This design comes from an exercise in tuning for small area, a short achievable clock period and few clock cycles per item on the open sky130 flow, not from production work. At most, simulation tests tie the RTL to the original design; equivalence was not proved. Not every run is shown, and edits may drop behaviour that the tests do not exercise. The RTL of runs 2 and 3 was laid out without a check of its function. No activity file was given, so power comes from the tool's default toggle rates.

[flow/config.mk]
export PLATFORM = sky130hd
export DESIGN_NAME = ripemd160
export DESIGN_NICKNAME = ripemd160
export VERILOG_FILES = /design/flow/design.v
export SDC_FILE = /design/flow/constraint.sdc
export NUM_CORES = 8
export LEC_CHECK = 0
export CAP_MARGIN = 20
export CORE_MARGIN = 2
export CORE_UTILIZATION = 25
export SLEW_MARGIN = 20
[flow/design.v]
module sub_block_left(
    input logic [159:0] data_in, 
    input logic [31:0] m, 
    input logic [7:0] s, 
    input logic [31:0] K, 
    input logic [2:0] t, 
    output logic [159:0] left_out
);
    function logic [31:0] F1(input logic [31:0] B,C,D);
        F1=B^C^D;
    endfunction
    function logic [31:0] F2(input logic [31:0] B,C,D);
        F2 = (B&C)|(~B&D);
    endfunction
    function logic [31:0] F3(input logic [31:0] B,C,D);
        F3 = (B|~C)^D;
    endfunction
    function logic [31:0] F4(input logic [31:0] B,C,D);
        F4 = (B&D)|(C&~D);
    endfunction
    function logic [31:0] F5(input logic [31:0] B,C,D);
        F5 = B^(C|~D);
    endfunction
    logic [31:0] temp;
    logic [31:0] f_out;
    logic [31:0]A,B,C,D,E;
    always_comb begin
        A=data_in[159:128];
        B=data_in[127:96];
        C=data_in[95:64];
        D=data_in[63:32];
        E=data_in[31:0];
        left_out[31:0] = D;  
        left_out[63:32] = {C[21:0],C[31:22]};  
        left_out[95:64] = B;  
        unique casez(t)
            4'h0: f_out = F1(data_in[127:96], data_in[95:64], data_in[63:32]);
            4'h1: f_out = F2(data_in[127:96], data_in[95:64], data_in[63:32]);
            4'h2: f_out = F3(data_in[127:96], data_in[95:64], data_in[63:32]);
            4'h3: f_out = F4(data_in[127:96], data_in[95:64], data_in[63:32]);
            4'h4: f_out = F5(data_in[127:96], data_in[95:64], data_in[63:32]);
            default: f_out = 'x;
        endcase
        temp = A + m + K + f_out;
        unique casez(s)
            8'd1: left_out[127:96] = {temp[30:0],temp[31]};
            8'd2: left_out[127:96] = {temp[29:0],temp[31:30]};
            8'd3: left_out[127:96] = {temp[28:0],temp[31:29]};
            8'd4: left_out[127:96] = {temp[27:0],temp[31:28]};
            8'd5: left_out[127:96] = {temp[26:0],temp[31:27]};
            8'd6: left_out[127:96] = {temp[25:0],temp[31:26]};
            8'd7: left_out[127:96] = {temp[24:0],temp[31:25]};
            8'd8: left_out[127:96] = {temp[23:0],temp[31:24]};
            8'd9: left_out[127:96] = {temp[22:0],temp[31:23]};
            8'd10: left_out[127:96] = {temp[21:0],temp[31:22]};
            8'd11: left_out[127:96] = {temp[20:0],temp[31:21]};
            8'd12: left_out[127:96] = {temp[19:0],temp[31:20]};
            8'd13: left_out[127:96] = {temp[18:0],temp[31:19]};
            8'd14: left_out[127:96] = {temp[17:0],temp[31:18]};
            8'd15: left_out[127:96] = {temp[16:0],temp[31:17]};
            default: left_out[127:96] = temp;
        endcase
        left_out[127:96] = left_out[127:96] + E;
        left_out[159:128] = E;  
    end
endmodule
module sub_block_right (
    input logic [159:0] data_in, 
    input logic [31:0] m, 
    input logic [7:0] s, 
    input logic [31:0] K, 
    input logic [2:0] t, 
    output logic [159:0] right_out
);
function logic [31:0] F1(input logic [31:0] B,C,D);
    F1=B^C^D;
endfunction
function logic [31:0] F2(input logic [31:0] B,C,D);
    F2 = (B&C)|(~B&D);
endfunction
function logic [31:0] F3(input logic [31:0] B,C,D);
    F3 = (B|~C)^D;
endfunction
function logic [31:0] F4(input logic [31:0] B,C,D);
    F4 = (B&D)|(C&~D);
endfunction
function logic [31:0] F5(input logic [31:0] B,C,D);
    F5 = B^(C|~D);
endfunction
    logic [31:0] temp;
    logic [31:0] f_out;
    logic [31:0] A,B,C,D,E;
    always_comb begin
        A=data_in[159:128];
        B=data_in[127:96];
        C=data_in[95:64];
        D=data_in[63:32];
        E=data_in[31:0];
        right_out[31:0] = D;  
        right_out[63:32] = {C[21:0],C[31:22]};  
        right_out[95:64] = B;  
        unique casez(t)
            4'h0: f_out = F5(data_in[127:96], data_in[95:64], data_in[63:32]);
            4'h1: f_out = F4(data_in[127:96], data_in[95:64], data_in[63:32]);
            4'h2: f_out = F3(data_in[127:96], data_in[95:64], data_in[63:32]);
            4'h3: f_out = F2(data_in[127:96], data_in[95:64], data_in[63:32]);
            4'h4: f_out = F1(data_in[127:96], data_in[95:64], data_in[63:32]);
            default: f_out = 'x;
        endcase
        temp = A + m + K + f_out;
        unique casez(s)
            8'd1: right_out[127:96] = {temp[30:0],temp[31]};
            8'd2: right_out[127:96] = {temp[29:0],temp[31:30]};
            8'd3: right_out[127:96] = {temp[28:0],temp[31:29]};
            8'd4: right_out[127:96] = {temp[27:0],temp[31:28]};
            8'd5: right_out[127:96] = {temp[26:0],temp[31:27]};
            8'd6: right_out[127:96] = {temp[25:0],temp[31:26]};
            8'd7: right_out[127:96] = {temp[24:0],temp[31:25]};
            8'd8: right_out[127:96] = {temp[23:0],temp[31:24]};
            8'd9: right_out[127:96] = {temp[22:0],temp[31:23]};
            8'd10: right_out[127:96] = {temp[21:0],temp[31:22]};
            8'd11: right_out[127:96] = {temp[20:0],temp[31:21]};
            8'd12: right_out[127:96] = {temp[19:0],temp[31:20]};
            8'd13: right_out[127:96] = {temp[18:0],temp[31:19]};
            8'd14: right_out[127:96] = {temp[17:0],temp[31:18]};
            8'd15: right_out[127:96] = {temp[16:0],temp[31:17]};
            default: right_out[127:96] = temp;
        endcase
        right_out[127:96] = right_out[127:96] + E;
        right_out[159:128] = E;  
    end
endmodule
module ripemd160
(
    input logic clk,
    input logic rst,
    input logic valid_in,
    output logic valid_out,
    input logic [439:0] message,
    output logic [159:0] Hash_result
);
parameter H0 = 32'h67452301;
parameter H1 = 32'hefcdab89;
parameter H2 = 32'h98badcfe;
parameter H3 = 32'h10325476;
parameter H4 = 32'hc3d2e1f0;
parameter K0 = 32'h0;
parameter K1 = 32'h5A827999;
parameter K2 = 32'h6ED9EBA1;
parameter K3 = 32'h8F1BBCDC;
parameter K4 = 32'hA953FD4E;
parameter K0_1 = 32'h50A28BE6;
parameter K1_1 = 32'h5C4DD124;
parameter K2_1 = 32'h6D703EF3;
parameter K3_1 = 32'h7A6D76E9;
parameter K4_1 = 32'h0;
logic [7:0] sub_block_iter_counter;
logic [2:0] stage;
logic [4:0][31:0] round_out;
enum logic [1:0] {INIT, START_HASH, END} state, next_state;
logic [159:0] sub_block_left_datain;
logic [159:0] sub_block_right_datain;
logic [31:0] sub_block_left_message_in;
logic [31:0] sub_block_right_message_in;
logic [7:0] sub_block_left_shift_amount;
logic [7:0] sub_block_right_shift_amount;
logic [31:0] sub_block_left_K_val;
logic [31:0] sub_block_right_K_val;
logic [159:0] sub_block_left_out;
logic [159:0] sub_block_right_out;
logic [511:0] chunk;
logic [15:0][31:0] padded_msg;
logic [159:0] hash_words;
sub_block_left left_combo(
    .data_in    (sub_block_left_datain),
    .m          (sub_block_left_message_in),
    .s          (sub_block_left_shift_amount),
    .K          (sub_block_left_K_val),
    .t          (stage),
    .left_out   (sub_block_left_out)
);
sub_block_right right_combo(
    .data_in    (sub_block_right_datain),
    .m          (sub_block_right_message_in),
    .s          (sub_block_right_shift_amount),
    .K          (sub_block_right_K_val),
    .t          (stage),
    .right_out  (sub_block_right_out)
);
always_comb begin
    for(int i=0;i<16;i++) begin
        padded_msg[i] = {chunk[480-32*i +: 8], chunk[488-32*i +: 8], chunk[496-32*i +: 8], chunk[504-32*i +: 8]};
    end
end
always_ff @(posedge clk) begin:ripemd_statemachine
    if (rst) begin:reset
        state <= INIT;
    end:reset
    else begin
        if(valid_in & (state==INIT || state==END)) begin
            state <= START_HASH;
            chunk <= {message, 8'h80, 8'hb8, 8'h01, 48'b0};
        end
        else if(state==END)
            state <= INIT;
        if(state==START_HASH && stage==4 && sub_block_iter_counter==15)
            state <= END;
    end
end:ripemd_statemachine
always_ff @(posedge clk) begin
    if (state==INIT || state==END) begin: initialize_counter_stage
        sub_block_iter_counter=0;
        stage=0;
        sub_block_left_datain={H0,H1,H2,H3,H4};
        sub_block_right_datain={H0,H1,H2,H3,H4};
    end: initialize_counter_stage
    if(state==START_HASH) begin
        sub_block_left_datain <= sub_block_left_out;
        sub_block_right_datain <= sub_block_right_out;
        stage <= sub_block_iter_counter == 15 ? stage+1 : stage;
        sub_block_iter_counter <= sub_block_iter_counter==15 ? 0 : sub_block_iter_counter+1;
    end
end
always_comb begin
    if(state==END) begin
        hash_words = { H1+sub_block_left_datain[95:64]+sub_block_right_datain[63:32],
                       H2+sub_block_left_datain[63:32]+sub_block_right_datain[31:0],
                       H3+sub_block_left_datain[31:0]+sub_block_right_datain[159:128],
                       H4+sub_block_left_datain[159:128]+sub_block_right_datain[127:96],
                       H0+sub_block_left_datain[127:96]+sub_block_right_datain[95:64]};
        for(int i=0;i<5;i++)
            Hash_result[32*i +: 32] = {hash_words[32*i +: 8], hash_words[32*i+8 +: 8], hash_words[32*i+16 +: 8], hash_words[32*i+24 +: 8]};
        valid_out = 1;
    end
    else begin
        hash_words = 'x;
        Hash_result = 'x;
        valid_out = 0;
    end
end
always_comb begin
    sub_block_left_K_val = 'x;
    sub_block_right_K_val = 'x;
    sub_block_left_message_in = 'x;
    sub_block_left_shift_amount = 'x;
    sub_block_right_message_in = 'x;
    sub_block_right_shift_amount = 'x;
    if(state==START_HASH) begin
        if(stage==0) begin
            sub_block_left_K_val = K0;
            sub_block_right_K_val = K0_1;
            unique casez(sub_block_iter_counter)
                8'd0: begin
                    sub_block_left_message_in = padded_msg[0];
                    sub_block_left_shift_amount = 'd11;
                    sub_block_right_message_in = padded_msg[5];
                    sub_block_right_shift_amount = 'd8;
                end
                8'd1: begin
                    sub_block_left_message_in = padded_msg[1];
                    sub_block_left_shift_amount = 'd14;
                    sub_block_right_message_in = padded_msg[14];
                    sub_block_right_shift_amount = 'd9;
                end
                8'd2: begin
                    sub_block_left_message_in = padded_msg[2];
                    sub_block_left_shift_amount = 'd15;
                    sub_block_right_message_in = padded_msg[7];
                    sub_block_right_shift_amount = 'd9;
                end
                8'd3: begin
                    sub_block_left_message_in = padded_msg[3];
                    sub_block_left_shift_amount = 'd12;
                    sub_block_right_message_in = padded_msg[0];
                    sub_block_right_shift_amount = 'd11;
                end
                8'd4: begin
                    sub_block_left_message_in = padded_msg[4];
                    sub_block_left_shift_amount = 'd5;
                    sub_block_right_message_in = padded_msg[9];
                    sub_block_right_shift_amount = 'd13;
                end
                8'd5: begin
                    sub_block_left_message_in = padded_msg[5];
                    sub_block_left_shift_amount = 'd8;
                    sub_block_right_message_in = padded_msg[2];
                    sub_block_right_shift_amount = 'd15;
                end
                8'd6: begin
                    sub_block_left_message_in = padded_msg[6];
                    sub_block_left_shift_amount = 'd7;
                    sub_block_right_message_in = padded_msg[11];
                    sub_block_right_shift_amount = 'd15;
                end
                8'd7: begin
                    sub_block_left_message_in = padded_msg[7];
                    sub_block_left_shift_amount = 'd9;
                    sub_block_right_message_in = padded_msg[4];
                    sub_block_right_shift_amount = 'd5;
                end
                8'd8: begin
                    sub_block_left_message_in = padded_msg[8];
                    sub_block_left_shift_amount = 'd11;
                    sub_block_right_message_in = padded_msg[13];
                    sub_block_right_shift_amount = 'd7;
                end
                8'd9: begin
                    sub_block_left_message_in = padded_msg[9];
                    sub_block_left_shift_amount = 'd13;
                    sub_block_right_message_in = padded_msg[6];
                    sub_block_right_shift_amount = 'd7;
                end
                8'd10: begin
                    sub_block_left_message_in = padded_msg[10];
                    sub_block_left_shift_amount = 'd14;
                    sub_block_right_message_in = padded_msg[15];
                    sub_block_right_shift_amount = 'd8;
                end
                8'd11: begin
                    sub_block_left_message_in = padded_msg[11];
                    sub_block_left_shift_amount = 'd15;
                    sub_block_right_message_in = padded_msg[8];
                    sub_block_right_shift_amount = 'd11;
                end
                8'd12: begin
                    sub_block_left_message_in = padded_msg[12];
                    sub_block_left_shift_amount = 'd6;
                    sub_block_right_message_in = padded_msg[1];
                    sub_block_right_shift_amount = 'd14;
                end
                8'd13: begin
                    sub_block_left_message_in = padded_msg[13];
                    sub_block_left_shift_amount = 'd7;
                    sub_block_right_message_in = padded_msg[10];
                    sub_block_right_shift_amount = 'd14;
                end
                8'd14: begin
                    sub_block_left_message_in = padded_msg[14];
                    sub_block_left_shift_amount = 'd9;
                    sub_block_right_message_in = padded_msg[3];
                    sub_block_right_shift_amount = 'd12;
                end
                8'd15: begin
                    sub_block_left_message_in = padded_msg[15];
                    sub_block_left_shift_amount = 'd8;
                    sub_block_right_message_in = padded_msg[12];
                    sub_block_right_shift_amount = 'd6;
                end
                default: begin
                    sub_block_left_message_in='x;
                    sub_block_left_shift_amount='x;
                    sub_block_right_message_in='x;
                    sub_block_right_shift_amount='x;
                end
            endcase
        end
        if(stage==1) begin
            sub_block_left_K_val = K1;
            sub_block_right_K_val = K1_1;
            unique casez(sub_block_iter_counter)
                8'd0: begin
                    sub_block_left_message_in = padded_msg[7];
                    sub_block_left_shift_amount = 'd7;
                    sub_block_right_message_in = padded_msg[6];
                    sub_block_right_shift_amount = 'd9;
                end
                8'd1: begin
                    sub_block_left_message_in = padded_msg[4];
                    sub_block_left_shift_amount = 'd6;
                    sub_block_right_message_in = padded_msg[11];
                    sub_block_right_shift_amount = 'd13;
                end
                8'd2: begin
                    sub_block_left_message_in = padded_msg[13];
                    sub_block_left_shift_amount = 'd8;
                    sub_block_right_message_in = padded_msg[3];
                    sub_block_right_shift_amount = 'd15;
                end
                8'd3: begin
                    sub_block_left_message_in = padded_msg[1];
                    sub_block_left_shift_amount = 'd13;
                    sub_block_right_message_in = padded_msg[7];
                    sub_block_right_shift_amount = 'd7;
                end
                8'd4: begin
                    sub_block_left_message_in = padded_msg[10];
                    sub_block_left_shift_amount = 'd11;
                    sub_block_right_message_in = padded_msg[0];
                    sub_block_right_shift_amount = 'd12;
                end
                8'd5: begin
                    sub_block_left_message_in = padded_msg[6];
                    sub_block_left_shift_amount = 'd9;
                    sub_block_right_message_in = padded_msg[13];
                    sub_block_right_shift_amount = 'd8;
                end
                8'd6: begin
                    sub_block_left_message_in = padded_msg[15];
                    sub_block_left_shift_amount = 'd7;
                    sub_block_right_message_in = padded_msg[5];
                    sub_block_right_shift_amount = 'd9;
                end
                8'd7: begin
                    sub_block_left_message_in = padded_msg[3];
                    sub_block_left_shift_amount = 'd15;
                    sub_block_right_message_in = padded_msg[10];
                    sub_block_right_shift_amount = 'd11;
                end
                8'd8: begin
                    sub_block_left_message_in = padded_msg[12];
                    sub_block_left_shift_amount = 'd7;
                    sub_block_right_message_in = padded_msg[14];
                    sub_block_right_shift_amount = 'd7;
                end
                8'd9: begin
                    sub_block_left_message_in = padded_msg[0];
                    sub_block_left_shift_amount = 'd12;
                    sub_block_right_message_in = padded_msg[15];
                    sub_block_right_shift_amount = 'd7;
                end
                8'd10: begin
                    sub_block_left_message_in = padded_msg[9];
                    sub_block_left_shift_amount = 'd15;
                    sub_block_right_message_in = padded_msg[8];
                    sub_block_right_shift_amount = 'd12;
                end
                8'd11: begin
                    sub_block_left_message_in = padded_msg[5];
                    sub_block_left_shift_amount = 'd9;
                    sub_block_right_message_in = padded_msg[12];
                    sub_block_right_shift_amount = 'd7;
                end
                8'd12: begin
                    sub_block_left_message_in = padded_msg[2];
                    sub_block_left_shift_amount = 'd11;
                    sub_block_right_message_in = padded_msg[4];
                    sub_block_right_shift_amount = 'd6;
                end
                8'd13: begin
                    sub_block_left_message_in = padded_msg[14];
                    sub_block_left_shift_amount = 'd7;
                    sub_block_right_message_in = padded_msg[9];
                    sub_block_right_shift_amount = 'd15;
                end
                8'd14: begin
                    sub_block_left_message_in = padded_msg[11];
                    sub_block_left_shift_amount = 'd13;
                    sub_block_right_message_in = padded_msg[1];
                    sub_block_right_shift_amount = 'd13;
                end
                8'd15: begin
                    sub_block_left_message_in = padded_msg[8];
                    sub_block_left_shift_amount = 'd12;
                    sub_block_right_message_in = padded_msg[2];
                    sub_block_right_shift_amount = 'd11;
                end
                default: begin
                    sub_block_left_message_in='x;
                    sub_block_left_shift_amount='x;
                    sub_block_right_message_in='x;
                    sub_block_right_shift_amount='x;
                end
            endcase
        end
        if(stage==2) begin
            sub_block_left_K_val = K2;
            sub_block_right_K_val = K2_1;
            unique casez(sub_block_iter_counter)
                8'd0: begin
                    sub_block_left_message_in = padded_msg[3];
                    sub_block_left_shift_amount = 'd11;
                    sub_block_right_message_in = padded_msg[15];
                    sub_block_right_shift_amount = 'd9;
                end
                8'd1: begin
                    sub_block_left_message_in = padded_msg[10];
                    sub_block_left_shift_amount = 'd13;
                    sub_block_right_message_in = padded_msg[5];
                    sub_block_right_shift_amount = 'd7;
                end
                8'd2: begin
                    sub_block_left_message_in = padded_msg[14];
                    sub_block_left_shift_amount = 'd6;
                    sub_block_right_message_in = padded_msg[1];
                    sub_block_right_shift_amount = 'd15;
                end
                8'd3: begin
                    sub_block_left_message_in = padded_msg[4];
                    sub_block_left_shift_amount = 'd7;
                    sub_block_right_message_in = padded_msg[3];
                    sub_block_right_shift_amount = 'd11;
                end
                8'd4: begin
                    sub_block_left_message_in = padded_msg[9];
                    sub_block_left_shift_amount = 'd14;
                    sub_block_right_message_in = padded_msg[7];
                    sub_block_right_shift_amount = 'd8;
                end
                8'd5: begin
                    sub_block_left_message_in = padded_msg[15];
                    sub_block_left_shift_amount = 'd9;
                    sub_block_right_message_in = padded_msg[14];
                    sub_block_right_shift_amount = 'd6;
                end
                8'd6: begin
                    sub_block_left_message_in = padded_msg[8];
                    sub_block_left_shift_amount = 'd13;
                    sub_block_right_message_in = padded_msg[6];
                    sub_block_right_shift_amount = 'd6;
                end
                8'd7: begin
                    sub_block_left_message_in = padded_msg[1];
                    sub_block_left_shift_amount = 'd15;
                    sub_block_right_message_in = padded_msg[9];
                    sub_block_right_shift_amount = 'd14;
                end
                8'd8: begin
                    sub_block_left_message_in = padded_msg[2];
                    sub_block_left_shift_amount = 'd14;
                    sub_block_right_message_in = padded_msg[11];
                    sub_block_right_shift_amount = 'd12;
                end
                8'd9: begin
                    sub_block_left_message_in = padded_msg[7];
                    sub_block_left_shift_amount = 'd8;
                    sub_block_right_message_in = padded_msg[8];
                    sub_block_right_shift_amount = 'd13;
                end
                8'd10: begin
                    sub_block_left_message_in = padded_msg[0];
                    sub_block_left_shift_amount = 'd13;
                    sub_block_right_message_in = padded_msg[12];
                    sub_block_right_shift_amount = 'd5;
                end
                8'd11: begin
                    sub_block_left_message_in = padded_msg[6];
                    sub_block_left_shift_amount = 'd6;
                    sub_block_right_message_in = padded_msg[2];
                    sub_block_right_shift_amount = 'd14;
                end
                8'd12: begin
                    sub_block_left_message_in = padded_msg[13];
                    sub_block_left_shift_amount = 'd5;
                    sub_block_right_message_in = padded_msg[10];
                    sub_block_right_shift_amount = 'd13;
                end
                8'd13: begin
                    sub_block_left_message_in = padded_msg[11];
                    sub_block_left_shift_amount = 'd12;
                    sub_block_right_message_in = padded_msg[0];
                    sub_block_right_shift_amount = 'd13;
                end
                8'd14: begin
                    sub_block_left_message_in = padded_msg[5];
                    sub_block_left_shift_amount = 'd7;
                    sub_block_right_message_in = padded_msg[4];
                    sub_block_right_shift_amount = 'd7;
                end
                8'd15: begin
                    sub_block_left_message_in = padded_msg[12];
                    sub_block_left_shift_amount = 'd5;
                    sub_block_right_message_in = padded_msg[13];
                    sub_block_right_shift_amount = 'd5;
                end
                default: begin
                    sub_block_left_message_in='x;
                    sub_block_left_shift_amount='x;
                    sub_block_right_message_in='x;
                    sub_block_right_shift_amount='x;
                end
            endcase
        end
        if(stage==3) begin
            sub_block_left_K_val = K3;
            sub_block_right_K_val = K3_1;
            unique casez(sub_block_iter_counter)
                8'd0: begin
                    sub_block_left_message_in = padded_msg[1];
                    sub_block_left_shift_amount = 'd11;
                    sub_block_right_message_in = padded_msg[8];
                    sub_block_right_shift_amount = 'd15;
                end
                8'd1: begin
                    sub_block_left_message_in = padded_msg[9];
                    sub_block_left_shift_amount = 'd12;
                    sub_block_right_message_in = padded_msg[6];
                    sub_block_right_shift_amount = 'd5;
                end
                8'd2: begin
                    sub_block_left_message_in = padded_msg[11];
                    sub_block_left_shift_amount = 'd14;
                    sub_block_right_message_in = padded_msg[4];
                    sub_block_right_shift_amount = 'd8;
                end
                8'd3: begin
                    sub_block_left_message_in = padded_msg[10];
                    sub_block_left_shift_amount = 'd15;
                    sub_block_right_message_in = padded_msg[1];
                    sub_block_right_shift_amount = 'd11;
                end
                8'd4: begin
                    sub_block_left_message_in = padded_msg[0];
                    sub_block_left_shift_amount = 'd14;
                    sub_block_right_message_in = padded_msg[3];
                    sub_block_right_shift_amount = 'd14;
                end
                8'd5: begin
                    sub_block_left_message_in = padded_msg[8];
                    sub_block_left_shift_amount = 'd15;
                    sub_block_right_message_in = padded_msg[11];
                    sub_block_right_shift_amount = 'd14;
                end
                8'd6: begin
                    sub_block_left_message_in = padded_msg[12];
                    sub_block_left_shift_amount = 'd9;
                    sub_block_right_message_in = padded_msg[15];
                    sub_block_right_shift_amount = 'd6;
                end
                8'd7: begin
                    sub_block_left_message_in = padded_msg[4];
                    sub_block_left_shift_amount = 'd8;
                    sub_block_right_message_in = padded_msg[0];
                    sub_block_right_shift_amount = 'd14;
                end
                8'd8: begin
                    sub_block_left_message_in = padded_msg[13];
                    sub_block_left_shift_amount = 'd9;
                    sub_block_right_message_in = padded_msg[5];
                    sub_block_right_shift_amount = 'd6;
                end
                8'd9: begin
                    sub_block_left_message_in = padded_msg[3];
                    sub_block_left_shift_amount = 'd14;
                    sub_block_right_message_in = padded_msg[12];
                    sub_block_right_shift_amount = 'd9;
                end
                8'd10: begin
                    sub_block_left_message_in = padded_msg[7];
                    sub_block_left_shift_amount = 'd5;
                    sub_block_right_message_in = padded_msg[2];
                    sub_block_right_shift_amount = 'd12;
                end
                8'd11: begin
                    sub_block_left_message_in = padded_msg[15];
                    sub_block_left_shift_amount = 'd6;
                    sub_block_right_message_in = padded_msg[13];
                    sub_block_right_shift_amount = 'd9;
                end
                8'd12: begin
                    sub_block_left_message_in = padded_msg[14];
                    sub_block_left_shift_amount = 'd8;
                    sub_block_right_message_in = padded_msg[9];
                    sub_block_right_shift_amount = 'd12;
                end
                8'd13: begin
                    sub_block_left_message_in = padded_msg[5];
                    sub_block_left_shift_amount = 'd6;
                    sub_block_right_message_in = padded_msg[7];
                    sub_block_right_shift_amount = 'd5;
                end
                8'd14: begin
                    sub_block_left_message_in = padded_msg[6];
                    sub_block_left_shift_amount = 'd5;
                    sub_block_right_message_in = padded_msg[10];
                    sub_block_right_shift_amount = 'd15;
                end
                8'd15: begin
                    sub_block_left_message_in = padded_msg[2];
                    sub_block_left_shift_amount = 'd12;
                    sub_block_right_message_in = padded_msg[14];
                    sub_block_right_shift_amount = 'd8;
                end
                default: begin
                    sub_block_left_message_in='x;
                    sub_block_left_shift_amount='x;
                    sub_block_right_message_in='x;
                    sub_block_right_shift_amount='x;
                end
            endcase
        end
        if(stage==4) begin
            sub_block_left_K_val = K4;
            sub_block_right_K_val = K4_1;
            unique casez(sub_block_iter_counter)
                8'd0: begin
                    sub_block_left_message_in = padded_msg[4];
                    sub_block_left_shift_amount = 'd9;
                    sub_block_right_message_in = padded_msg[12];
                    sub_block_right_shift_amount = 'd8;
                end
                8'd1: begin
                    sub_block_left_message_in = padded_msg[0];
                    sub_block_left_shift_amount = 'd15;
                    sub_block_right_message_in = padded_msg[15];
                    sub_block_right_shift_amount = 'd5;
                end
                8'd2: begin
                    sub_block_left_message_in = padded_msg[5];
                    sub_block_left_shift_amount = 'd5;
                    sub_block_right_message_in = padded_msg[10];
                    sub_block_right_shift_amount = 'd12;
                end
                8'd3: begin
                    sub_block_left_message_in = padded_msg[9];
                    sub_block_left_shift_amount = 'd11;
                    sub_block_right_message_in = padded_msg[4];
                    sub_block_right_shift_amount = 'd9;
                end
                8'd4: begin
                    sub_block_left_message_in = padded_msg[7];
                    sub_block_left_shift_amount = 'd6;
                    sub_block_right_message_in = padded_msg[1];
                    sub_block_right_shift_amount = 'd12;
                end
                8'd5: begin
                    sub_block_left_message_in = padded_msg[12];
                    sub_block_left_shift_amount = 'd8;
                    sub_block_right_message_in = padded_msg[5];
                    sub_block_right_shift_amount = 'd5;
                end
                8'd6: begin
                    sub_block_left_message_in = padded_msg[2];
                    sub_block_left_shift_amount = 'd13;
                    sub_block_right_message_in = padded_msg[8];
                    sub_block_right_shift_amount = 'd14;
                end
                8'd7: begin
                    sub_block_left_message_in = padded_msg[10];
                    sub_block_left_shift_amount = 'd12;
                    sub_block_right_message_in = padded_msg[7];
                    sub_block_right_shift_amount = 'd6;
                end
                8'd8: begin
                    sub_block_left_message_in = padded_msg[14];
                    sub_block_left_shift_amount = 'd5;
                    sub_block_right_message_in = padded_msg[6];
                    sub_block_right_shift_amount = 'd8;
                end
                8'd9: begin
                    sub_block_left_message_in = padded_msg[1];
                    sub_block_left_shift_amount = 'd12;
                    sub_block_right_message_in = padded_msg[2];
                    sub_block_right_shift_amount = 'd13;
                end
                8'd10: begin
                    sub_block_left_message_in = padded_msg[3];
                    sub_block_left_shift_amount = 'd13;
                    sub_block_right_message_in = padded_msg[13];
                    sub_block_right_shift_amount = 'd6;
                end
                8'd11: begin
                    sub_block_left_message_in = padded_msg[8];
                    sub_block_left_shift_amount = 'd14;
                    sub_block_right_message_in = padded_msg[14];
                    sub_block_right_shift_amount = 'd5;
                end
                8'd12: begin
                    sub_block_left_message_in = padded_msg[11];
                    sub_block_left_shift_amount = 'd11;
                    sub_block_right_message_in = padded_msg[0];
                    sub_block_right_shift_amount = 'd15;
                end
                8'd13: begin
                    sub_block_left_message_in = padded_msg[6];
                    sub_block_left_shift_amount = 'd8;
                    sub_block_right_message_in = padded_msg[3];
                    sub_block_right_shift_amount = 'd13;
                end
                8'd14: begin
                    sub_block_left_message_in = padded_msg[15];
                    sub_block_left_shift_amount = 'd5;
                    sub_block_right_message_in = padded_msg[9];
                    sub_block_right_shift_amount = 'd11;
                end
                8'd15: begin
                    sub_block_left_message_in = padded_msg[13];
                    sub_block_left_shift_amount = 'd6;
                    sub_block_right_message_in = padded_msg[11];
                    sub_block_right_shift_amount = 'd11;
                end
                default: begin
                    sub_block_left_message_in='x;
                    sub_block_left_shift_amount='x;
                    sub_block_right_message_in='x;
                    sub_block_right_shift_amount='x;
                end
            endcase
        end        
    end
    else begin
        sub_block_left_K_val = 'x;
        sub_block_right_K_val='x;
        sub_block_left_message_in = 'x;
        sub_block_left_shift_amount = 'x;
        sub_block_right_message_in='x;
        sub_block_right_shift_amount='x;
    end
end
endmodule
[flow/run.sh]
#!/bin/bash
# synth_recipe.tcl (not shown) runs the flow's synth.tcl, then flattens the netlist and writes it again
# the make line also repeats each setting of config.mk as NAME=value (left out here)
make -C /OpenROAD-flow-scripts/flow DESIGN_CONFIG=/design/flow/config.mk WORK_HOME=/design/flow/orfs CLKGATE_MAP_FILE= SYNTH_SCRIPT=/design/flow/synth_recipe.tcl finish
[flow/constraint.sdc]
create_clock -name core_clock -period 14.0 [get_ports {clk}]
set_input_delay 2.8000 -clock core_clock [delete_from_list [all_inputs] [get_ports {clk}]]
set_output_delay 2.8000 -clock core_clock [all_outputs]
set_load 0.01 [all_outputs]
run_1/layer_met3.png
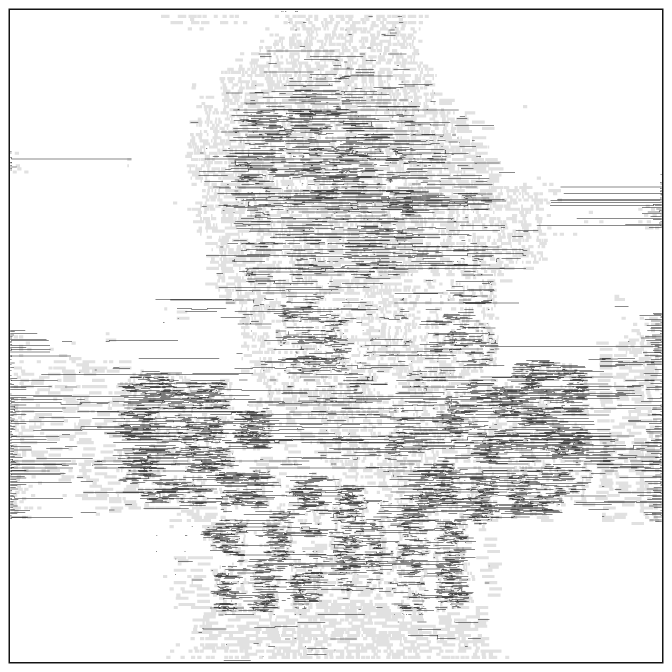
longest straight run: 211 um
nets with wire on the layer: 1802

run_1/flops_by_reg.png
Other sequential cells in the stronger gray, the rest of the logic in the fainter gray.
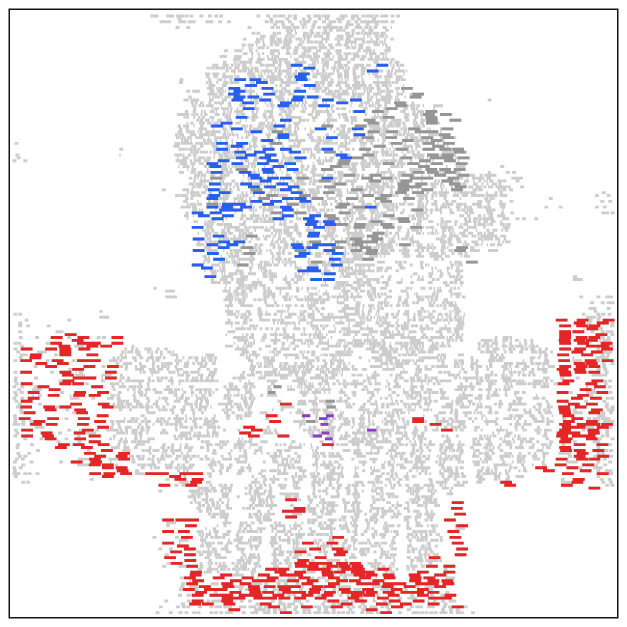
[chunk] red | sequential cells: 440
[sub_block_right_datain] blue | sequential cells: 160
[sub_block_iter_counter] purple | sequential cells: 8
not colored: 165

run_1/layer_met1.png
Supply wires on this layer in gray.
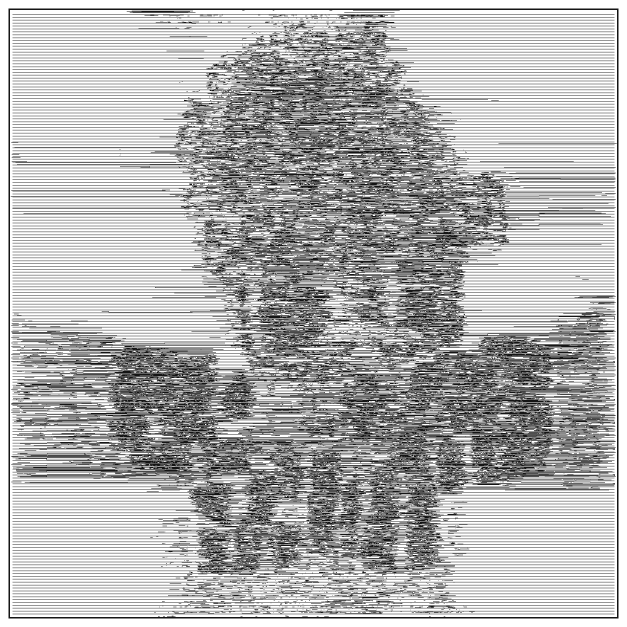
nets with wire on the layer: 9547
longest straight run: 190 um
wire length on this layer: 159 mm

-- run 1: worst max-delay path by stage --
stage	start	to	slack, ps	depth (start not counted)
floorplan	valid_in	chunk[100]	-350	1
detailed placement	sub_block_iter_counter[3]	sub_block_left_datain[126]	2920	36
global route	sub_block_iter_counter[3]	sub_block_left_datain[126]	1930	36
CTS	sub_block_iter_counter[3]	sub_block_left_datain[126]	2890	36
finish	sub_block_iter_counter[3]	sub_block_left_datain[126]	2530	36
global placement	sub_block_iter_counter[4]	sub_block_right_datain[126]	2980	35
-- run 1: state kept, by name, indices dropped and copies added (netlist names) --
| name | flops |
|---|---|
| sub_block_left_datain | 160 |
| stage | 3 |
| state | 2 |
| chunk | 440 |
| sub_block_iter_counter | 8 |
| sub_block_right_datain | 160 |
-- run 1: synth_stat cells (80+ instances only) --
library cell	count	area share [%]
a222oi_1	305	3.8
xor2_1	89	0.97
buf_1	265	1.2
ha_1	497	7.8
o22ai_1	188	1.5
a22oi_1	1086	10
o21ai_0	497	3.1
nand2_1	554	2.6
a21o_1	108	1.0
mux2i_1	112	1.4
fa_1	129	3.2
edfxtp_1	760	28
nor2_1	512	2.4
nand3_1	347	2.2
xnor2_1	257	2.8
nand4_1	175	1.4
clkbuf_1	785	3.7
and3_1	101	0.79
inv_1	586	2.7
a21oi_1	394	2.5
nand2b_1	100	0.78
nor3_1	117	0.73
a31oi_1	106	0.83
a22o_1	125	1.4
buf_2	80	0.50
a221oi_1	288	3.1
-- run 1: cell families (layout without fill, tap and decap cells) --
kind of cell | Yosys count | in the layout | share of synthesized area [%]
DFF | 773 | 773 | 28.8
xor gates and xnor gates | 350 | 350 | 3.87
other | 0 | 20 | 0
and+or+nand+nor | 2149 | 2149 | 12.9
AOI/OAI and AO/OA | 3638 | 3638 | 33.2
buffers and inverters | 1740 | 1526 | 8.39
muxes | 139 | 139 | 1.83
adders and majority gates | 627 | 627 | 11.0
-- run 1: through the flow --
step	total power, mW	hold slack (ps)	setup TNS, ps	cell area (um^2)	setup WS, ps
3_5_place_dp	14.4	538	0	88700	2920
4_1_cts	17.0	546	0	91800	2890
3_3_place_gp	14.5	527	0	88700	2980
6_report	17.3	547	0	91900	2530
2_1_floorplan	10.3	483	-153910	80100	-350
5_1_grt	18.3	572	0	91900	1930
-- run 1: placed cells by master, fill, tap and decap left out, drive strengths merged, types with 79 or more instances in the layout --
master / n
clkdlybuf4s50: 603
nand4: 175
a21o: 108
a221oi: 288
clkbuf: 99
a21oi: 394
buf: 165
a221o: 79
nand2b: 100
a22o: 125
nand2: 554
ha: 497
a31oi: 106
inv: 601
xnor2: 260
o21ai: 502
and3: 101
edfxtp: 760
a222oi: 305
a22oi: 1087
fa: 129
nor3: 121
mux2i: 112
o22ai: 188
nor2: 513
nand3: 347
xor2: 90
-- run 1: power by group --
part	internal, mW	switching, mW	total (mW)
combinational	4.40	7.08	11.5
sequential	2.81	0.484	3.30
clock	1.43	1.11	2.54
-- run 1: per-layer routing --
| layer | track usage, % | up-vias | wire length (um) |
|---|---|---|---|
| met4 | 18.5 | 36 | 38800 |
| met3 | 8.73 | 1687 | 59900 |
| met5 | 0 | - | 218 |
| li1 | - | 36100 | - |
| met1 | 31.6 | 41400 | 159000 |
| met2 | 36.0 | 7712 | 175000 |
-- run 1: critical path, delay by kind of cell, from the launching register on --
family	cells	cell delay [ps]
flip-flops	1	480
AO/OA/AOI/OAI	20	4900
adder cells (fa/ha/maj)	5	2010
buffers and inverters	2	1070
XOR/XNOR	2	840
AND/OR/NAND/NOR	7	1520
-- run 1: final cells by class --
class,instances,area [um^2],share of cell area [%]
Multi-Input combinational cell,6903,50600,55.1
Clock buffer,98,2300,2.51
Inverter,591,2240,2.43
Clock inverter,68,791,0.860
Sequential cell,773,23100,25.1
Antenna cell,20,50.0,0.0545
Timing Repair Buffer,769,7580,8.25
Tap cell,4180,5230,5.69
==> results.yml, run 1 <==
run_status:
  status: "finished clean"
synth:
  synth_ff_type: "edfxtp_1"
  syn_nets: 10500
  netlist-cell-type-count: 100
  async_flop_share_pct: 0
  syn_inst: 9416
  synth_seq_area_share_pct: 28.8
  yosys_warnings: 3
  synth_edf_count: 760
  synth_area_mm2: 0.0801
  synth-seq-cells: 773
  synth.avg_cell_area_um2: 8.50
floorplanning:
  design.die.area_mm2: 0.325
  fp.dieW_um: 570
  core-area_mm2: 0.318
  io_pins: 604
  die_h_um: 570
  initial_core_util_pct: 25.2
  row_count: 207
grt:
  grt_antenna_before_repair: 46
  grt_overflow_total: 0
  grt_pass1_vias: 80500
  grt_max_degree: 185
  grt_pass1_wl_mm: 610
  grtUsageTotal_pct: 25.4
clocking:
  cts_max_level: 3
  cts_root_buf: "clkbuf_16"
  cts_resized: 0
  clock_path_buffers: 3
  cts_tree: "done"
  clock-sinks: 773
  clock_latency_ps: 780
  path_clk_slew_ps: 80
  cts_setup_buffers: 0
  cts_buffers: 91
  postCtsHoldBufs: 0
sta:
  hold_violations: 0
  tightest_slew_ps: 1330
  period_needed_ps: 11470
  min_period_over_period_pct: 82.0
  rsz0062_at_grt: "false"
  slew_viol_final: 0
  max_freq_ghz: 0.0872
  finClkSkew_ps: 62.5
  relSlewSlack_pct: 11.7
  setup_viol: 0
detailed_routing:
  ant_nets: 0
  first_pass_iters: 13
  drcViolationCount: 0
  post_drt_via_cell_ratio: 6.49
  wl_per_cell_um: 32.3
  vias: 87000
  drt_iter0_drc: 18900
  wirelength_mm: 433
worst_setup_path:
  crit_fanout: 155
  crit_path_start_kind: "register"
  cp-end-kind: "register"
  crit_top_cell: "o21ai_0"
  r2r_cells: 36
  crit_slowest_cell: "a31oi_1"
  crit_type: "reg2reg"
  max_stage_delay_ps: 780
  r2r_slack_ps: 2530
  r2r-start: "sub_block_iter_counter[3]"
  worstReg2RegEnd: "sub_block_left_datain[126]"
  cp_data_required_time_ps: 14480
  arrival_ps: 11950
worst_hold_path:
  holdCritStartpoint: "sub_block_iter_counter[7]"
  hp-class: "reg2reg"
  whs_endpoint: "sub_block_iter_counter[7]"
  holdPathStages: 2
placement:
  gp_congestion: 1.00
  place_inst: 13200
  io_buffers: 603
  dp_hpwl_mm: 304
layout:
  nets: 10200
  fin_cells: 13400
  layout-drive-gt1-share_pct: 4.87
  synthToLayoutAreaGrowth_pct: 14.8
  final_core_util_pct: 28.9
  n_fill_cell: 33500
run:
  drv_cap: 0
power:
  pwr_density_cell_mw_per_mm2: 189
  p_leak_nw: 33.1
  peakVddDrop_mv: 0.143
Testbench counts for the RTL of run 1, summed over its fixed seeds: cycles 20,744, hashes 256.
## Run 2: files that changed since run 1, shown whole
==> flow/design.v <==
module rmd_line #(
    parameter bit LEFT = 1
) (
    input  logic         clk,
    input  logic         busy,       
    input  logic         first,      
    input  logic [31:0]  x_first,    
    input  logic [511:0] xw,         
    input  logic [15:0]  selx,       
    input  logic [4:0]   krnd,       
    input  logic [10:0]  rot,        
    input  logic [5:0]   fsel,       
    output logic [31:0]  B, C, D, E, P
);
    localparam logic [31:0] H0 = 32'h67452301;
    localparam logic [31:0] H1 = 32'hefcdab89;
    localparam logic [31:0] H2 = 32'h98badcfe;
    localparam logic [31:0] H3 = 32'h10325476;
    localparam logic [31:0] H4 = 32'hc3d2e1f0;
    localparam logic [159:0] KL = {32'hA953FD4E, 32'h8F1BBCDC, 32'h6ED9EBA1, 32'h5A827999, 32'h00000000};
    localparam logic [159:0] KR = {32'h00000000, 32'h7A6D76E9, 32'h6D703EF3, 32'h5C4DD124, 32'h50A28BE6};
    localparam logic [31:0] C0 = LEFT ? ((H1 ^ H2 ^ H3) + H0 + KL[31:0])
                                      : ((H1 ^ (H2 | ~H3)) + H0 + KR[31:0]);
    logic [4:0][31:0] h0, h1;
    logic [31:0] g0, g1, f, x, k, S, R, T, Pn;
    always_comb begin
        h1[0] = ~(C ^ D);  h0[0] = C ^ D;
        h1[1] = C;         h0[1] = D;
        h1[2] = ~D;        h0[2] = ~(C ^ D);
        h1[3] = C | D;     h0[3] = C & ~D;
        h1[4] = ~C & D;    h0[4] = C | ~D;
        g0 = '0;
        g1 = '0;
        for (int i = 0; i < 5; i++) begin
            g1 = g1 | ({32{fsel[i]}} & h1[LEFT ? i : 4 - i]);
            g0 = g0 | ({32{fsel[i]}} & h0[LEFT ? i : 4 - i]);
        end
        g1 = g1 | ({32{fsel[5]}} & C0);
        g0 = g0 | ({32{fsel[5]}} & C0);
        f = (B & g1) | (~B & g0);
        S = f + P;
        R = '0;
        for (int i = 0; i < 11; i++)
            R = R | (((S << (5 + i)) | (S >> (27 - i))) & {32{rot[i]}});
        T = R + E;
        x = '0;
        for (int i = 0; i < 16; i++)
            x = x | (xw[32*i +: 32] & {32{selx[i]}});
        k = '0;
        for (int i = 0; i < 5; i++)
            k = k | ((LEFT ? KL[32*i +: 32] : KR[32*i +: 32]) & {32{krnd[i]}});
        Pn = E + x + k;
    end
    always_ff @(posedge clk) begin
        B <= T;
        C <= !busy ? H2 : first ? H1 : B;
        D <= !busy ? H3 : {C[21:0], C[31:22]};
        E <= !busy ? H4 : D;
        P <= !busy ? x_first : Pn;
    end
endmodule
module ripemd160
(
    input  logic         clk,
    input  logic         rst,
    input  logic         valid_in,
    output logic         valid_out,
    input  logic [439:0] message,
    output logic [159:0] Hash_result
);
localparam logic [31:0] H0 = 32'h67452301;
localparam logic [31:0] H1 = 32'hefcdab89;
localparam logic [31:0] H2 = 32'h98badcfe;
localparam logic [31:0] H3 = 32'h10325476;
localparam logic [31:0] H4 = 32'hc3d2e1f0;
function automatic logic [15:0] selx_l(input logic [6:0] t);
    case (t)
        7'd0: selx_l = 16'b0000000000000010;
        7'd1: selx_l = 16'b0000000000000100;
        7'd2: selx_l = 16'b0000000000001000;
        7'd3: selx_l = 16'b0000000000010000;
        7'd4: selx_l = 16'b0000000000100000;
        7'd5: selx_l = 16'b0000000001000000;
        7'd6: selx_l = 16'b0000000010000000;
        7'd7: selx_l = 16'b0000000100000000;
        7'd8: selx_l = 16'b0000001000000000;
        7'd9: selx_l = 16'b0000010000000000;
        7'd10: selx_l = 16'b0000100000000000;
        7'd11: selx_l = 16'b0001000000000000;
        7'd12: selx_l = 16'b0010000000000000;
        7'd13: selx_l = 16'b0100000000000000;
        7'd14: selx_l = 16'b1000000000000000;
        7'd15: selx_l = 16'b0000000010000000;
        7'd16: selx_l = 16'b0000000000010000;
        7'd17: selx_l = 16'b0010000000000000;
        7'd18: selx_l = 16'b0000000000000010;
        7'd19: selx_l = 16'b0000010000000000;
        7'd20: selx_l = 16'b0000000001000000;
        7'd21: selx_l = 16'b1000000000000000;
        7'd22: selx_l = 16'b0000000000001000;
        7'd23: selx_l = 16'b0001000000000000;
        7'd24: selx_l = 16'b0000000000000001;
        7'd25: selx_l = 16'b0000001000000000;
        7'd26: selx_l = 16'b0000000000100000;
        7'd27: selx_l = 16'b0000000000000100;
        7'd28: selx_l = 16'b0100000000000000;
        7'd29: selx_l = 16'b0000100000000000;
        7'd30: selx_l = 16'b0000000100000000;
        7'd31: selx_l = 16'b0000000000001000;
        7'd32: selx_l = 16'b0000010000000000;
        7'd33: selx_l = 16'b0100000000000000;
        7'd34: selx_l = 16'b0000000000010000;
        7'd35: selx_l = 16'b0000001000000000;
        7'd36: selx_l = 16'b1000000000000000;
        7'd37: selx_l = 16'b0000000100000000;
        7'd38: selx_l = 16'b0000000000000010;
        7'd39: selx_l = 16'b0000000000000100;
        7'd40: selx_l = 16'b0000000010000000;
        7'd41: selx_l = 16'b0000000000000001;
        7'd42: selx_l = 16'b0000000001000000;
        7'd43: selx_l = 16'b0010000000000000;
        7'd44: selx_l = 16'b0000100000000000;
        7'd45: selx_l = 16'b0000000000100000;
        7'd46: selx_l = 16'b0001000000000000;
        7'd47: selx_l = 16'b0000000000000010;
        7'd48: selx_l = 16'b0000001000000000;
        7'd49: selx_l = 16'b0000100000000000;
        7'd50: selx_l = 16'b0000010000000000;
        7'd51: selx_l = 16'b0000000000000001;
        7'd52: selx_l = 16'b0000000100000000;
        7'd53: selx_l = 16'b0001000000000000;
        7'd54: selx_l = 16'b0000000000010000;
        7'd55: selx_l = 16'b0010000000000000;
        7'd56: selx_l = 16'b0000000000001000;
        7'd57: selx_l = 16'b0000000010000000;
        7'd58: selx_l = 16'b1000000000000000;
        7'd59: selx_l = 16'b0100000000000000;
        7'd60: selx_l = 16'b0000000000100000;
        7'd61: selx_l = 16'b0000000001000000;
        7'd62: selx_l = 16'b0000000000000100;
        7'd63: selx_l = 16'b0000000000010000;
        7'd64: selx_l = 16'b0000000000000001;
        7'd65: selx_l = 16'b0000000000100000;
        7'd66: selx_l = 16'b0000001000000000;
        7'd67: selx_l = 16'b0000000010000000;
        7'd68: selx_l = 16'b0001000000000000;
        7'd69: selx_l = 16'b0000000000000100;
        7'd70: selx_l = 16'b0000010000000000;
        7'd71: selx_l = 16'b0100000000000000;
        7'd72: selx_l = 16'b0000000000000010;
        7'd73: selx_l = 16'b0000000000001000;
        7'd74: selx_l = 16'b0000000100000000;
        7'd75: selx_l = 16'b0000100000000000;
        7'd76: selx_l = 16'b0000000001000000;
        7'd77: selx_l = 16'b1000000000000000;
        7'd78: selx_l = 16'b0010000000000000;
        7'd79: selx_l = 16'd0;
        7'd80: selx_l = 16'd0;
        default: selx_l = 'x;
    endcase
endfunction
function automatic logic [15:0] selx_r(input logic [6:0] t);
    case (t)
        7'd0: selx_r = 16'b0100000000000000;
        7'd1: selx_r = 16'b0000000010000000;
        7'd2: selx_r = 16'b0000000000000001;
        7'd3: selx_r = 16'b0000001000000000;
        7'd4: selx_r = 16'b0000000000000100;
        7'd5: selx_r = 16'b0000100000000000;
        7'd6: selx_r = 16'b0000000000010000;
        7'd7: selx_r = 16'b0010000000000000;
        7'd8: selx_r = 16'b0000000001000000;
        7'd9: selx_r = 16'b1000000000000000;
        7'd10: selx_r = 16'b0000000100000000;
        7'd11: selx_r = 16'b0000000000000010;
        7'd12: selx_r = 16'b0000010000000000;
        7'd13: selx_r = 16'b0000000000001000;
        7'd14: selx_r = 16'b0001000000000000;
        7'd15: selx_r = 16'b0000000001000000;
        7'd16: selx_r = 16'b0000100000000000;
        7'd17: selx_r = 16'b0000000000001000;
        7'd18: selx_r = 16'b0000000010000000;
        7'd19: selx_r = 16'b0000000000000001;
        7'd20: selx_r = 16'b0010000000000000;
        7'd21: selx_r = 16'b0000000000100000;
        7'd22: selx_r = 16'b0000010000000000;
        7'd23: selx_r = 16'b0100000000000000;
        7'd24: selx_r = 16'b1000000000000000;
        7'd25: selx_r = 16'b0000000100000000;
        7'd26: selx_r = 16'b0001000000000000;
        7'd27: selx_r = 16'b0000000000010000;
        7'd28: selx_r = 16'b0000001000000000;
        7'd29: selx_r = 16'b0000000000000010;
        7'd30: selx_r = 16'b0000000000000100;
        7'd31: selx_r = 16'b1000000000000000;
        7'd32: selx_r = 16'b0000000000100000;
        7'd33: selx_r = 16'b0000000000000010;
        7'd34: selx_r = 16'b0000000000001000;
        7'd35: selx_r = 16'b0000000010000000;
        7'd36: selx_r = 16'b0100000000000000;
        7'd37: selx_r = 16'b0000000001000000;
        7'd38: selx_r = 16'b0000001000000000;
        7'd39: selx_r = 16'b0000100000000000;
        7'd40: selx_r = 16'b0000000100000000;
        7'd41: selx_r = 16'b0001000000000000;
        7'd42: selx_r = 16'b0000000000000100;
        7'd43: selx_r = 16'b0000010000000000;
        7'd44: selx_r = 16'b0000000000000001;
        7'd45: selx_r = 16'b0000000000010000;
        7'd46: selx_r = 16'b0010000000000000;
        7'd47: selx_r = 16'b0000000100000000;
        7'd48: selx_r = 16'b0000000001000000;
        7'd49: selx_r = 16'b0000000000010000;
        7'd50: selx_r = 16'b0000000000000010;
        7'd51: selx_r = 16'b0000000000001000;
        7'd52: selx_r = 16'b0000100000000000;
        7'd53: selx_r = 16'b1000000000000000;
        7'd54: selx_r = 16'b0000000000000001;
        7'd55: selx_r = 16'b0000000000100000;
        7'd56: selx_r = 16'b0001000000000000;
        7'd57: selx_r = 16'b0000000000000100;
        7'd58: selx_r = 16'b0010000000000000;
        7'd59: selx_r = 16'b0000001000000000;
        7'd60: selx_r = 16'b0000000010000000;
        7'd61: selx_r = 16'b0000010000000000;
        7'd62: selx_r = 16'b0100000000000000;
        7'd63: selx_r = 16'b0001000000000000;
        7'd64: selx_r = 16'b1000000000000000;
        7'd65: selx_r = 16'b0000010000000000;
        7'd66: selx_r = 16'b0000000000010000;
        7'd67: selx_r = 16'b0000000000000010;
        7'd68: selx_r = 16'b0000000000100000;
        7'd69: selx_r = 16'b0000000100000000;
        7'd70: selx_r = 16'b0000000010000000;
        7'd71: selx_r = 16'b0000000001000000;
        7'd72: selx_r = 16'b0000000000000100;
        7'd73: selx_r = 16'b0010000000000000;
        7'd74: selx_r = 16'b0100000000000000;
        7'd75: selx_r = 16'b0000000000000001;
        7'd76: selx_r = 16'b0000000000001000;
        7'd77: selx_r = 16'b0000001000000000;
        7'd78: selx_r = 16'b0000100000000000;
        7'd79: selx_r = 16'd0;
        7'd80: selx_r = 16'd0;
        default: selx_r = 'x;
    endcase
endfunction
function automatic logic [4:0] krnd_of(input logic [6:0] t);
    case (t)
        7'd0: krnd_of = 5'b00001;
        7'd1: krnd_of = 5'b00001;
        7'd2: krnd_of = 5'b00001;
        7'd3: krnd_of = 5'b00001;
        7'd4: krnd_of = 5'b00001;
        7'd5: krnd_of = 5'b00001;
        7'd6: krnd_of = 5'b00001;
        7'd7: krnd_of = 5'b00001;
        7'd8: krnd_of = 5'b00001;
        7'd9: krnd_of = 5'b00001;
        7'd10: krnd_of = 5'b00001;
        7'd11: krnd_of = 5'b00001;
        7'd12: krnd_of = 5'b00001;
        7'd13: krnd_of = 5'b00001;
        7'd14: krnd_of = 5'b00001;
        7'd15: krnd_of = 5'b00010;
        7'd16: krnd_of = 5'b00010;
        7'd17: krnd_of = 5'b00010;
        7'd18: krnd_of = 5'b00010;
        7'd19: krnd_of = 5'b00010;
        7'd20: krnd_of = 5'b00010;
        7'd21: krnd_of = 5'b00010;
        7'd22: krnd_of = 5'b00010;
        7'd23: krnd_of = 5'b00010;
        7'd24: krnd_of = 5'b00010;
        7'd25: krnd_of = 5'b00010;
        7'd26: krnd_of = 5'b00010;
        7'd27: krnd_of = 5'b00010;
        7'd28: krnd_of = 5'b00010;
        7'd29: krnd_of = 5'b00010;
        7'd30: krnd_of = 5'b00010;
        7'd31: krnd_of = 5'b00100;
        7'd32: krnd_of = 5'b00100;
        7'd33: krnd_of = 5'b00100;
        7'd34: krnd_of = 5'b00100;
        7'd35: krnd_of = 5'b00100;
        7'd36: krnd_of = 5'b00100;
        7'd37: krnd_of = 5'b00100;
        7'd38: krnd_of = 5'b00100;
        7'd39: krnd_of = 5'b00100;
        7'd40: krnd_of = 5'b00100;
        7'd41: krnd_of = 5'b00100;
        7'd42: krnd_of = 5'b00100;
        7'd43: krnd_of = 5'b00100;
        7'd44: krnd_of = 5'b00100;
        7'd45: krnd_of = 5'b00100;
        7'd46: krnd_of = 5'b00100;
        7'd47: krnd_of = 5'b01000;
        7'd48: krnd_of = 5'b01000;
        7'd49: krnd_of = 5'b01000;
        7'd50: krnd_of = 5'b01000;
        7'd51: krnd_of = 5'b01000;
        7'd52: krnd_of = 5'b01000;
        7'd53: krnd_of = 5'b01000;
        7'd54: krnd_of = 5'b01000;
        7'd55: krnd_of = 5'b01000;
        7'd56: krnd_of = 5'b01000;
        7'd57: krnd_of = 5'b01000;
        7'd58: krnd_of = 5'b01000;
        7'd59: krnd_of = 5'b01000;
        7'd60: krnd_of = 5'b01000;
        7'd61: krnd_of = 5'b01000;
        7'd62: krnd_of = 5'b01000;
        7'd63: krnd_of = 5'b10000;
        7'd64: krnd_of = 5'b10000;
        7'd65: krnd_of = 5'b10000;
        7'd66: krnd_of = 5'b10000;
        7'd67: krnd_of = 5'b10000;
        7'd68: krnd_of = 5'b10000;
        7'd69: krnd_of = 5'b10000;
        7'd70: krnd_of = 5'b10000;
        7'd71: krnd_of = 5'b10000;
        7'd72: krnd_of = 5'b10000;
        7'd73: krnd_of = 5'b10000;
        7'd74: krnd_of = 5'b10000;
        7'd75: krnd_of = 5'b10000;
        7'd76: krnd_of = 5'b10000;
        7'd77: krnd_of = 5'b10000;
        7'd78: krnd_of = 5'b10000;
        7'd79: krnd_of = 5'd0;
        7'd80: krnd_of = 5'd0;
        default: krnd_of = 'x;
    endcase
endfunction
function automatic logic [10:0] rot_l(input logic [6:0] t);
    case (t)
        7'd0: rot_l = 11'b00001000000;
        7'd1: rot_l = 11'b01000000000;
        7'd2: rot_l = 11'b10000000000;
        7'd3: rot_l = 11'b00010000000;
        7'd4: rot_l = 11'b00000000001;
        7'd5: rot_l = 11'b00000001000;
        7'd6: rot_l = 11'b00000000100;
        7'd7: rot_l = 11'b00000010000;
        7'd8: rot_l = 11'b00001000000;
        7'd9: rot_l = 11'b00100000000;
        7'd10: rot_l = 11'b01000000000;
        7'd11: rot_l = 11'b10000000000;
        7'd12: rot_l = 11'b00000000010;
        7'd13: rot_l = 11'b00000000100;
        7'd14: rot_l = 11'b00000010000;
        7'd15: rot_l = 11'b00000001000;
        7'd16: rot_l = 11'b00000000100;
        7'd17: rot_l = 11'b00000000010;
        7'd18: rot_l = 11'b00000001000;
        7'd19: rot_l = 11'b00100000000;
        7'd20: rot_l = 11'b00001000000;
        7'd21: rot_l = 11'b00000010000;
        7'd22: rot_l = 11'b00000000100;
        7'd23: rot_l = 11'b10000000000;
        7'd24: rot_l = 11'b00000000100;
        7'd25: rot_l = 11'b00010000000;
        7'd26: rot_l = 11'b10000000000;
        7'd27: rot_l = 11'b00000010000;
        7'd28: rot_l = 11'b00001000000;
        7'd29: rot_l = 11'b00000000100;
        7'd30: rot_l = 11'b00100000000;
        7'd31: rot_l = 11'b00010000000;
        7'd32: rot_l = 11'b00001000000;
        7'd33: rot_l = 11'b00100000000;
        7'd34: rot_l = 11'b00000000010;
        7'd35: rot_l = 11'b00000000100;
        7'd36: rot_l = 11'b01000000000;
        7'd37: rot_l = 11'b00000010000;
        7'd38: rot_l = 11'b00100000000;
        7'd39: rot_l = 11'b10000000000;
        7'd40: rot_l = 11'b01000000000;
        7'd41: rot_l = 11'b00000001000;
        7'd42: rot_l = 11'b00100000000;
        7'd43: rot_l = 11'b00000000010;
        7'd44: rot_l = 11'b00000000001;
        7'd45: rot_l = 11'b00010000000;
        7'd46: rot_l = 11'b00000000100;
        7'd47: rot_l = 11'b00000000001;
        7'd48: rot_l = 11'b00001000000;
        7'd49: rot_l = 11'b00010000000;
        7'd50: rot_l = 11'b01000000000;
        7'd51: rot_l = 11'b10000000000;
        7'd52: rot_l = 11'b01000000000;
        7'd53: rot_l = 11'b10000000000;
        7'd54: rot_l = 11'b00000010000;
        7'd55: rot_l = 11'b00000001000;
        7'd56: rot_l = 11'b00000010000;
        7'd57: rot_l = 11'b01000000000;
        7'd58: rot_l = 11'b00000000001;
        7'd59: rot_l = 11'b00000000010;
        7'd60: rot_l = 11'b00000001000;
        7'd61: rot_l = 11'b00000000010;
        7'd62: rot_l = 11'b00000000001;
        7'd63: rot_l = 11'b00010000000;
        7'd64: rot_l = 11'b00000010000;
        7'd65: rot_l = 11'b10000000000;
        7'd66: rot_l = 11'b00000000001;
        7'd67: rot_l = 11'b00001000000;
        7'd68: rot_l = 11'b00000000010;
        7'd69: rot_l = 11'b00000001000;
        7'd70: rot_l = 11'b00100000000;
        7'd71: rot_l = 11'b00010000000;
        7'd72: rot_l = 11'b00000000001;
        7'd73: rot_l = 11'b00010000000;
        7'd74: rot_l = 11'b00100000000;
        7'd75: rot_l = 11'b01000000000;
        7'd76: rot_l = 11'b00001000000;
        7'd77: rot_l = 11'b00000001000;
        7'd78: rot_l = 11'b00000000001;
        7'd79: rot_l = 11'b00000000010;
        default: rot_l = 'x;
    endcase
endfunction
function automatic logic [10:0] rot_r(input logic [6:0] t);
    case (t)
        7'd0: rot_r = 11'b00000001000;
        7'd1: rot_r = 11'b00000010000;
        7'd2: rot_r = 11'b00000010000;
        7'd3: rot_r = 11'b00001000000;
        7'd4: rot_r = 11'b00100000000;
        7'd5: rot_r = 11'b10000000000;
        7'd6: rot_r = 11'b10000000000;
        7'd7: rot_r = 11'b00000000001;
        7'd8: rot_r = 11'b00000000100;
        7'd9: rot_r = 11'b00000000100;
        7'd10: rot_r = 11'b00000001000;
        7'd11: rot_r = 11'b00001000000;
        7'd12: rot_r = 11'b01000000000;
        7'd13: rot_r = 11'b01000000000;
        7'd14: rot_r = 11'b00010000000;
        7'd15: rot_r = 11'b00000000010;
        7'd16: rot_r = 11'b00000010000;
        7'd17: rot_r = 11'b00100000000;
        7'd18: rot_r = 11'b10000000000;
        7'd19: rot_r = 11'b00000000100;
        7'd20: rot_r = 11'b00010000000;
        7'd21: rot_r = 11'b00000001000;
        7'd22: rot_r = 11'b00000010000;
        7'd23: rot_r = 11'b00001000000;
        7'd24: rot_r = 11'b00000000100;
        7'd25: rot_r = 11'b00000000100;
        7'd26: rot_r = 11'b00010000000;
        7'd27: rot_r = 11'b00000000100;
        7'd28: rot_r = 11'b00000000010;
        7'd29: rot_r = 11'b10000000000;
        7'd30: rot_r = 11'b00100000000;
        7'd31: rot_r = 11'b00001000000;
        7'd32: rot_r = 11'b00000010000;
        7'd33: rot_r = 11'b00000000100;
        7'd34: rot_r = 11'b10000000000;
        7'd35: rot_r = 11'b00001000000;
        7'd36: rot_r = 11'b00000001000;
        7'd37: rot_r = 11'b00000000010;
        7'd38: rot_r = 11'b00000000010;
        7'd39: rot_r = 11'b01000000000;
        7'd40: rot_r = 11'b00010000000;
        7'd41: rot_r = 11'b00100000000;
        7'd42: rot_r = 11'b00000000001;
        7'd43: rot_r = 11'b01000000000;
        7'd44: rot_r = 11'b00100000000;
        7'd45: rot_r = 11'b00100000000;
        7'd46: rot_r = 11'b00000000100;
        7'd47: rot_r = 11'b00000000001;
        7'd48: rot_r = 11'b10000000000;
        7'd49: rot_r = 11'b00000000001;
        7'd50: rot_r = 11'b00000001000;
        7'd51: rot_r = 11'b00001000000;
        7'd52: rot_r = 11'b01000000000;
        7'd53: rot_r = 11'b01000000000;
        7'd54: rot_r = 11'b00000000010;
        7'd55: rot_r = 11'b01000000000;
        7'd56: rot_r = 11'b00000000010;
        7'd57: rot_r = 11'b00000010000;
        7'd58: rot_r = 11'b00010000000;
        7'd59: rot_r = 11'b00000010000;
        7'd60: rot_r = 11'b00010000000;
        7'd61: rot_r = 11'b00000000001;
        7'd62: rot_r = 11'b10000000000;
        7'd63: rot_r = 11'b00000001000;
        7'd64: rot_r = 11'b00000001000;
        7'd65: rot_r = 11'b00000000001;
        7'd66: rot_r = 11'b00010000000;
        7'd67: rot_r = 11'b00000010000;
        7'd68: rot_r = 11'b00010000000;
        7'd69: rot_r = 11'b00000000001;
        7'd70: rot_r = 11'b01000000000;
        7'd71: rot_r = 11'b00000000010;
        7'd72: rot_r = 11'b00000001000;
        7'd73: rot_r = 11'b00100000000;
        7'd74: rot_r = 11'b00000000010;
        7'd75: rot_r = 11'b00000000001;
        7'd76: rot_r = 11'b10000000000;
        7'd77: rot_r = 11'b00100000000;
        7'd78: rot_r = 11'b00001000000;
        7'd79: rot_r = 11'b00001000000;
        default: rot_r = 'x;
    endcase
endfunction
function automatic logic [5:0] fsel_of(input logic [6:0] t);
    case (t)
        7'd0: fsel_of = 6'b100000;
        7'd1: fsel_of = 6'b000001;
        7'd2: fsel_of = 6'b000001;
        7'd3: fsel_of = 6'b000001;
        7'd4: fsel_of = 6'b000001;
        7'd5: fsel_of = 6'b000001;
        7'd6: fsel_of = 6'b000001;
        7'd7: fsel_of = 6'b000001;
        7'd8: fsel_of = 6'b000001;
        7'd9: fsel_of = 6'b000001;
        7'd10: fsel_of = 6'b000001;
        7'd11: fsel_of = 6'b000001;
        7'd12: fsel_of = 6'b000001;
        7'd13: fsel_of = 6'b000001;
        7'd14: fsel_of = 6'b000001;
        7'd15: fsel_of = 6'b000001;
        7'd16: fsel_of = 6'b000010;
        7'd17: fsel_of = 6'b000010;
        7'd18: fsel_of = 6'b000010;
        7'd19: fsel_of = 6'b000010;
        7'd20: fsel_of = 6'b000010;
        7'd21: fsel_of = 6'b000010;
        7'd22: fsel_of = 6'b000010;
        7'd23: fsel_of = 6'b000010;
        7'd24: fsel_of = 6'b000010;
        7'd25: fsel_of = 6'b000010;
        7'd26: fsel_of = 6'b000010;
        7'd27: fsel_of = 6'b000010;
        7'd28: fsel_of = 6'b000010;
        7'd29: fsel_of = 6'b000010;
        7'd30: fsel_of = 6'b000010;
        7'd31: fsel_of = 6'b000010;
        7'd32: fsel_of = 6'b000100;
        7'd33: fsel_of = 6'b000100;
        7'd34: fsel_of = 6'b000100;
        7'd35: fsel_of = 6'b000100;
        7'd36: fsel_of = 6'b000100;
        7'd37: fsel_of = 6'b000100;
        7'd38: fsel_of = 6'b000100;
        7'd39: fsel_of = 6'b000100;
        7'd40: fsel_of = 6'b000100;
        7'd41: fsel_of = 6'b000100;
        7'd42: fsel_of = 6'b000100;
        7'd43: fsel_of = 6'b000100;
        7'd44: fsel_of = 6'b000100;
        7'd45: fsel_of = 6'b000100;
        7'd46: fsel_of = 6'b000100;
        7'd47: fsel_of = 6'b000100;
        7'd48: fsel_of = 6'b001000;
        7'd49: fsel_of = 6'b001000;
        7'd50: fsel_of = 6'b001000;
        7'd51: fsel_of = 6'b001000;
        7'd52: fsel_of = 6'b001000;
        7'd53: fsel_of = 6'b001000;
        7'd54: fsel_of = 6'b001000;
        7'd55: fsel_of = 6'b001000;
        7'd56: fsel_of = 6'b001000;
        7'd57: fsel_of = 6'b001000;
        7'd58: fsel_of = 6'b001000;
        7'd59: fsel_of = 6'b001000;
        7'd60: fsel_of = 6'b001000;
        7'd61: fsel_of = 6'b001000;
        7'd62: fsel_of = 6'b001000;
        7'd63: fsel_of = 6'b001000;
        7'd64: fsel_of = 6'b010000;
        7'd65: fsel_of = 6'b010000;
        7'd66: fsel_of = 6'b010000;
        7'd67: fsel_of = 6'b010000;
        7'd68: fsel_of = 6'b010000;
        7'd69: fsel_of = 6'b010000;
        7'd70: fsel_of = 6'b010000;
        7'd71: fsel_of = 6'b010000;
        7'd72: fsel_of = 6'b010000;
        7'd73: fsel_of = 6'b010000;
        7'd74: fsel_of = 6'b010000;
        7'd75: fsel_of = 6'b010000;
        7'd76: fsel_of = 6'b010000;
        7'd77: fsel_of = 6'b010000;
        7'd78: fsel_of = 6'b010000;
        7'd79: fsel_of = 6'b010000;
        default: fsel_of = 'x;
    endcase
endfunction
function automatic logic [31:0] bswap(input logic [31:0] x);
    bswap = {x[7:0], x[15:8], x[23:16], x[31:24]};
endfunction
logic [439:0] msg_q;
logic         busy;
logic         vout;
logic [6:0]   t;
logic [15:0]  selxL, selxR;
logic [4:0]   krnd;
logic [10:0]  rotL, rotR;
logic [5:0]   fsel;
logic [511:0] xw;              
logic [31:0]  x0_in, x5_in;    
logic [31:0]  BL, CL, DL, EL, PL;
logic [31:0]  BR, CR, DR, ER, PR;
logic [159:0] hash_q;
wire accept = valid_in & ~busy;
wire [6:0] t_next = busy ? t + 7'd1 : 7'd0;
always_comb begin
    for (int i = 0; i < 13; i++)
        xw[32*i +: 32] = bswap(msg_q[439-32*i -: 32]);
    xw[32*13 +: 32] = {8'h80, msg_q[7:0], msg_q[15:8], msg_q[23:16]};
    xw[32*14 +: 32] = 32'h000001b8;
    xw[32*15 +: 32] = 32'h00000000;
    x0_in = bswap(message[439 -: 32]);
    x5_in = bswap(message[439-32*5 -: 32]);
end
always_ff @(posedge clk) begin
    if (!busy)
        msg_q <= message;
end
always_ff @(posedge clk) begin
    if (rst) begin
        busy <= 1'b0;
        vout <= 1'b0;
    end else begin
        vout <= busy & (t == 7'd80);
        if (accept)
            busy <= 1'b1;
        else if (t == 7'd80)
            busy <= 1'b0;
    end
end
always_ff @(posedge clk) begin
    t     <= t_next;
    selxL <= selx_l(t_next);
    selxR <= selx_r(t_next);
    krnd  <= krnd_of(t_next);
    rotL  <= rot_l(t_next);
    rotR  <= rot_r(t_next);
    fsel  <= fsel_of(t_next);
end
rmd_line #(.LEFT(1)) u_left (
    .clk(clk), .busy(busy), .first(fsel[5]), .x_first(x0_in), .xw(xw),
    .selx(selxL), .krnd(krnd), .rot(rotL), .fsel(fsel),
    .B(BL), .C(CL), .D(DL), .E(EL), .P(PL)
);
rmd_line #(.LEFT(0)) u_right (
    .clk(clk), .busy(busy), .first(fsel[5]), .x_first(x5_in), .xw(xw),
    .selx(selxR), .krnd(krnd), .rot(rotR), .fsel(fsel),
    .B(BR), .C(CR), .D(DR), .E(ER), .P(PR)
);
always_ff @(posedge clk) begin
    hash_q <= {bswap(H1 + CL + DR), bswap(H2 + DL + ER), bswap(H3 + EL + PR),
               bswap(H4 + PL + BR), bswap(H0 + BL + CR)};
end
assign valid_out   = vout;
assign Hash_result = hash_q;
endmodule
run_2/flops_by_reg.png
Other sequential cells in the stronger gray, the rest of the logic in the fainter gray.
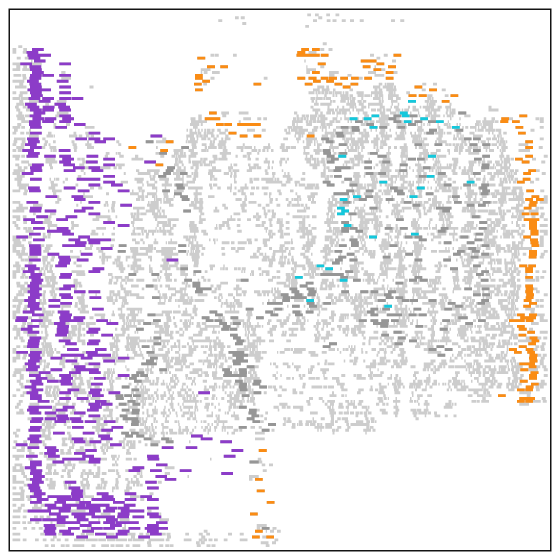
[hash_q] orange | sequential cells: 160
[msg_q] purple | sequential cells: 440 | where: a vertical strip on the left
[u_right.E] cyan | sequential cells: 32

run_2/clock_tree.png
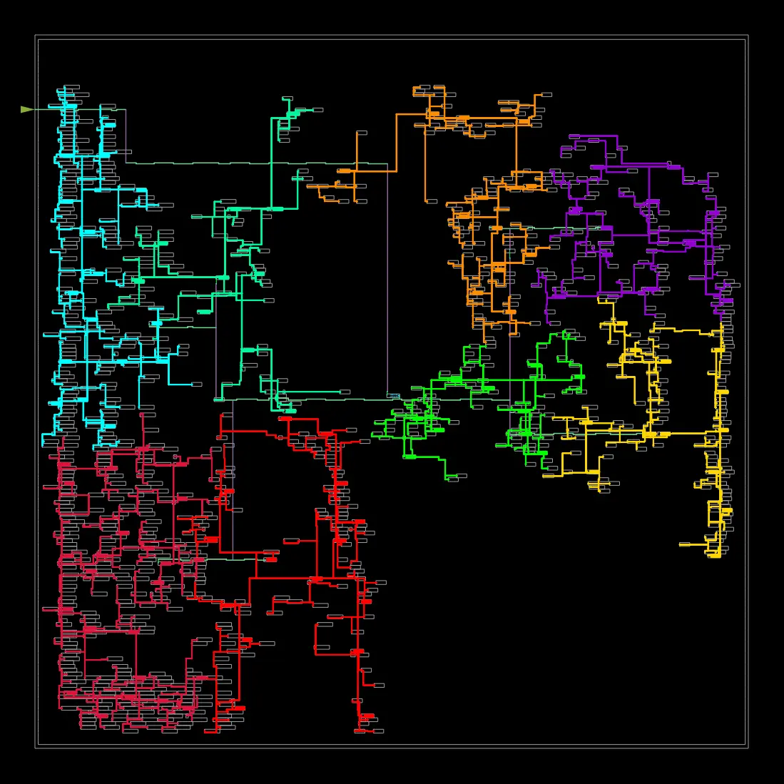
Num CTS Buffers: 113
clk sinks: 989
CTS H-tree lvls: 3
Seq Cell Count: 989
CTS Root Cell: clkbuf_16

==> run 2 against run 1 <==
Die area fell by 20%. Count of clock-buffer cells in the layout rose by 50. Sequential power rose by 33%. Non-clock buffer count fell by 53. Worst hold slack got worse by 38 ps. Via count fell by 31%. Critical path type unchanged.
==> results.yml, run 2 <==
floorplanning:
  row_count: 185
  design.die.area_mm2: 0.259
  fp.dieW_um: 509
  core-area_mm2: 0.254
  die_h_um: 509
  io_pins: 604
  initial_core_util_pct: 25.1
detailed_routing:
  post_drt_via_cell_ratio: 5.63
  vias: 60400
  first_pass_iters: 10
  drcViolationCount: 0
  drt_iter0_drc: 9557
  wirelength_mm: 339
  wl_per_cell_um: 31.6
  ant_nets: 0
clocking:
  postCtsHoldBufs: 0
  clock_path_buffers: 3
  path_clk_slew_ps: 60
  cts_tree: "done"
  clock_latency_ps: 870
  cts_setup_buffers: 0
  cts_resized: 0
synth:
  synth_area_leader_cell: "edfxtp_1"
  synth_seq_area_share_pct: 37.9
  syn_nets: 7950
  yosys_warnings: 3
  syn_inst: 6738
  synth_top_area_share_pct: 20.7
  async_flop_share_pct: 0
  synth_common_cells: "ha_1, nand2_1, dfxtp_1"
  synth.avg_cell_area_um2: 9.47
  synthTopCellsByArea: "edfxtp_1, dfxtp_1, ha_1, a22oi_1, nand2_1"
  netlist-cell-type-count: 98
  synth_ff_type: "dfxtp_1"
  synth-seq-cells: 989
  synth_most_common_cell: "ha_1"
  synth_edf_count: 440
  synth_area_mm2: 0.0638
grt:
  grt_overflow_total: 0
  grtUsageTotal_pct: 25.1
  grt_pass1_wl_mm: 460
  grt_pass1_vias: 57000
  grt_max_degree: 176
  grt_antenna_before_repair: 64
worst_setup_path:
  r2r_slack_ps: 4300
  path_delay_family: "compound AO/OA/AOI/OAI gates"
  worst-path-buf-inv: 3
  cp-startpoint: "fsel[4]"
  r2r_cells: 27
  crit_top_cell: "a21oi_1"
  cp_data_required_time_ps: 14700
  crit_cells: 27
  crit_type: "reg2reg"
  arrival_ps: 10400
  crit_path_start_kind: "register"
  max_stage_delay_ps: 680
  cp-end-kind: "register"
  worstReg2RegEnd: "u_right.B[31]"
  crit_fanout: 28
  setup.worst_path.end: "u_right.B[31]"
  r2r-start: "fsel[4]"
  crit_slowest_cell: "a21oi_1"
power:
  total_power_mw: 17.3
  p_leak_nw: 31.9
  peakVddDrop_mv: 0.138
  pwr_density_cell_mw_per_mm2: 222
placement:
  place_area_mm2: 0.0737
  gp_congestion: 1.02
  place_inst: 10500
  dp_hpwl_mm: 264
  io_buffers: 603
sta:
  max_freq_ghz: 0.103
  tightest_slew_ps: 1220
  slew_viol_final: 0
  period_needed_ps: 9700
  finClkSkew_ps: 149
  relSlewSlack_pct: 18.4
  setup_viol: 0
  setup_tns_ps: 0
  hold_violations: 0
  min_period_over_period_pct: 69.3
  rsz0062_at_grt: "false"
layout:
  top_register: "msg_q"
  synthToLayoutAreaGrowth_pct: 22.1
  n_fill_cell: 26100
  layout-drive-gt1-share_pct: 5.57
  final_cell_mix: "ha_1, clkdlybuf4s50_1, nand2_1, dfxtp_1, inv_1"
  fin_cells: 10700
  final_common_cell: "ha_1"
  largest_reg_flops: 440
  finalInstanceArea_mm2: 0.0779
  reg_top3: "msg_q: 440 flops, hash_q: 160 flops"
  nets: 8454
worst_hold_path:
  hp-class: "reg2reg"
run_status:
  status: "finished clean"
run:
  drv_cap: 0
run_2/layer_met3.png
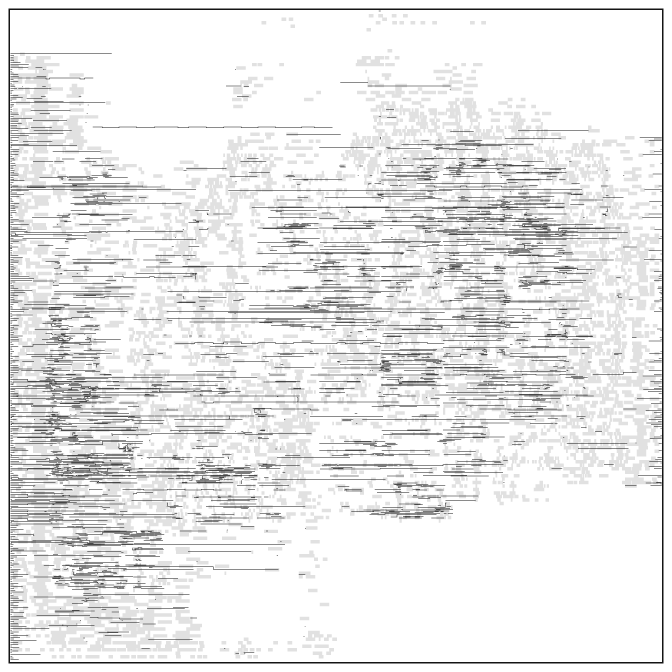
main direction: horizontal
wire length on this layer: 34.1 mm

run_2/metal_density.png
Scale bar: 200 um. 25 x 25 tiles, from dark purple (low) to yellow (high), scaled to the fullest tile. Values are wire area over tile area, all layers added.
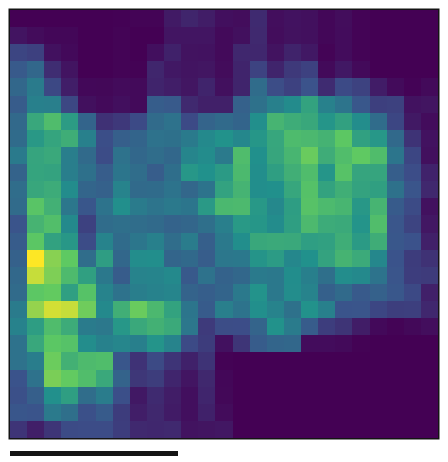
nearly empty tiles: 18%
mean over tiles: 0.23
emptiest ninth of the die: lower right

## run 2: final cells by class
type,count,area (um^2),share of cell area [%]
Multi-Input combinational cell,4888,36400,46.7
Sequential cell,989,24200,31.1
Timing Repair Buffer,716,6910,8.88
Tap cell,3366,4210,5.41
Clock buffer,148,3230,4.15
Inverter,534,2010,2.58
Clock inverter,63,877,1.13
Antenna cell,17,42.5,0.0546
## run 2: layer usage
metal / track usage (%) / vias up / wire length (um)
met5: 0 / - / 400
met3: 5.88 / 768 / 34100
li1: - / 26300 / -
met1: 33.1 / 29300 / 139000
met4: 13.7 / 60 / 21900
met2: 37.9 / 3916 / 144000
## run 2: report_power, final
part	switching (mW)	internal [mW]
Clock	1.37	1.88
Combinational	5.95	3.67
Sequential	0.757	3.64
Total	8.08	9.20
## run 2: worst register-to-register path: cells and delay by family, from the launching register on
kind	cells	cell delay (ps)
AND/OR/NAND/NOR	6	2270
XOR/XNOR	1	140
AO/OA/AOI/OAI	14	4010
flip-flops	1	340
adder cells (fa/ha/maj)	2	990
buffers and inverters	3	1650
multiplexers	1	220
## run 2: worst min-delay path by stage
| stage | cells past startpoint | end | slack (ps) | start |
|---|---|---|---|---|
| 2_1_floorplan | 2 | u_left.C[25] | 440 | u_left.B[25] |
| 3_3_place_gp | 2 | u_left.C[9] | 500 | u_left.B[9] |
| 3_5_place_dp | 2 | u_left.C[9] | 490 | u_left.B[9] |
| 4_1_cts | 2 | u_left.C[9] | 500 | u_left.B[9] |
| 5_1_grt | 2 | u_right.C[22] | 540 | u_right.B[22] |
| 6_report | 2 | u_left.C[9] | 510 | u_left.B[9] |
## run 2: logic make-up (layout without fill, tap and decap cells)
logic type / Yosys count / in the layout / share of synthesized area [%]
compound gates: 2117 / 2117 / 23.8
xor+xnor: 306 / 306 / 4.23
fa+ha+maj: 769 / 769 / 15.9
buf+inv: 861 / 1461 / 5.09
flops: 989 / 989 / 37.9
mux: 75 / 75 / 1.25
other cells: 0 / 17 / 0
simple gates: 1621 / 1621 / 11.8
## run 2: through the flow
step | hold slack [ps] | utilization [%] | setup slack (ps)
CTS | 503 | 30.6 | 4630
floorplan | 443 | - | 6650
global route | 543 | 30.7 | 4090
finish | 510 | 30.7 | 4300
detailed placement | 489 | 29.0 | 4650
global placement | 500 | 29.0 | 4600
## Run 3: large edit since run 2, in outline
flow/design.v: 657 -> 1157 lines; modules unchanged: 0
  ripemd160: edited, 596 -> 1157 lines
  removed: rmd_line
run_3/flops_by_reg.png
Other sequential cells in the stronger gray, the rest of the logic in the fainter gray.
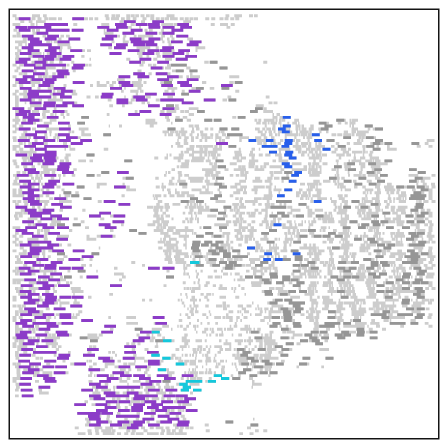
[selx] cyan | sequential cells: 16 | where: bottom center
[Sq] blue | sequential cells: 32
[msg_q] purple | sequential cells: 440
not colored: 366

run_3/layer_met3.png
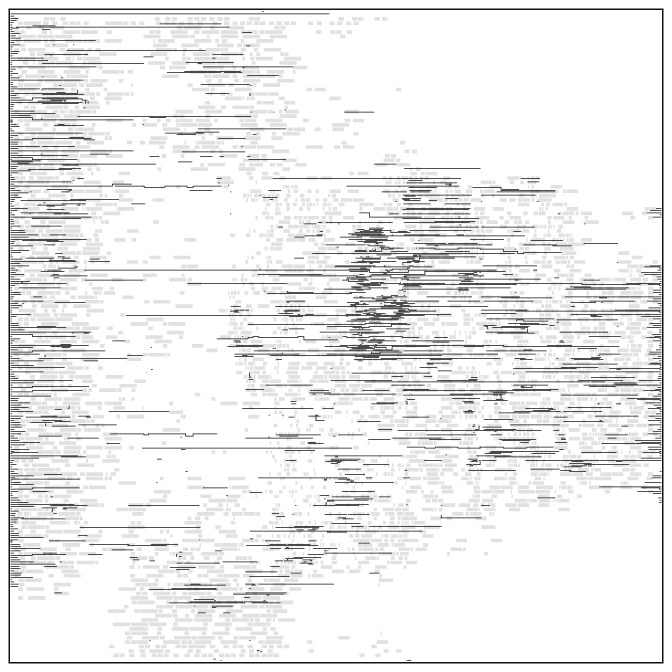
wire length on this layer: 17300 um
share of all routed wire: 9.1%
longest straight run: 196 um
main direction: horizontal
nets with wire on the layer: 806

==> run 3 against run 2 <==
Combinational power down 83%. Synthesized area down 38%. Sequential share of layout area up 11 points. Critical path type is now reg2out. Critical endpoint is now Hash_result[7]. Largest cell class is now flip-flops and latches. Highest routed layer unchanged.
==> results.yml, run 3 <==
worst_setup_path:
  r2r_slack_ps: 9260
  path_delay_family: "flip-flops"
  crit_slowest_cell: "dfxtp_1"
  r2r-start: "fsel[3]"
  r2r_cells: 16
  max_stage_delay_ps: 840
  path_cells: "clkdlybuf4s50_1"
  crit_type: "reg2out"
  crit_path_start_kind: "register"
  cp_data_required_time_ps: 11200
  worst-path-buf-inv: 1
  crit_fanout: 2
  cp-end-kind: "output port"
  worstReg2RegEnd: "Sq[31]"
  arrival_ps: 2280
synth:
  synth_ff_type: "edfxtp_1"
  yosys.area_share.simple_pct: 9.51
  synth_common_cells: "edfxtp_1, dfxtp_1, nand2_1"
  syn_inst: 3506
  synth_top_family_by_area: "compound AO/OA/AOI/OAI gates"
  syn_nets: 4180
  synth.avg_cell_area_um2: 11.2
  synth_area_mm2: 0.0394
  netlist-cell-type-count: 82
  synth_compound_area_share_pct: 20.8
  synth_most_common_cell: "edfxtp_1"
  synth_top_area_share_pct: 33.5
  synth_edf_count: 440
  synthXorXnorAreaFrac_pct: 2.18
  synthAdderAreaFrac_pct: 7.98
  muxShareOfSynthArea_pct: 1.49
  synth-seq-cells: 854
  yosys_warnings: 1
  synthTopCellsByArea: "edfxtp_1, dfxtp_1, ha_1, a22oi_1, a22o_1"
  synth_seq_area_share_pct: 54.5
  synth_area_leader_cell: "edfxtp_1"
  async_flop_share_pct: 0
floorplanning:
  row_count: 145
  core-area_mm2: 0.156
  die_h_um: 401
  fp.dieW_um: 401
  design.die.area_mm2: 0.161
  initial_core_util_pct: 25.2
  io_pins: 604
worst_hold_path:
  holdPathStages: 1
  hp-class: "reg2reg"
  holdCritStartpoint: "B1[19]"
  whs_endpoint: "C0[19]"
layout:
  synthToLayoutAreaGrowth_pct: 30.1
  largest_reg_flops: 440
  final_core_util_pct: 32.8
  final_cell_mix: "clkdlybuf4s50_1, edfxtp_1, dfxtp_1, nand2_1, a22oi_1"
  n_fill_cell: 15800
  finalInstanceArea_mm2: 0.0513
  fin_cells: 6200
  top_register: "msg_q"
  final_common_cell: "clkdlybuf4s50_1"
  nets: 4718
  layout-drive-gt1-share_pct: 8.06
clocking:
  path_clk_slew_ps: 60
  cts_root_buf: "clkbuf_16"
  clock_latency_ps: 760
  cts_tree: "done"
  postCtsHoldBufs: 0
  cts_setup_buffers: 0
  cts_max_level: 3
  clock_path_buffers: 3
  cts_resized: 0
detailed_routing:
  drt_iter0_drc: 4544
  post_drt_via_cell_ratio: 5.40
  first_pass_iters: 10
  drcViolationCount: 0
  ant_nets: 0
sta:
  relSlewSlack_pct: 29.2
  period_needed_ps: 5080
  setup_tns_ps: 0
  setup_viol: 0
  tightest_slew_ps: 1060
  finClkSkew_ps: 109
  fin_ws_ps: 8920
  holdWs_ps: 353
  slew_viol_final: 0
  hold_violations: 0
  rsz0062_at_grt: "false"
  max_freq_ghz: 0.197
  min_period_over_period_pct: 36.3
power:
  pwr_density_cell_mw_per_mm2: 153
  p_clk_share_pct: 35.4
  peakVddDrop_mv: 0.109
  combPwrFrac_pct: 21.1
  p_sw_mw: 2.61
  switching_share_pct: 33.3
  p_leak_nw: 19.2
  seq_power_share_pct: 43.5
  power.internal_mw: 5.23
  total_power_mw: 7.83
grt:
  grt_pass1_vias: 32400
  grt_antenna_before_repair: 37
  grt_pass1_wl_mm: 261
  grt_max_degree: 172
  grt_overflow_total: 0
placement:
  gp_congestion: 0.924
  dp_hpwl_mm: 145
  place_area_mm2: 0.0478
  place_inst: 6001
  io_buffers: 603
  place_ws_ps: 9440
run:
  drv_cap: 0
run_status:
  status: "finished clean"
run_3/metal_density.png
Scale bar: 100 um. 20 x 20 tiles, from dark purple (low) to yellow (high), scaled to the fullest tile. Values are wire area over tile area, all layers added.
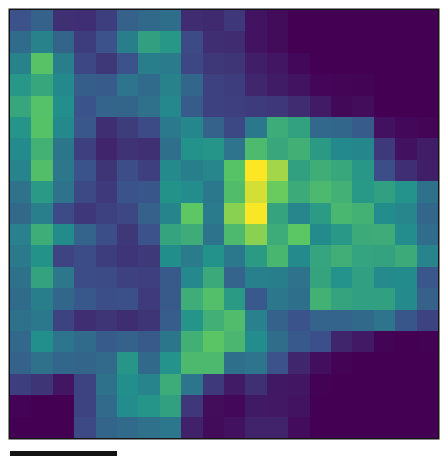
final wirelength: 191 mm
Routed WL per cell: 30.8 um
vias: 33.5k
gr usage total: 22.9%

run_3/clock_tree.png
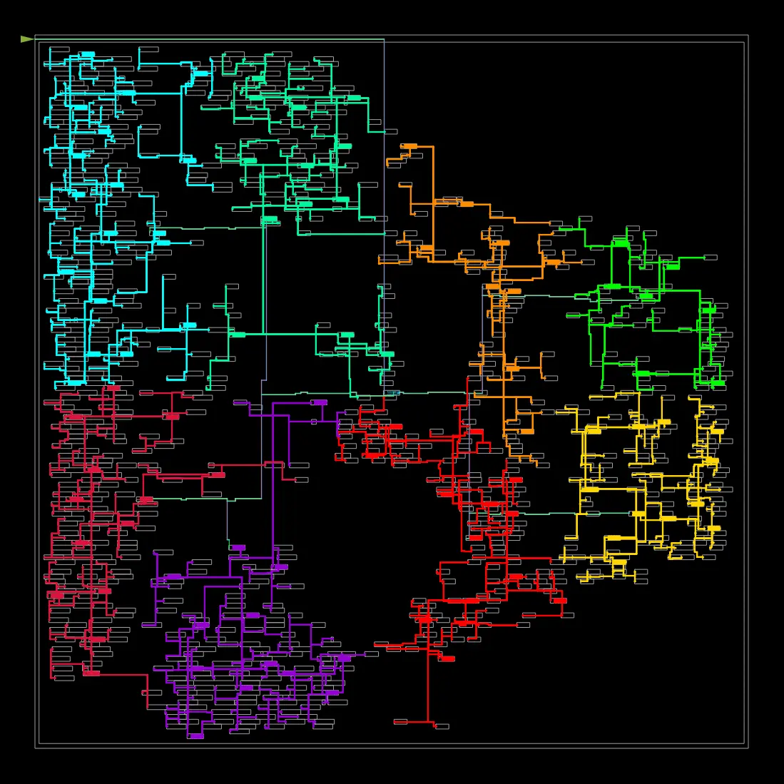
clk sinks: 854
Num CTS Buffers: 99

-- run 3: worst max-delay path by stage --
| stage | startpoint | endpoint | slack, ps | cells after the start |
|---|---|---|---|---|
| 2_1_floorplan | busy | init | 960 | 4 |
| 3_3_place_gp | fsel[4] | Sq[30] | 9400 | 16 |
| 3_5_place_dp | fsel[3] | Sq[28] | 9440 | 16 |
| 4_1_cts | P0[31] | Hash_result[7] | 8880 | 1 |
| 5_1_grt | D1[19] | Hash_result[43] | 8850 | 1 |
| 6_report | P0[31] | Hash_result[7] | 8920 | 1 |
-- run 3: area by class of cell --
| class | instances | area [um^2] | share of cell area [%] |
|---|---|---|---|
| Inverter | 131 | 500 | 0.975 |
| Clock buffer | 118 | 2640 | 5.14 |
| Sequential cell | 854 | 21500 | 42.0 |
| Multi-Input combinational cell | 2284 | 16600 | 32.3 |
| Antenna cell | 12 | 30.0 | 0.0585 |
| Clock inverter | 69 | 875 | 1.70 |
| Tap cell | 2058 | 2570 | 5.02 |
| Timing Repair Buffer | 674 | 6590 | 12.9 |
-- run 3: kinds of logic (layout without fill, tap and decap cells) --
family	count (synthesis)	count (layout)
AOI/OAI and AO/OA	1123	1123
xor gates and xnor gates	95	95
adders and majority gates	231	231
buffers and inverters	368	992
DFF	854	854
muxes	56	56
other	0	12
and+or+nand+nor	779	779
-- run 3: power by group through the flow --
stage	Sequential (mW)	Clock [mW]	Combinational, mW
2_1_floorplan	3.15	0	1.02
3_3_place_gp	3.45	0	1.64
3_5_place_dp	3.44	0	1.63
4_1_cts	3.39	2.83	1.64
5_1_grt	3.42	2.92	1.77
6_report	3.41	2.77	1.65
-- run 3: routing by layer --
layer | track usage [%] | vias to the layer above | wire, um
met1 | 29.5 | 16700 | 78500
met2 | 37.4 | 1923 | 88800
met4 | 6.90 | 20 | 5990
met5 | 0 | - | 126
met3 | 5.93 | 296 | 17300
li1 | - | 14500 | -
--- run 4: outline of the changes from run 3 ---
flow/design.v: 1157 -> 1181 lines; modules unchanged: 0
  ripemd160: edited, 1157 -> 1181 lines
--- a/flow/config.mk
+++ b/flow/config.mk
@@ -8,4 +8,4 @@
 export CAP_MARGIN = 20
 export CORE_MARGIN = 2
-export CORE_UTILIZATION = 25
-export SLEW_MARGIN = 20
+export CORE_UTILIZATION = 50
+export SLEW_MARGIN = 70
==> run 4 against run 3 <==
Highest routed layer unchanged. Core utilization grew 32 points. Critical path type is now reg2reg. Design area decreased by 5.3%. Sequential share of layout area increased by 2.6 points. Global-route usage increased by 13 points. Clock power fell by 13%. Clock skew fell by 72 ps. Combinational power down 8%. Synthesized cell count down 11%. Flip-flop and latch count up 6. Largest cell class unchanged. Sequential power decreased by 7.0%. Count of clock-buffer cells in the layout increased by 12. Synthesized area shrank 4.5%.
==> results.yml, run 4 <==
sta:
  relSlewSlack_pct: 68.2
  hold_violations: 0
  setup_tns_ps: 0
  max_freq_ghz: 0.213
  tightest_slew_ps: 472
  period_needed_ps: 4690
  slew_viol_final: 0
  setup_viol: 0
  finClkSkew_ps: 37.1
  holdWs_ps: 325
  rsz0062_at_grt: "false"
  min_period_over_period_pct: 33.5
synth:
  syn_inst: 3132
  async_flop_share_pct: 0
  synth.avg_cell_area_um2: 12.0
  synth_seq_area_share_pct: 57.4
  synth_common_cells: "edfxtp_1, dfxtp_1, a22oi_1"
  synth-seq-cells: 860
  synth_most_common_cell: "edfxtp_1"
  synth_top_area_share_pct: 35.1
  yosys_warnings: 1
  synth_ff_type: "edfxtp_1"
  synth_area_leader_cell: "edfxtp_1"
  synth_edf_count: 440
  netlist-cell-type-count: 79
  synth_area_mm2: 0.0377
  syn_nets: 3730
  synthTopCellsByArea: "edfxtp_1, dfxtp_1, a22oi_1, mux4_2, fa_1"
power:
  total_power_mw: 7.10
  p_clk_share_pct: 33.8
  pwr_density_cell_mw_per_mm2: 146
  switching_share_pct: 29.9
  p_sw_mw: 2.12
  peakVddDrop_mv: 0.0942
  power.internal_mw: 4.98
  p_leak_nw: 18.2
  combPwrFrac_pct: 21.5
  seq_power_share_pct: 44.7
worst_setup_path:
  max_stage_delay_ps: 510
  crit_type: "reg2reg"
  cp-end-kind: "register"
  path_cells: "mux4_2, mux2i_1, fa_1, inv_1, ha_1, inv_1, fa_1, nand2b_2, a211oi_2, o311a_4, a31oi_4, o41ai_4, a211oi_4, o21ai_2, o221ai_1, xnor2_1"
  crit_slowest_cell: "mux4_2"
  crit_fanout: 32
  cp_data_required_time_ps: 14550
  crit_path_start_kind: "register"
  worst-path-buf-inv: 2
  path_delay_family: "compound AO/OA/AOI/OAI gates"
  arrival_ps: 5240
layout:
  fin_cells: 4778
  top_register: "msg_q"
  nets: 4304
  final_common_cell: "clkdlybuf4s50_1"
  largest_reg_flops: 440
  final_cell_mix: "clkdlybuf4s50_1, edfxtp_1, dfxtp_1, a22oi_1, nand2_1"
  synthToLayoutAreaGrowth_pct: 29.0
  layout-drive-gt1-share_pct: 11.2
run:
  drv_cap: 0
detailed_routing:
  wl_per_cell_um: 30.2
  post_drt_via_cell_ratio: 6.37
  drcViolationCount: 0
  wirelength_mm: 144
  vias: 30400
  ant_nets: 0
  drt_iter0_drc: 4293
  first_pass_iters: 9
clocking:
  postCtsHoldBufs: 0
  cts_root_buf: "clkbuf_16"
  cts_setup_buffers: 0
  cts_resized: 0
  path_clk_slew_ps: 60
  clock_latency_ps: 670
  cts_tree: "done"
  clock_path_buffers: 3
  cts_max_level: 3
floorplanning:
  fp.dieW_um: 279
  initial_core_util_pct: 50.5
  die_h_um: 279
  design.die.area_mm2: 0.0776
  core-area_mm2: 0.0746
  io_pins: 604
  row_count: 100
placement:
  gp_congestion: 0.956
  place_inst: 4580
  dp_hpwl_mm: 106
  io_buffers: 603
grt:
  grt_pass1_wl_mm: 205
  grt_pass1_vias: 29600
  grt_overflow_total: 0
  grt_antenna_before_repair: 36
  grtUsageTotal_pct: 36.3
  grt_max_degree: 61
run_status:
  status: "finished clean"
worst_hold_path:
  hp-class: "reg2reg"
Testbench counts for the RTL of run 4, summed over its fixed seeds: cycles 43,528, hashes 256.
run 4: final timing paths:
path,from,endpoint,slack (ps),depth (start not counted)
max,tt[7],Sq[31],9310,16
min,E0[21],E1[21],330,0
max reg2reg,tt[7],Sq[31],9310,16
min reg2reg,E0[21],E1[21],330,0
run 4: stage by stage:
| stage | area (um^2) | util [%] | setup slack, ps |
|---|---|---|---|
| 2_1_floorplan | 37700 | - | 959 |
| 3_3_place_gp | 44700 | 59.9 | 9110 |
| 3_5_place_dp | 45400 | 60.9 | 9280 |
| 4_1_cts | 48400 | 64.9 | 9250 |
| 5_1_grt | 48600 | 65.2 | 9190 |
| 6_report | 48600 | 65.2 | 9310 |
run 4: worst register-to-register path, stage by stage (launching register included):
cell,delay (ps)
dfxtp_4,450
mux4_2,520
mux2i_1,280
fa_1,470
inv_1,70
ha_1,190
inv_1,80
fa_1,470
nand2b_2,220
a211oi_2,270
o311a_4,270
a31oi_4,110
o41ai_4,410
a211oi_4,140
o21ai_2,270
o221ai_1,200
xnor2_1,150
run 4: metal layers:
| layer | wire, um | GRT usage, % | part of all wire [%] |
|---|---|---|---|
| met5 | 81 | 0 | 0.056 |
| met4 | 7340 | 18.2 | 5.1 |
| met3 | 13100 | 6.62 | 9.0 |
| met2 | 69000 | 57.9 | 48 |
| met1 | 54900 | 47.8 | 38 |
run 4: cells by family (layout without fill, tap and decap cells):
group	Yosys count	after routing	share of synthesized area [%]
adders and majority gates	155	155	6.40
buffers and inverters	332	981	3.39
other	0	28	0
muxes	132	132	5.69
xor gates and xnor gates	70	70	1.63
DFF	860	860	57.4
AOI/OAI and AO/OA	907	907	17.3
and+or+nand+nor	676	676	8.22
run 4: power by group through the flow:
stage	registers, mW	logic, mW	clock network, mW
after floorplan	3.17	0.836	0
final	3.17	1.52	2.40
after global placement	3.21	1.43	0
after detailed placement	3.21	1.49	0
after global routing	3.19	1.64	2.52
after CTS	3.16	1.50	2.41
run 4: area by class of cell:
cell class,instances,area [um^2]
Fill cell,5609,26000
Inverter,127,489
Antenna cell,28,70.1
Sequential cell,860,21700
Clock inverter,35,494
Timing Repair Buffer,689,7020
Clock buffer,130,2450
Multi-Input combinational cell,1940,15200
Tap cell,969,1210
run_4/clock_tree.png
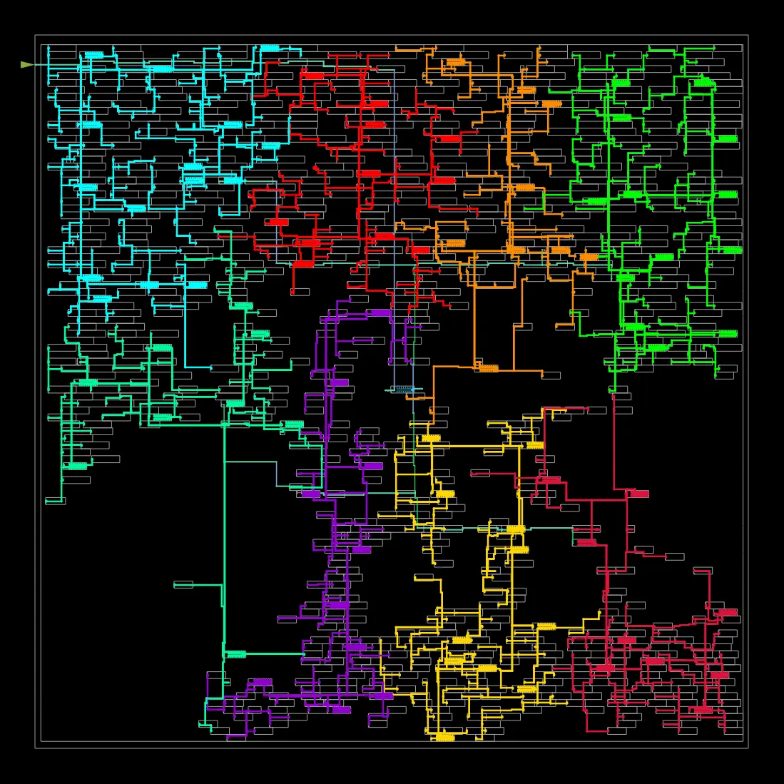
clk sinks: 860
Seq Cell Count: 860
Num CTS Buffers: 88

run_4/layer_met1.png
Supply wires on this layer in gray.
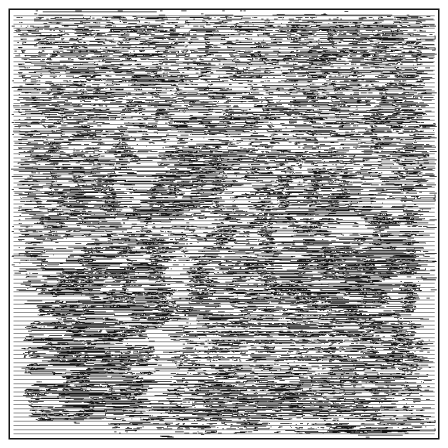
longest straight run: 109 um
main direction: horizontal
share of all routed wire: 38%

run_4/layer_met3.png
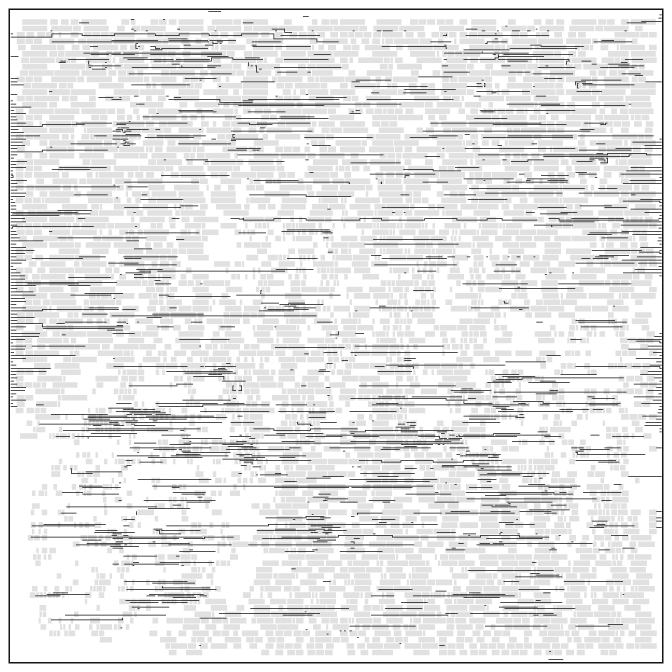
nets with wire on the layer: 703
longest straight run: 120 um

run_4/flops_by_reg.png
Other sequential cells in the stronger gray, the rest of the logic in the fainter gray.
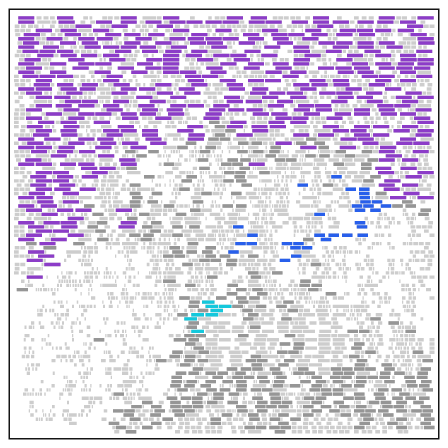
[Sq] blue | sequential cells: 32 | where: middle right
[msg_q] purple | sequential cells: 440
[tt] cyan | sequential cells: 8
not colored: 380

==> run 5: changes to the inputs <==
--- a/flow/design.v
+++ b/flow/design.v
@@ -1088,2 +1088,20 @@
 endfunction
+function automatic logic [31:0] add32(input logic [31:0] a, input logic [31:0] b);
+    logic [31:0] g, p, gn, pn;
+    begin
+        g = a & b;
+        p = a ^ b;
+        for (int l = 0; l < 5; l++) begin
+            gn = g;
+            pn = p;
+            for (int i = (1 << l); i < 32; i++) begin
+                gn[i] = g[i] | (p[i] & g[i - (1 << l)]);
+                pn[i] = p[i] & p[i - (1 << l)];
+            end
+            g = gn;
+            p = pn;
+        end
+        add32 = a ^ b ^ {g[30:0], 1'b0};
+    end
+endfunction
 function automatic logic [31:0] bswap(input logic [31:0] x);
@@ -1095,3 +1113,3 @@
 logic [7:0]   n;
-logic [7:0]   tt;
+logic [7:0]   ttn;
 logic [31:0]  kq;
@@ -1104,2 +1122,3 @@
 logic [31:0]  Sq, Xq;
+logic [31:0]  G0, G1, G0n, G1n, C0n, D0n;
 logic [511:0] xw;
@@ -1134,3 +1153,2 @@
     n     <= n_next;
-    tt    <= tt_next(n_idx);
     kq    <= k_of(kidx_next(n_idx));
@@ -1145,4 +1163,3 @@
 always_comb begin
-    for (int i = 0; i < 32; i++)
-        f[i] = tt[{B0[i], C0[i], D0[i]}];
+    f = (B0 & G1) | (~B0 & G0);
     k = kq;
@@ -1152,3 +1169,3 @@
     c2 = {(f[30:0] & s1[30:0]) | (f[30:0] & c1[30:0]) | (s1[30:0] & c1[30:0]), 1'b0};
-    S = s2 + c2;
+    S = add32(s2, c2);
     x = (selx == 5'd16) ? A0 : '0;
@@ -1163,3 +1180,12 @@
     ea = ({32{ein[0]}} & E1) | ({32{ein[1]}} & B0);
-    T = R + ea;
+    T = add32(R, ea);
+end
+always_comb begin
+    C0n = (init || !busy) ? H2 : first ? H1 : B1;
+    D0n = (init || !busy) ? H3 : unrot ? C1 : {C1[21:0], C1[31:22]};
+    ttn = tt_next(n_idx);
+    for (int i = 0; i < 32; i++) begin
+        G1n[i] = ttn[{1'b1, C0n[i], D0n[i]}];
+        G0n[i] = ttn[{1'b0, C0n[i], D0n[i]}];
+    end
 end
@@ -1173,4 +1199,6 @@
     B0 <= T;
-    C0 <= (init || !busy) ? H2 : first ? H1 : B1;
-    D0 <= (init || !busy) ? H3 : unrot ? C1 : {C1[21:0], C1[31:22]};
+    C0 <= C0n;
+    D0 <= D0n;
+    G1 <= G1n;
+    G0 <= G0n;
     E0 <= (init || !busy) ? H4 : D1;
==> flow/flow/run.sh (new file) <==
#!/bin/bash
set -euo pipefail
cd "$(dirname "$0")/.."
export BUFFER_PORTS_ARGS="-buffer_cell sky130_fd_sc_hd__buf_2"
export SETUP_SLACK_MARGIN=10
bash ./standard.sh > standard.log 2>&1
==> flow/standard.sh (new file) <==
#!/bin/bash
# synth_recipe.tcl (not shown) runs the flow's synth.tcl, then flattens the netlist and writes it again
# the make line also repeats each setting of config.mk as NAME=value (left out here)
make -C /OpenROAD-flow-scripts/flow DESIGN_CONFIG=/design/flow/config.mk WORK_HOME=/design/flow/orfs CLKGATE_MAP_FILE= SYNTH_SCRIPT=/design/flow/synth_recipe.tcl "${@:-finish}"
--- a/flow/config.mk
+++ b/flow/config.mk
@@ -10,2 +10,4 @@
 export CORE_UTILIZATION = 50
-export SLEW_MARGIN = 70
+export CTS_CLUSTER_DIAMETER = 100
+export CTS_CLUSTER_SIZE = 30
+export SLEW_MARGIN = 20
removed: flow/run.sh
==> run 5 against run 4 <==
Still clean on timing, DRC and antenna. Non-clock buffer count up 32. Sequential power up 5%. Global-route usage increased by 1.8 points. Total power decreased by 12%. Register-to-register slack gained 720 ps. Design area fell by 6.2%. Clock power is 39% lower. Worst hold slack lost 15 ps. Routed wire length grew 9.1%. First-iteration DRC count decreased by 4.4%. Cell count rose by 4.9%. Setup slack better by 690 ps. Critical path type is now reg2out. Largest cell class unchanged. Largest power group unchanged. Highest routed layer unchanged.
==> results.yml, run 5 <==
run_status:
  status: "finished clean"
worst_setup_path:
  crit_fanout: 2
  max_stage_delay_ps: 460
  arrival_ps: 1200
  path_delay_family: "flip-flops"
  crit_path_start_kind: "register"
  cp_data_required_time_ps: 11200
  path_cells: "buf_6"
synth:
  synth_top_family_by_area: "compound AO/OA/AOI/OAI gates"
  netlist-cell-type-count: 77
  synth_compound_area_share_pct: 18.8
  synth.avg_cell_area_um2: 11.6
  synth_area_leader_cell: "edfxtp_1"
  synth_top_area_share_pct: 33.8
  synth_seq_area_share_pct: 58.2
  syn_nets: 3975
  syn_inst: 3377
  synthTopCellsByArea: "edfxtp_1, dfxtp_1, a22oi_1, fa_1, nand2_1"
  synth-seq-cells: 916
  yosys.area_share.simple_pct: 9.11
  async_flop_share_pct: 0
  synth_area_mm2: 0.0391
  synthXorXnorAreaFrac_pct: 1.55
  muxShareOfSynthArea_pct: 3.57
  synth_most_common_cell: "dfxtp_1"
sta:
  tightest_slew_ps: 1160
  finClkSkew_ps: 57.0
  relSlewSlack_pct: 22.3
  period_needed_ps: 4000
  setup_viol: 0
  max_freq_ghz: 0.250
  hold_violations: 0
floorplanning:
  design.die.area_mm2: 0.0804
  die_h_um: 284
  io_pins: 604
  initial_core_util_pct: 50.5
  fp.dieW_um: 284
  row_count: 102
grt:
  grt_overflow_total: 0
  grt_max_degree: 102
  grt_pass1_wl_mm: 223
  grt_antenna_before_repair: 40
  grtUsageTotal_pct: 38.1
layout:
  largest_reg_flops: 440
  final_common_cell: "buf_2"
  top_register: "msg_q"
  final_cell_mix: "buf_2, edfxtp_1, dfxtp_1, nand2_1, a22oi_1"
  synthToLayoutAreaGrowth_pct: 16.6
  n_fill_cell: 6489
  nets: 4522
clocking:
  cts_tree: "done"
  clock-sinks: 916
  cts_root_buf: "clkbuf_16"
  clock_path_buffers: 3
  postCtsHoldBufs: 0
placement:
  io_buffers: 603
  dp_hpwl_mm: 118
detailed_routing:
  post_drt_via_cell_ratio: 6.37
  ant_nets: 0
  drcViolationCount: 0
  first_pass_iters: 8
  wl_per_cell_um: 31.4
  drt_iter0_drc: 4106
power:
  peakVddDrop_mv: 0.112
Testbench counts for the RTL of run 5, summed over its fixed seeds: cycles 43,528, hashes 256.
-- run 5: through the flow --
stage | setup slack, ps | power [mW] | cells | utilization, % | hold slack (ps)
finish | 10000 | 6.23 | 5010 | 58.8 | 311
global route | 9950 | 6.43 | 5006 | 58.8 | 309
CTS | 9900 | 6.14 | 4970 | 58.3 | 318
detailed placement | 9690 | 4.68 | 4863 | 55.7 | 312
global placement | 9500 | 4.65 | 4863 | 55.7 | 310
floorplan | 10260 | 4.07 | 3377 | - | 310
-- run 5: final timing paths --
| check | start | to | slack (ps) | depth (start not counted) |
|---|---|---|---|---|
| max | B1[15] | Hash_result[151] | 10000 | 1 |
| min | E0[5] | E1[5] | 310 | 0 |
| max reg2reg | busy | kq[14] | 10030 | 9 |
| min reg2reg | E0[5] | E1[5] | 310 | 0 |
-- run 5: metal layers --
layer  part of all wire (%)  GRT usage [%]  wire length [um]  up-vias
met1                     39           49.7             61400    15700
met4                    6.9           22.2             10900       26
li1                       -              -                 -    13800
met5                   0.11              0               181        -
met2                     45           60.0             71500     1956
met3                    8.6           6.70             13500      411
-- run 5: report_power, final --
group | switching [mW] | internal [mW] | total, mW
logic | 0.864 | 0.560 | 1.42
registers | 0.237 | 3.09 | 3.33
clock network | 0.892 | 0.580 | 1.47
total | 1.99 | 4.23 | 6.23
-- run 5: worst reg2reg max path, delay by kind of cell, from the launching register on --
family,cells,cell delay (ps)
buffers and inverters,2,560
and+or+nand+nor,3,980
DFF,1,600
AOI/OAI and AO/OA,2,680
adders and majority gates,2,970
-- run 5: cell families after synthesis --
group           Yosys count
mux                     129
simple gates            774
flops                   916
buf+inv                 266
xor+xnor                 69
compound gates         1068
fa+ha+maj               155
-- run 5: area by class of cell --
class	count	area [um^2]	share of cell area, %
clock buffer	50	1040	2.28
inverter	49	194	0.425
timing repair buffer	721	4050	8.89
clock inverter	15	229	0.502
antenna	23	57.6	0.126
multi-input combinational	2196	15500	34.1
tap	1040	1300	2.85
sequential	916	23200	50.8
-- run 5: timing repair --
item / in CTS / in global routing
cloned: 1 / 0
pin swaps: 1 / 3
gates resized for setup: 234 / 59
setup endpoints to repair: 156 / 148
setup buffers: 41 / 17
endpoints found under the hold margin: 0 / 0
run_5/flops_by_reg.png
Other sequential cells in the stronger gray, the rest of the logic in the fainter gray.
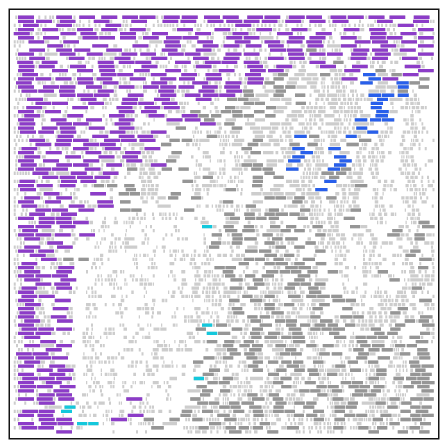
[n] cyan | sequential cells: 8
[Sq] blue | sequential cells: 32 | where: upper right
[msg_q] purple | sequential cells: 440 | where: widely spread
not colored: 436

run_5/layer_met1.png
Supply wires on this layer in gray.
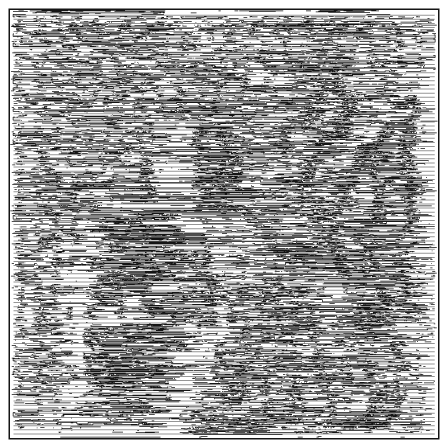
vias: 31.9k
final wirelength: 158 mm
routing usage on met1: 49.7%

run_5/clock_tree.png
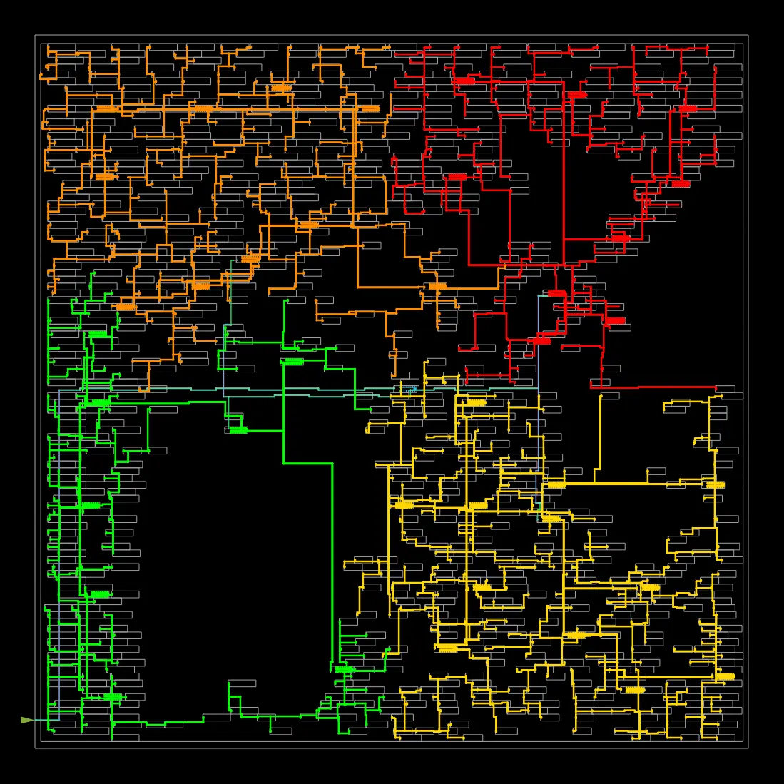
CTS H-tree lvls: 2
Num CTS Buffers: 40
Seq Cell Count: 916

run_5/layer_met3.png
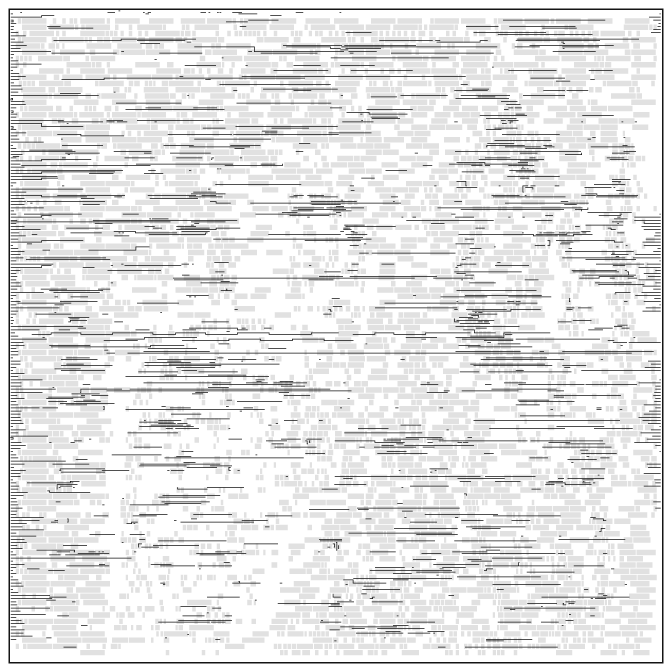
GR Util met3: 6.70%

## separate check: timing with driven ports
The results above use ideal ports. As a check the final layouts listed here were re-extracted and re-timed, cells and wires unchanged.
Step 1 sets driving cells, clkbuf_16 on the clock port and buf_2 on the other inputs (assumed; they add their load-dependent delay and slew).
Step 2 moves the port delays by t, midway between the first and last clock arrival at a register: inputs arrive t later, outputs are due t later. That takes back most of the time a late clock gives input paths.
a / b / c = no drivers / after step 1 / after step 2; a / b = the first two.
run	t (ns)	slack for setup (ns)	worst setup path after step 2	pins driven straight from the clock port
run 1	0.836	2.526 / 2.526 / 2.526	register to register	1
run 2	0.888	4.301 / 4.301 / 4.301	register to register	1
run 3	0.791	8.924 / 8.842 / 9.256	register to register	1
run 4	0.730	9.311 / 9.308 / 9.311	register to register	1
run 5	0.689	9.998 / 9.927 / 10.028	register to register	1
After both steps every run listed still meets setup and hold.
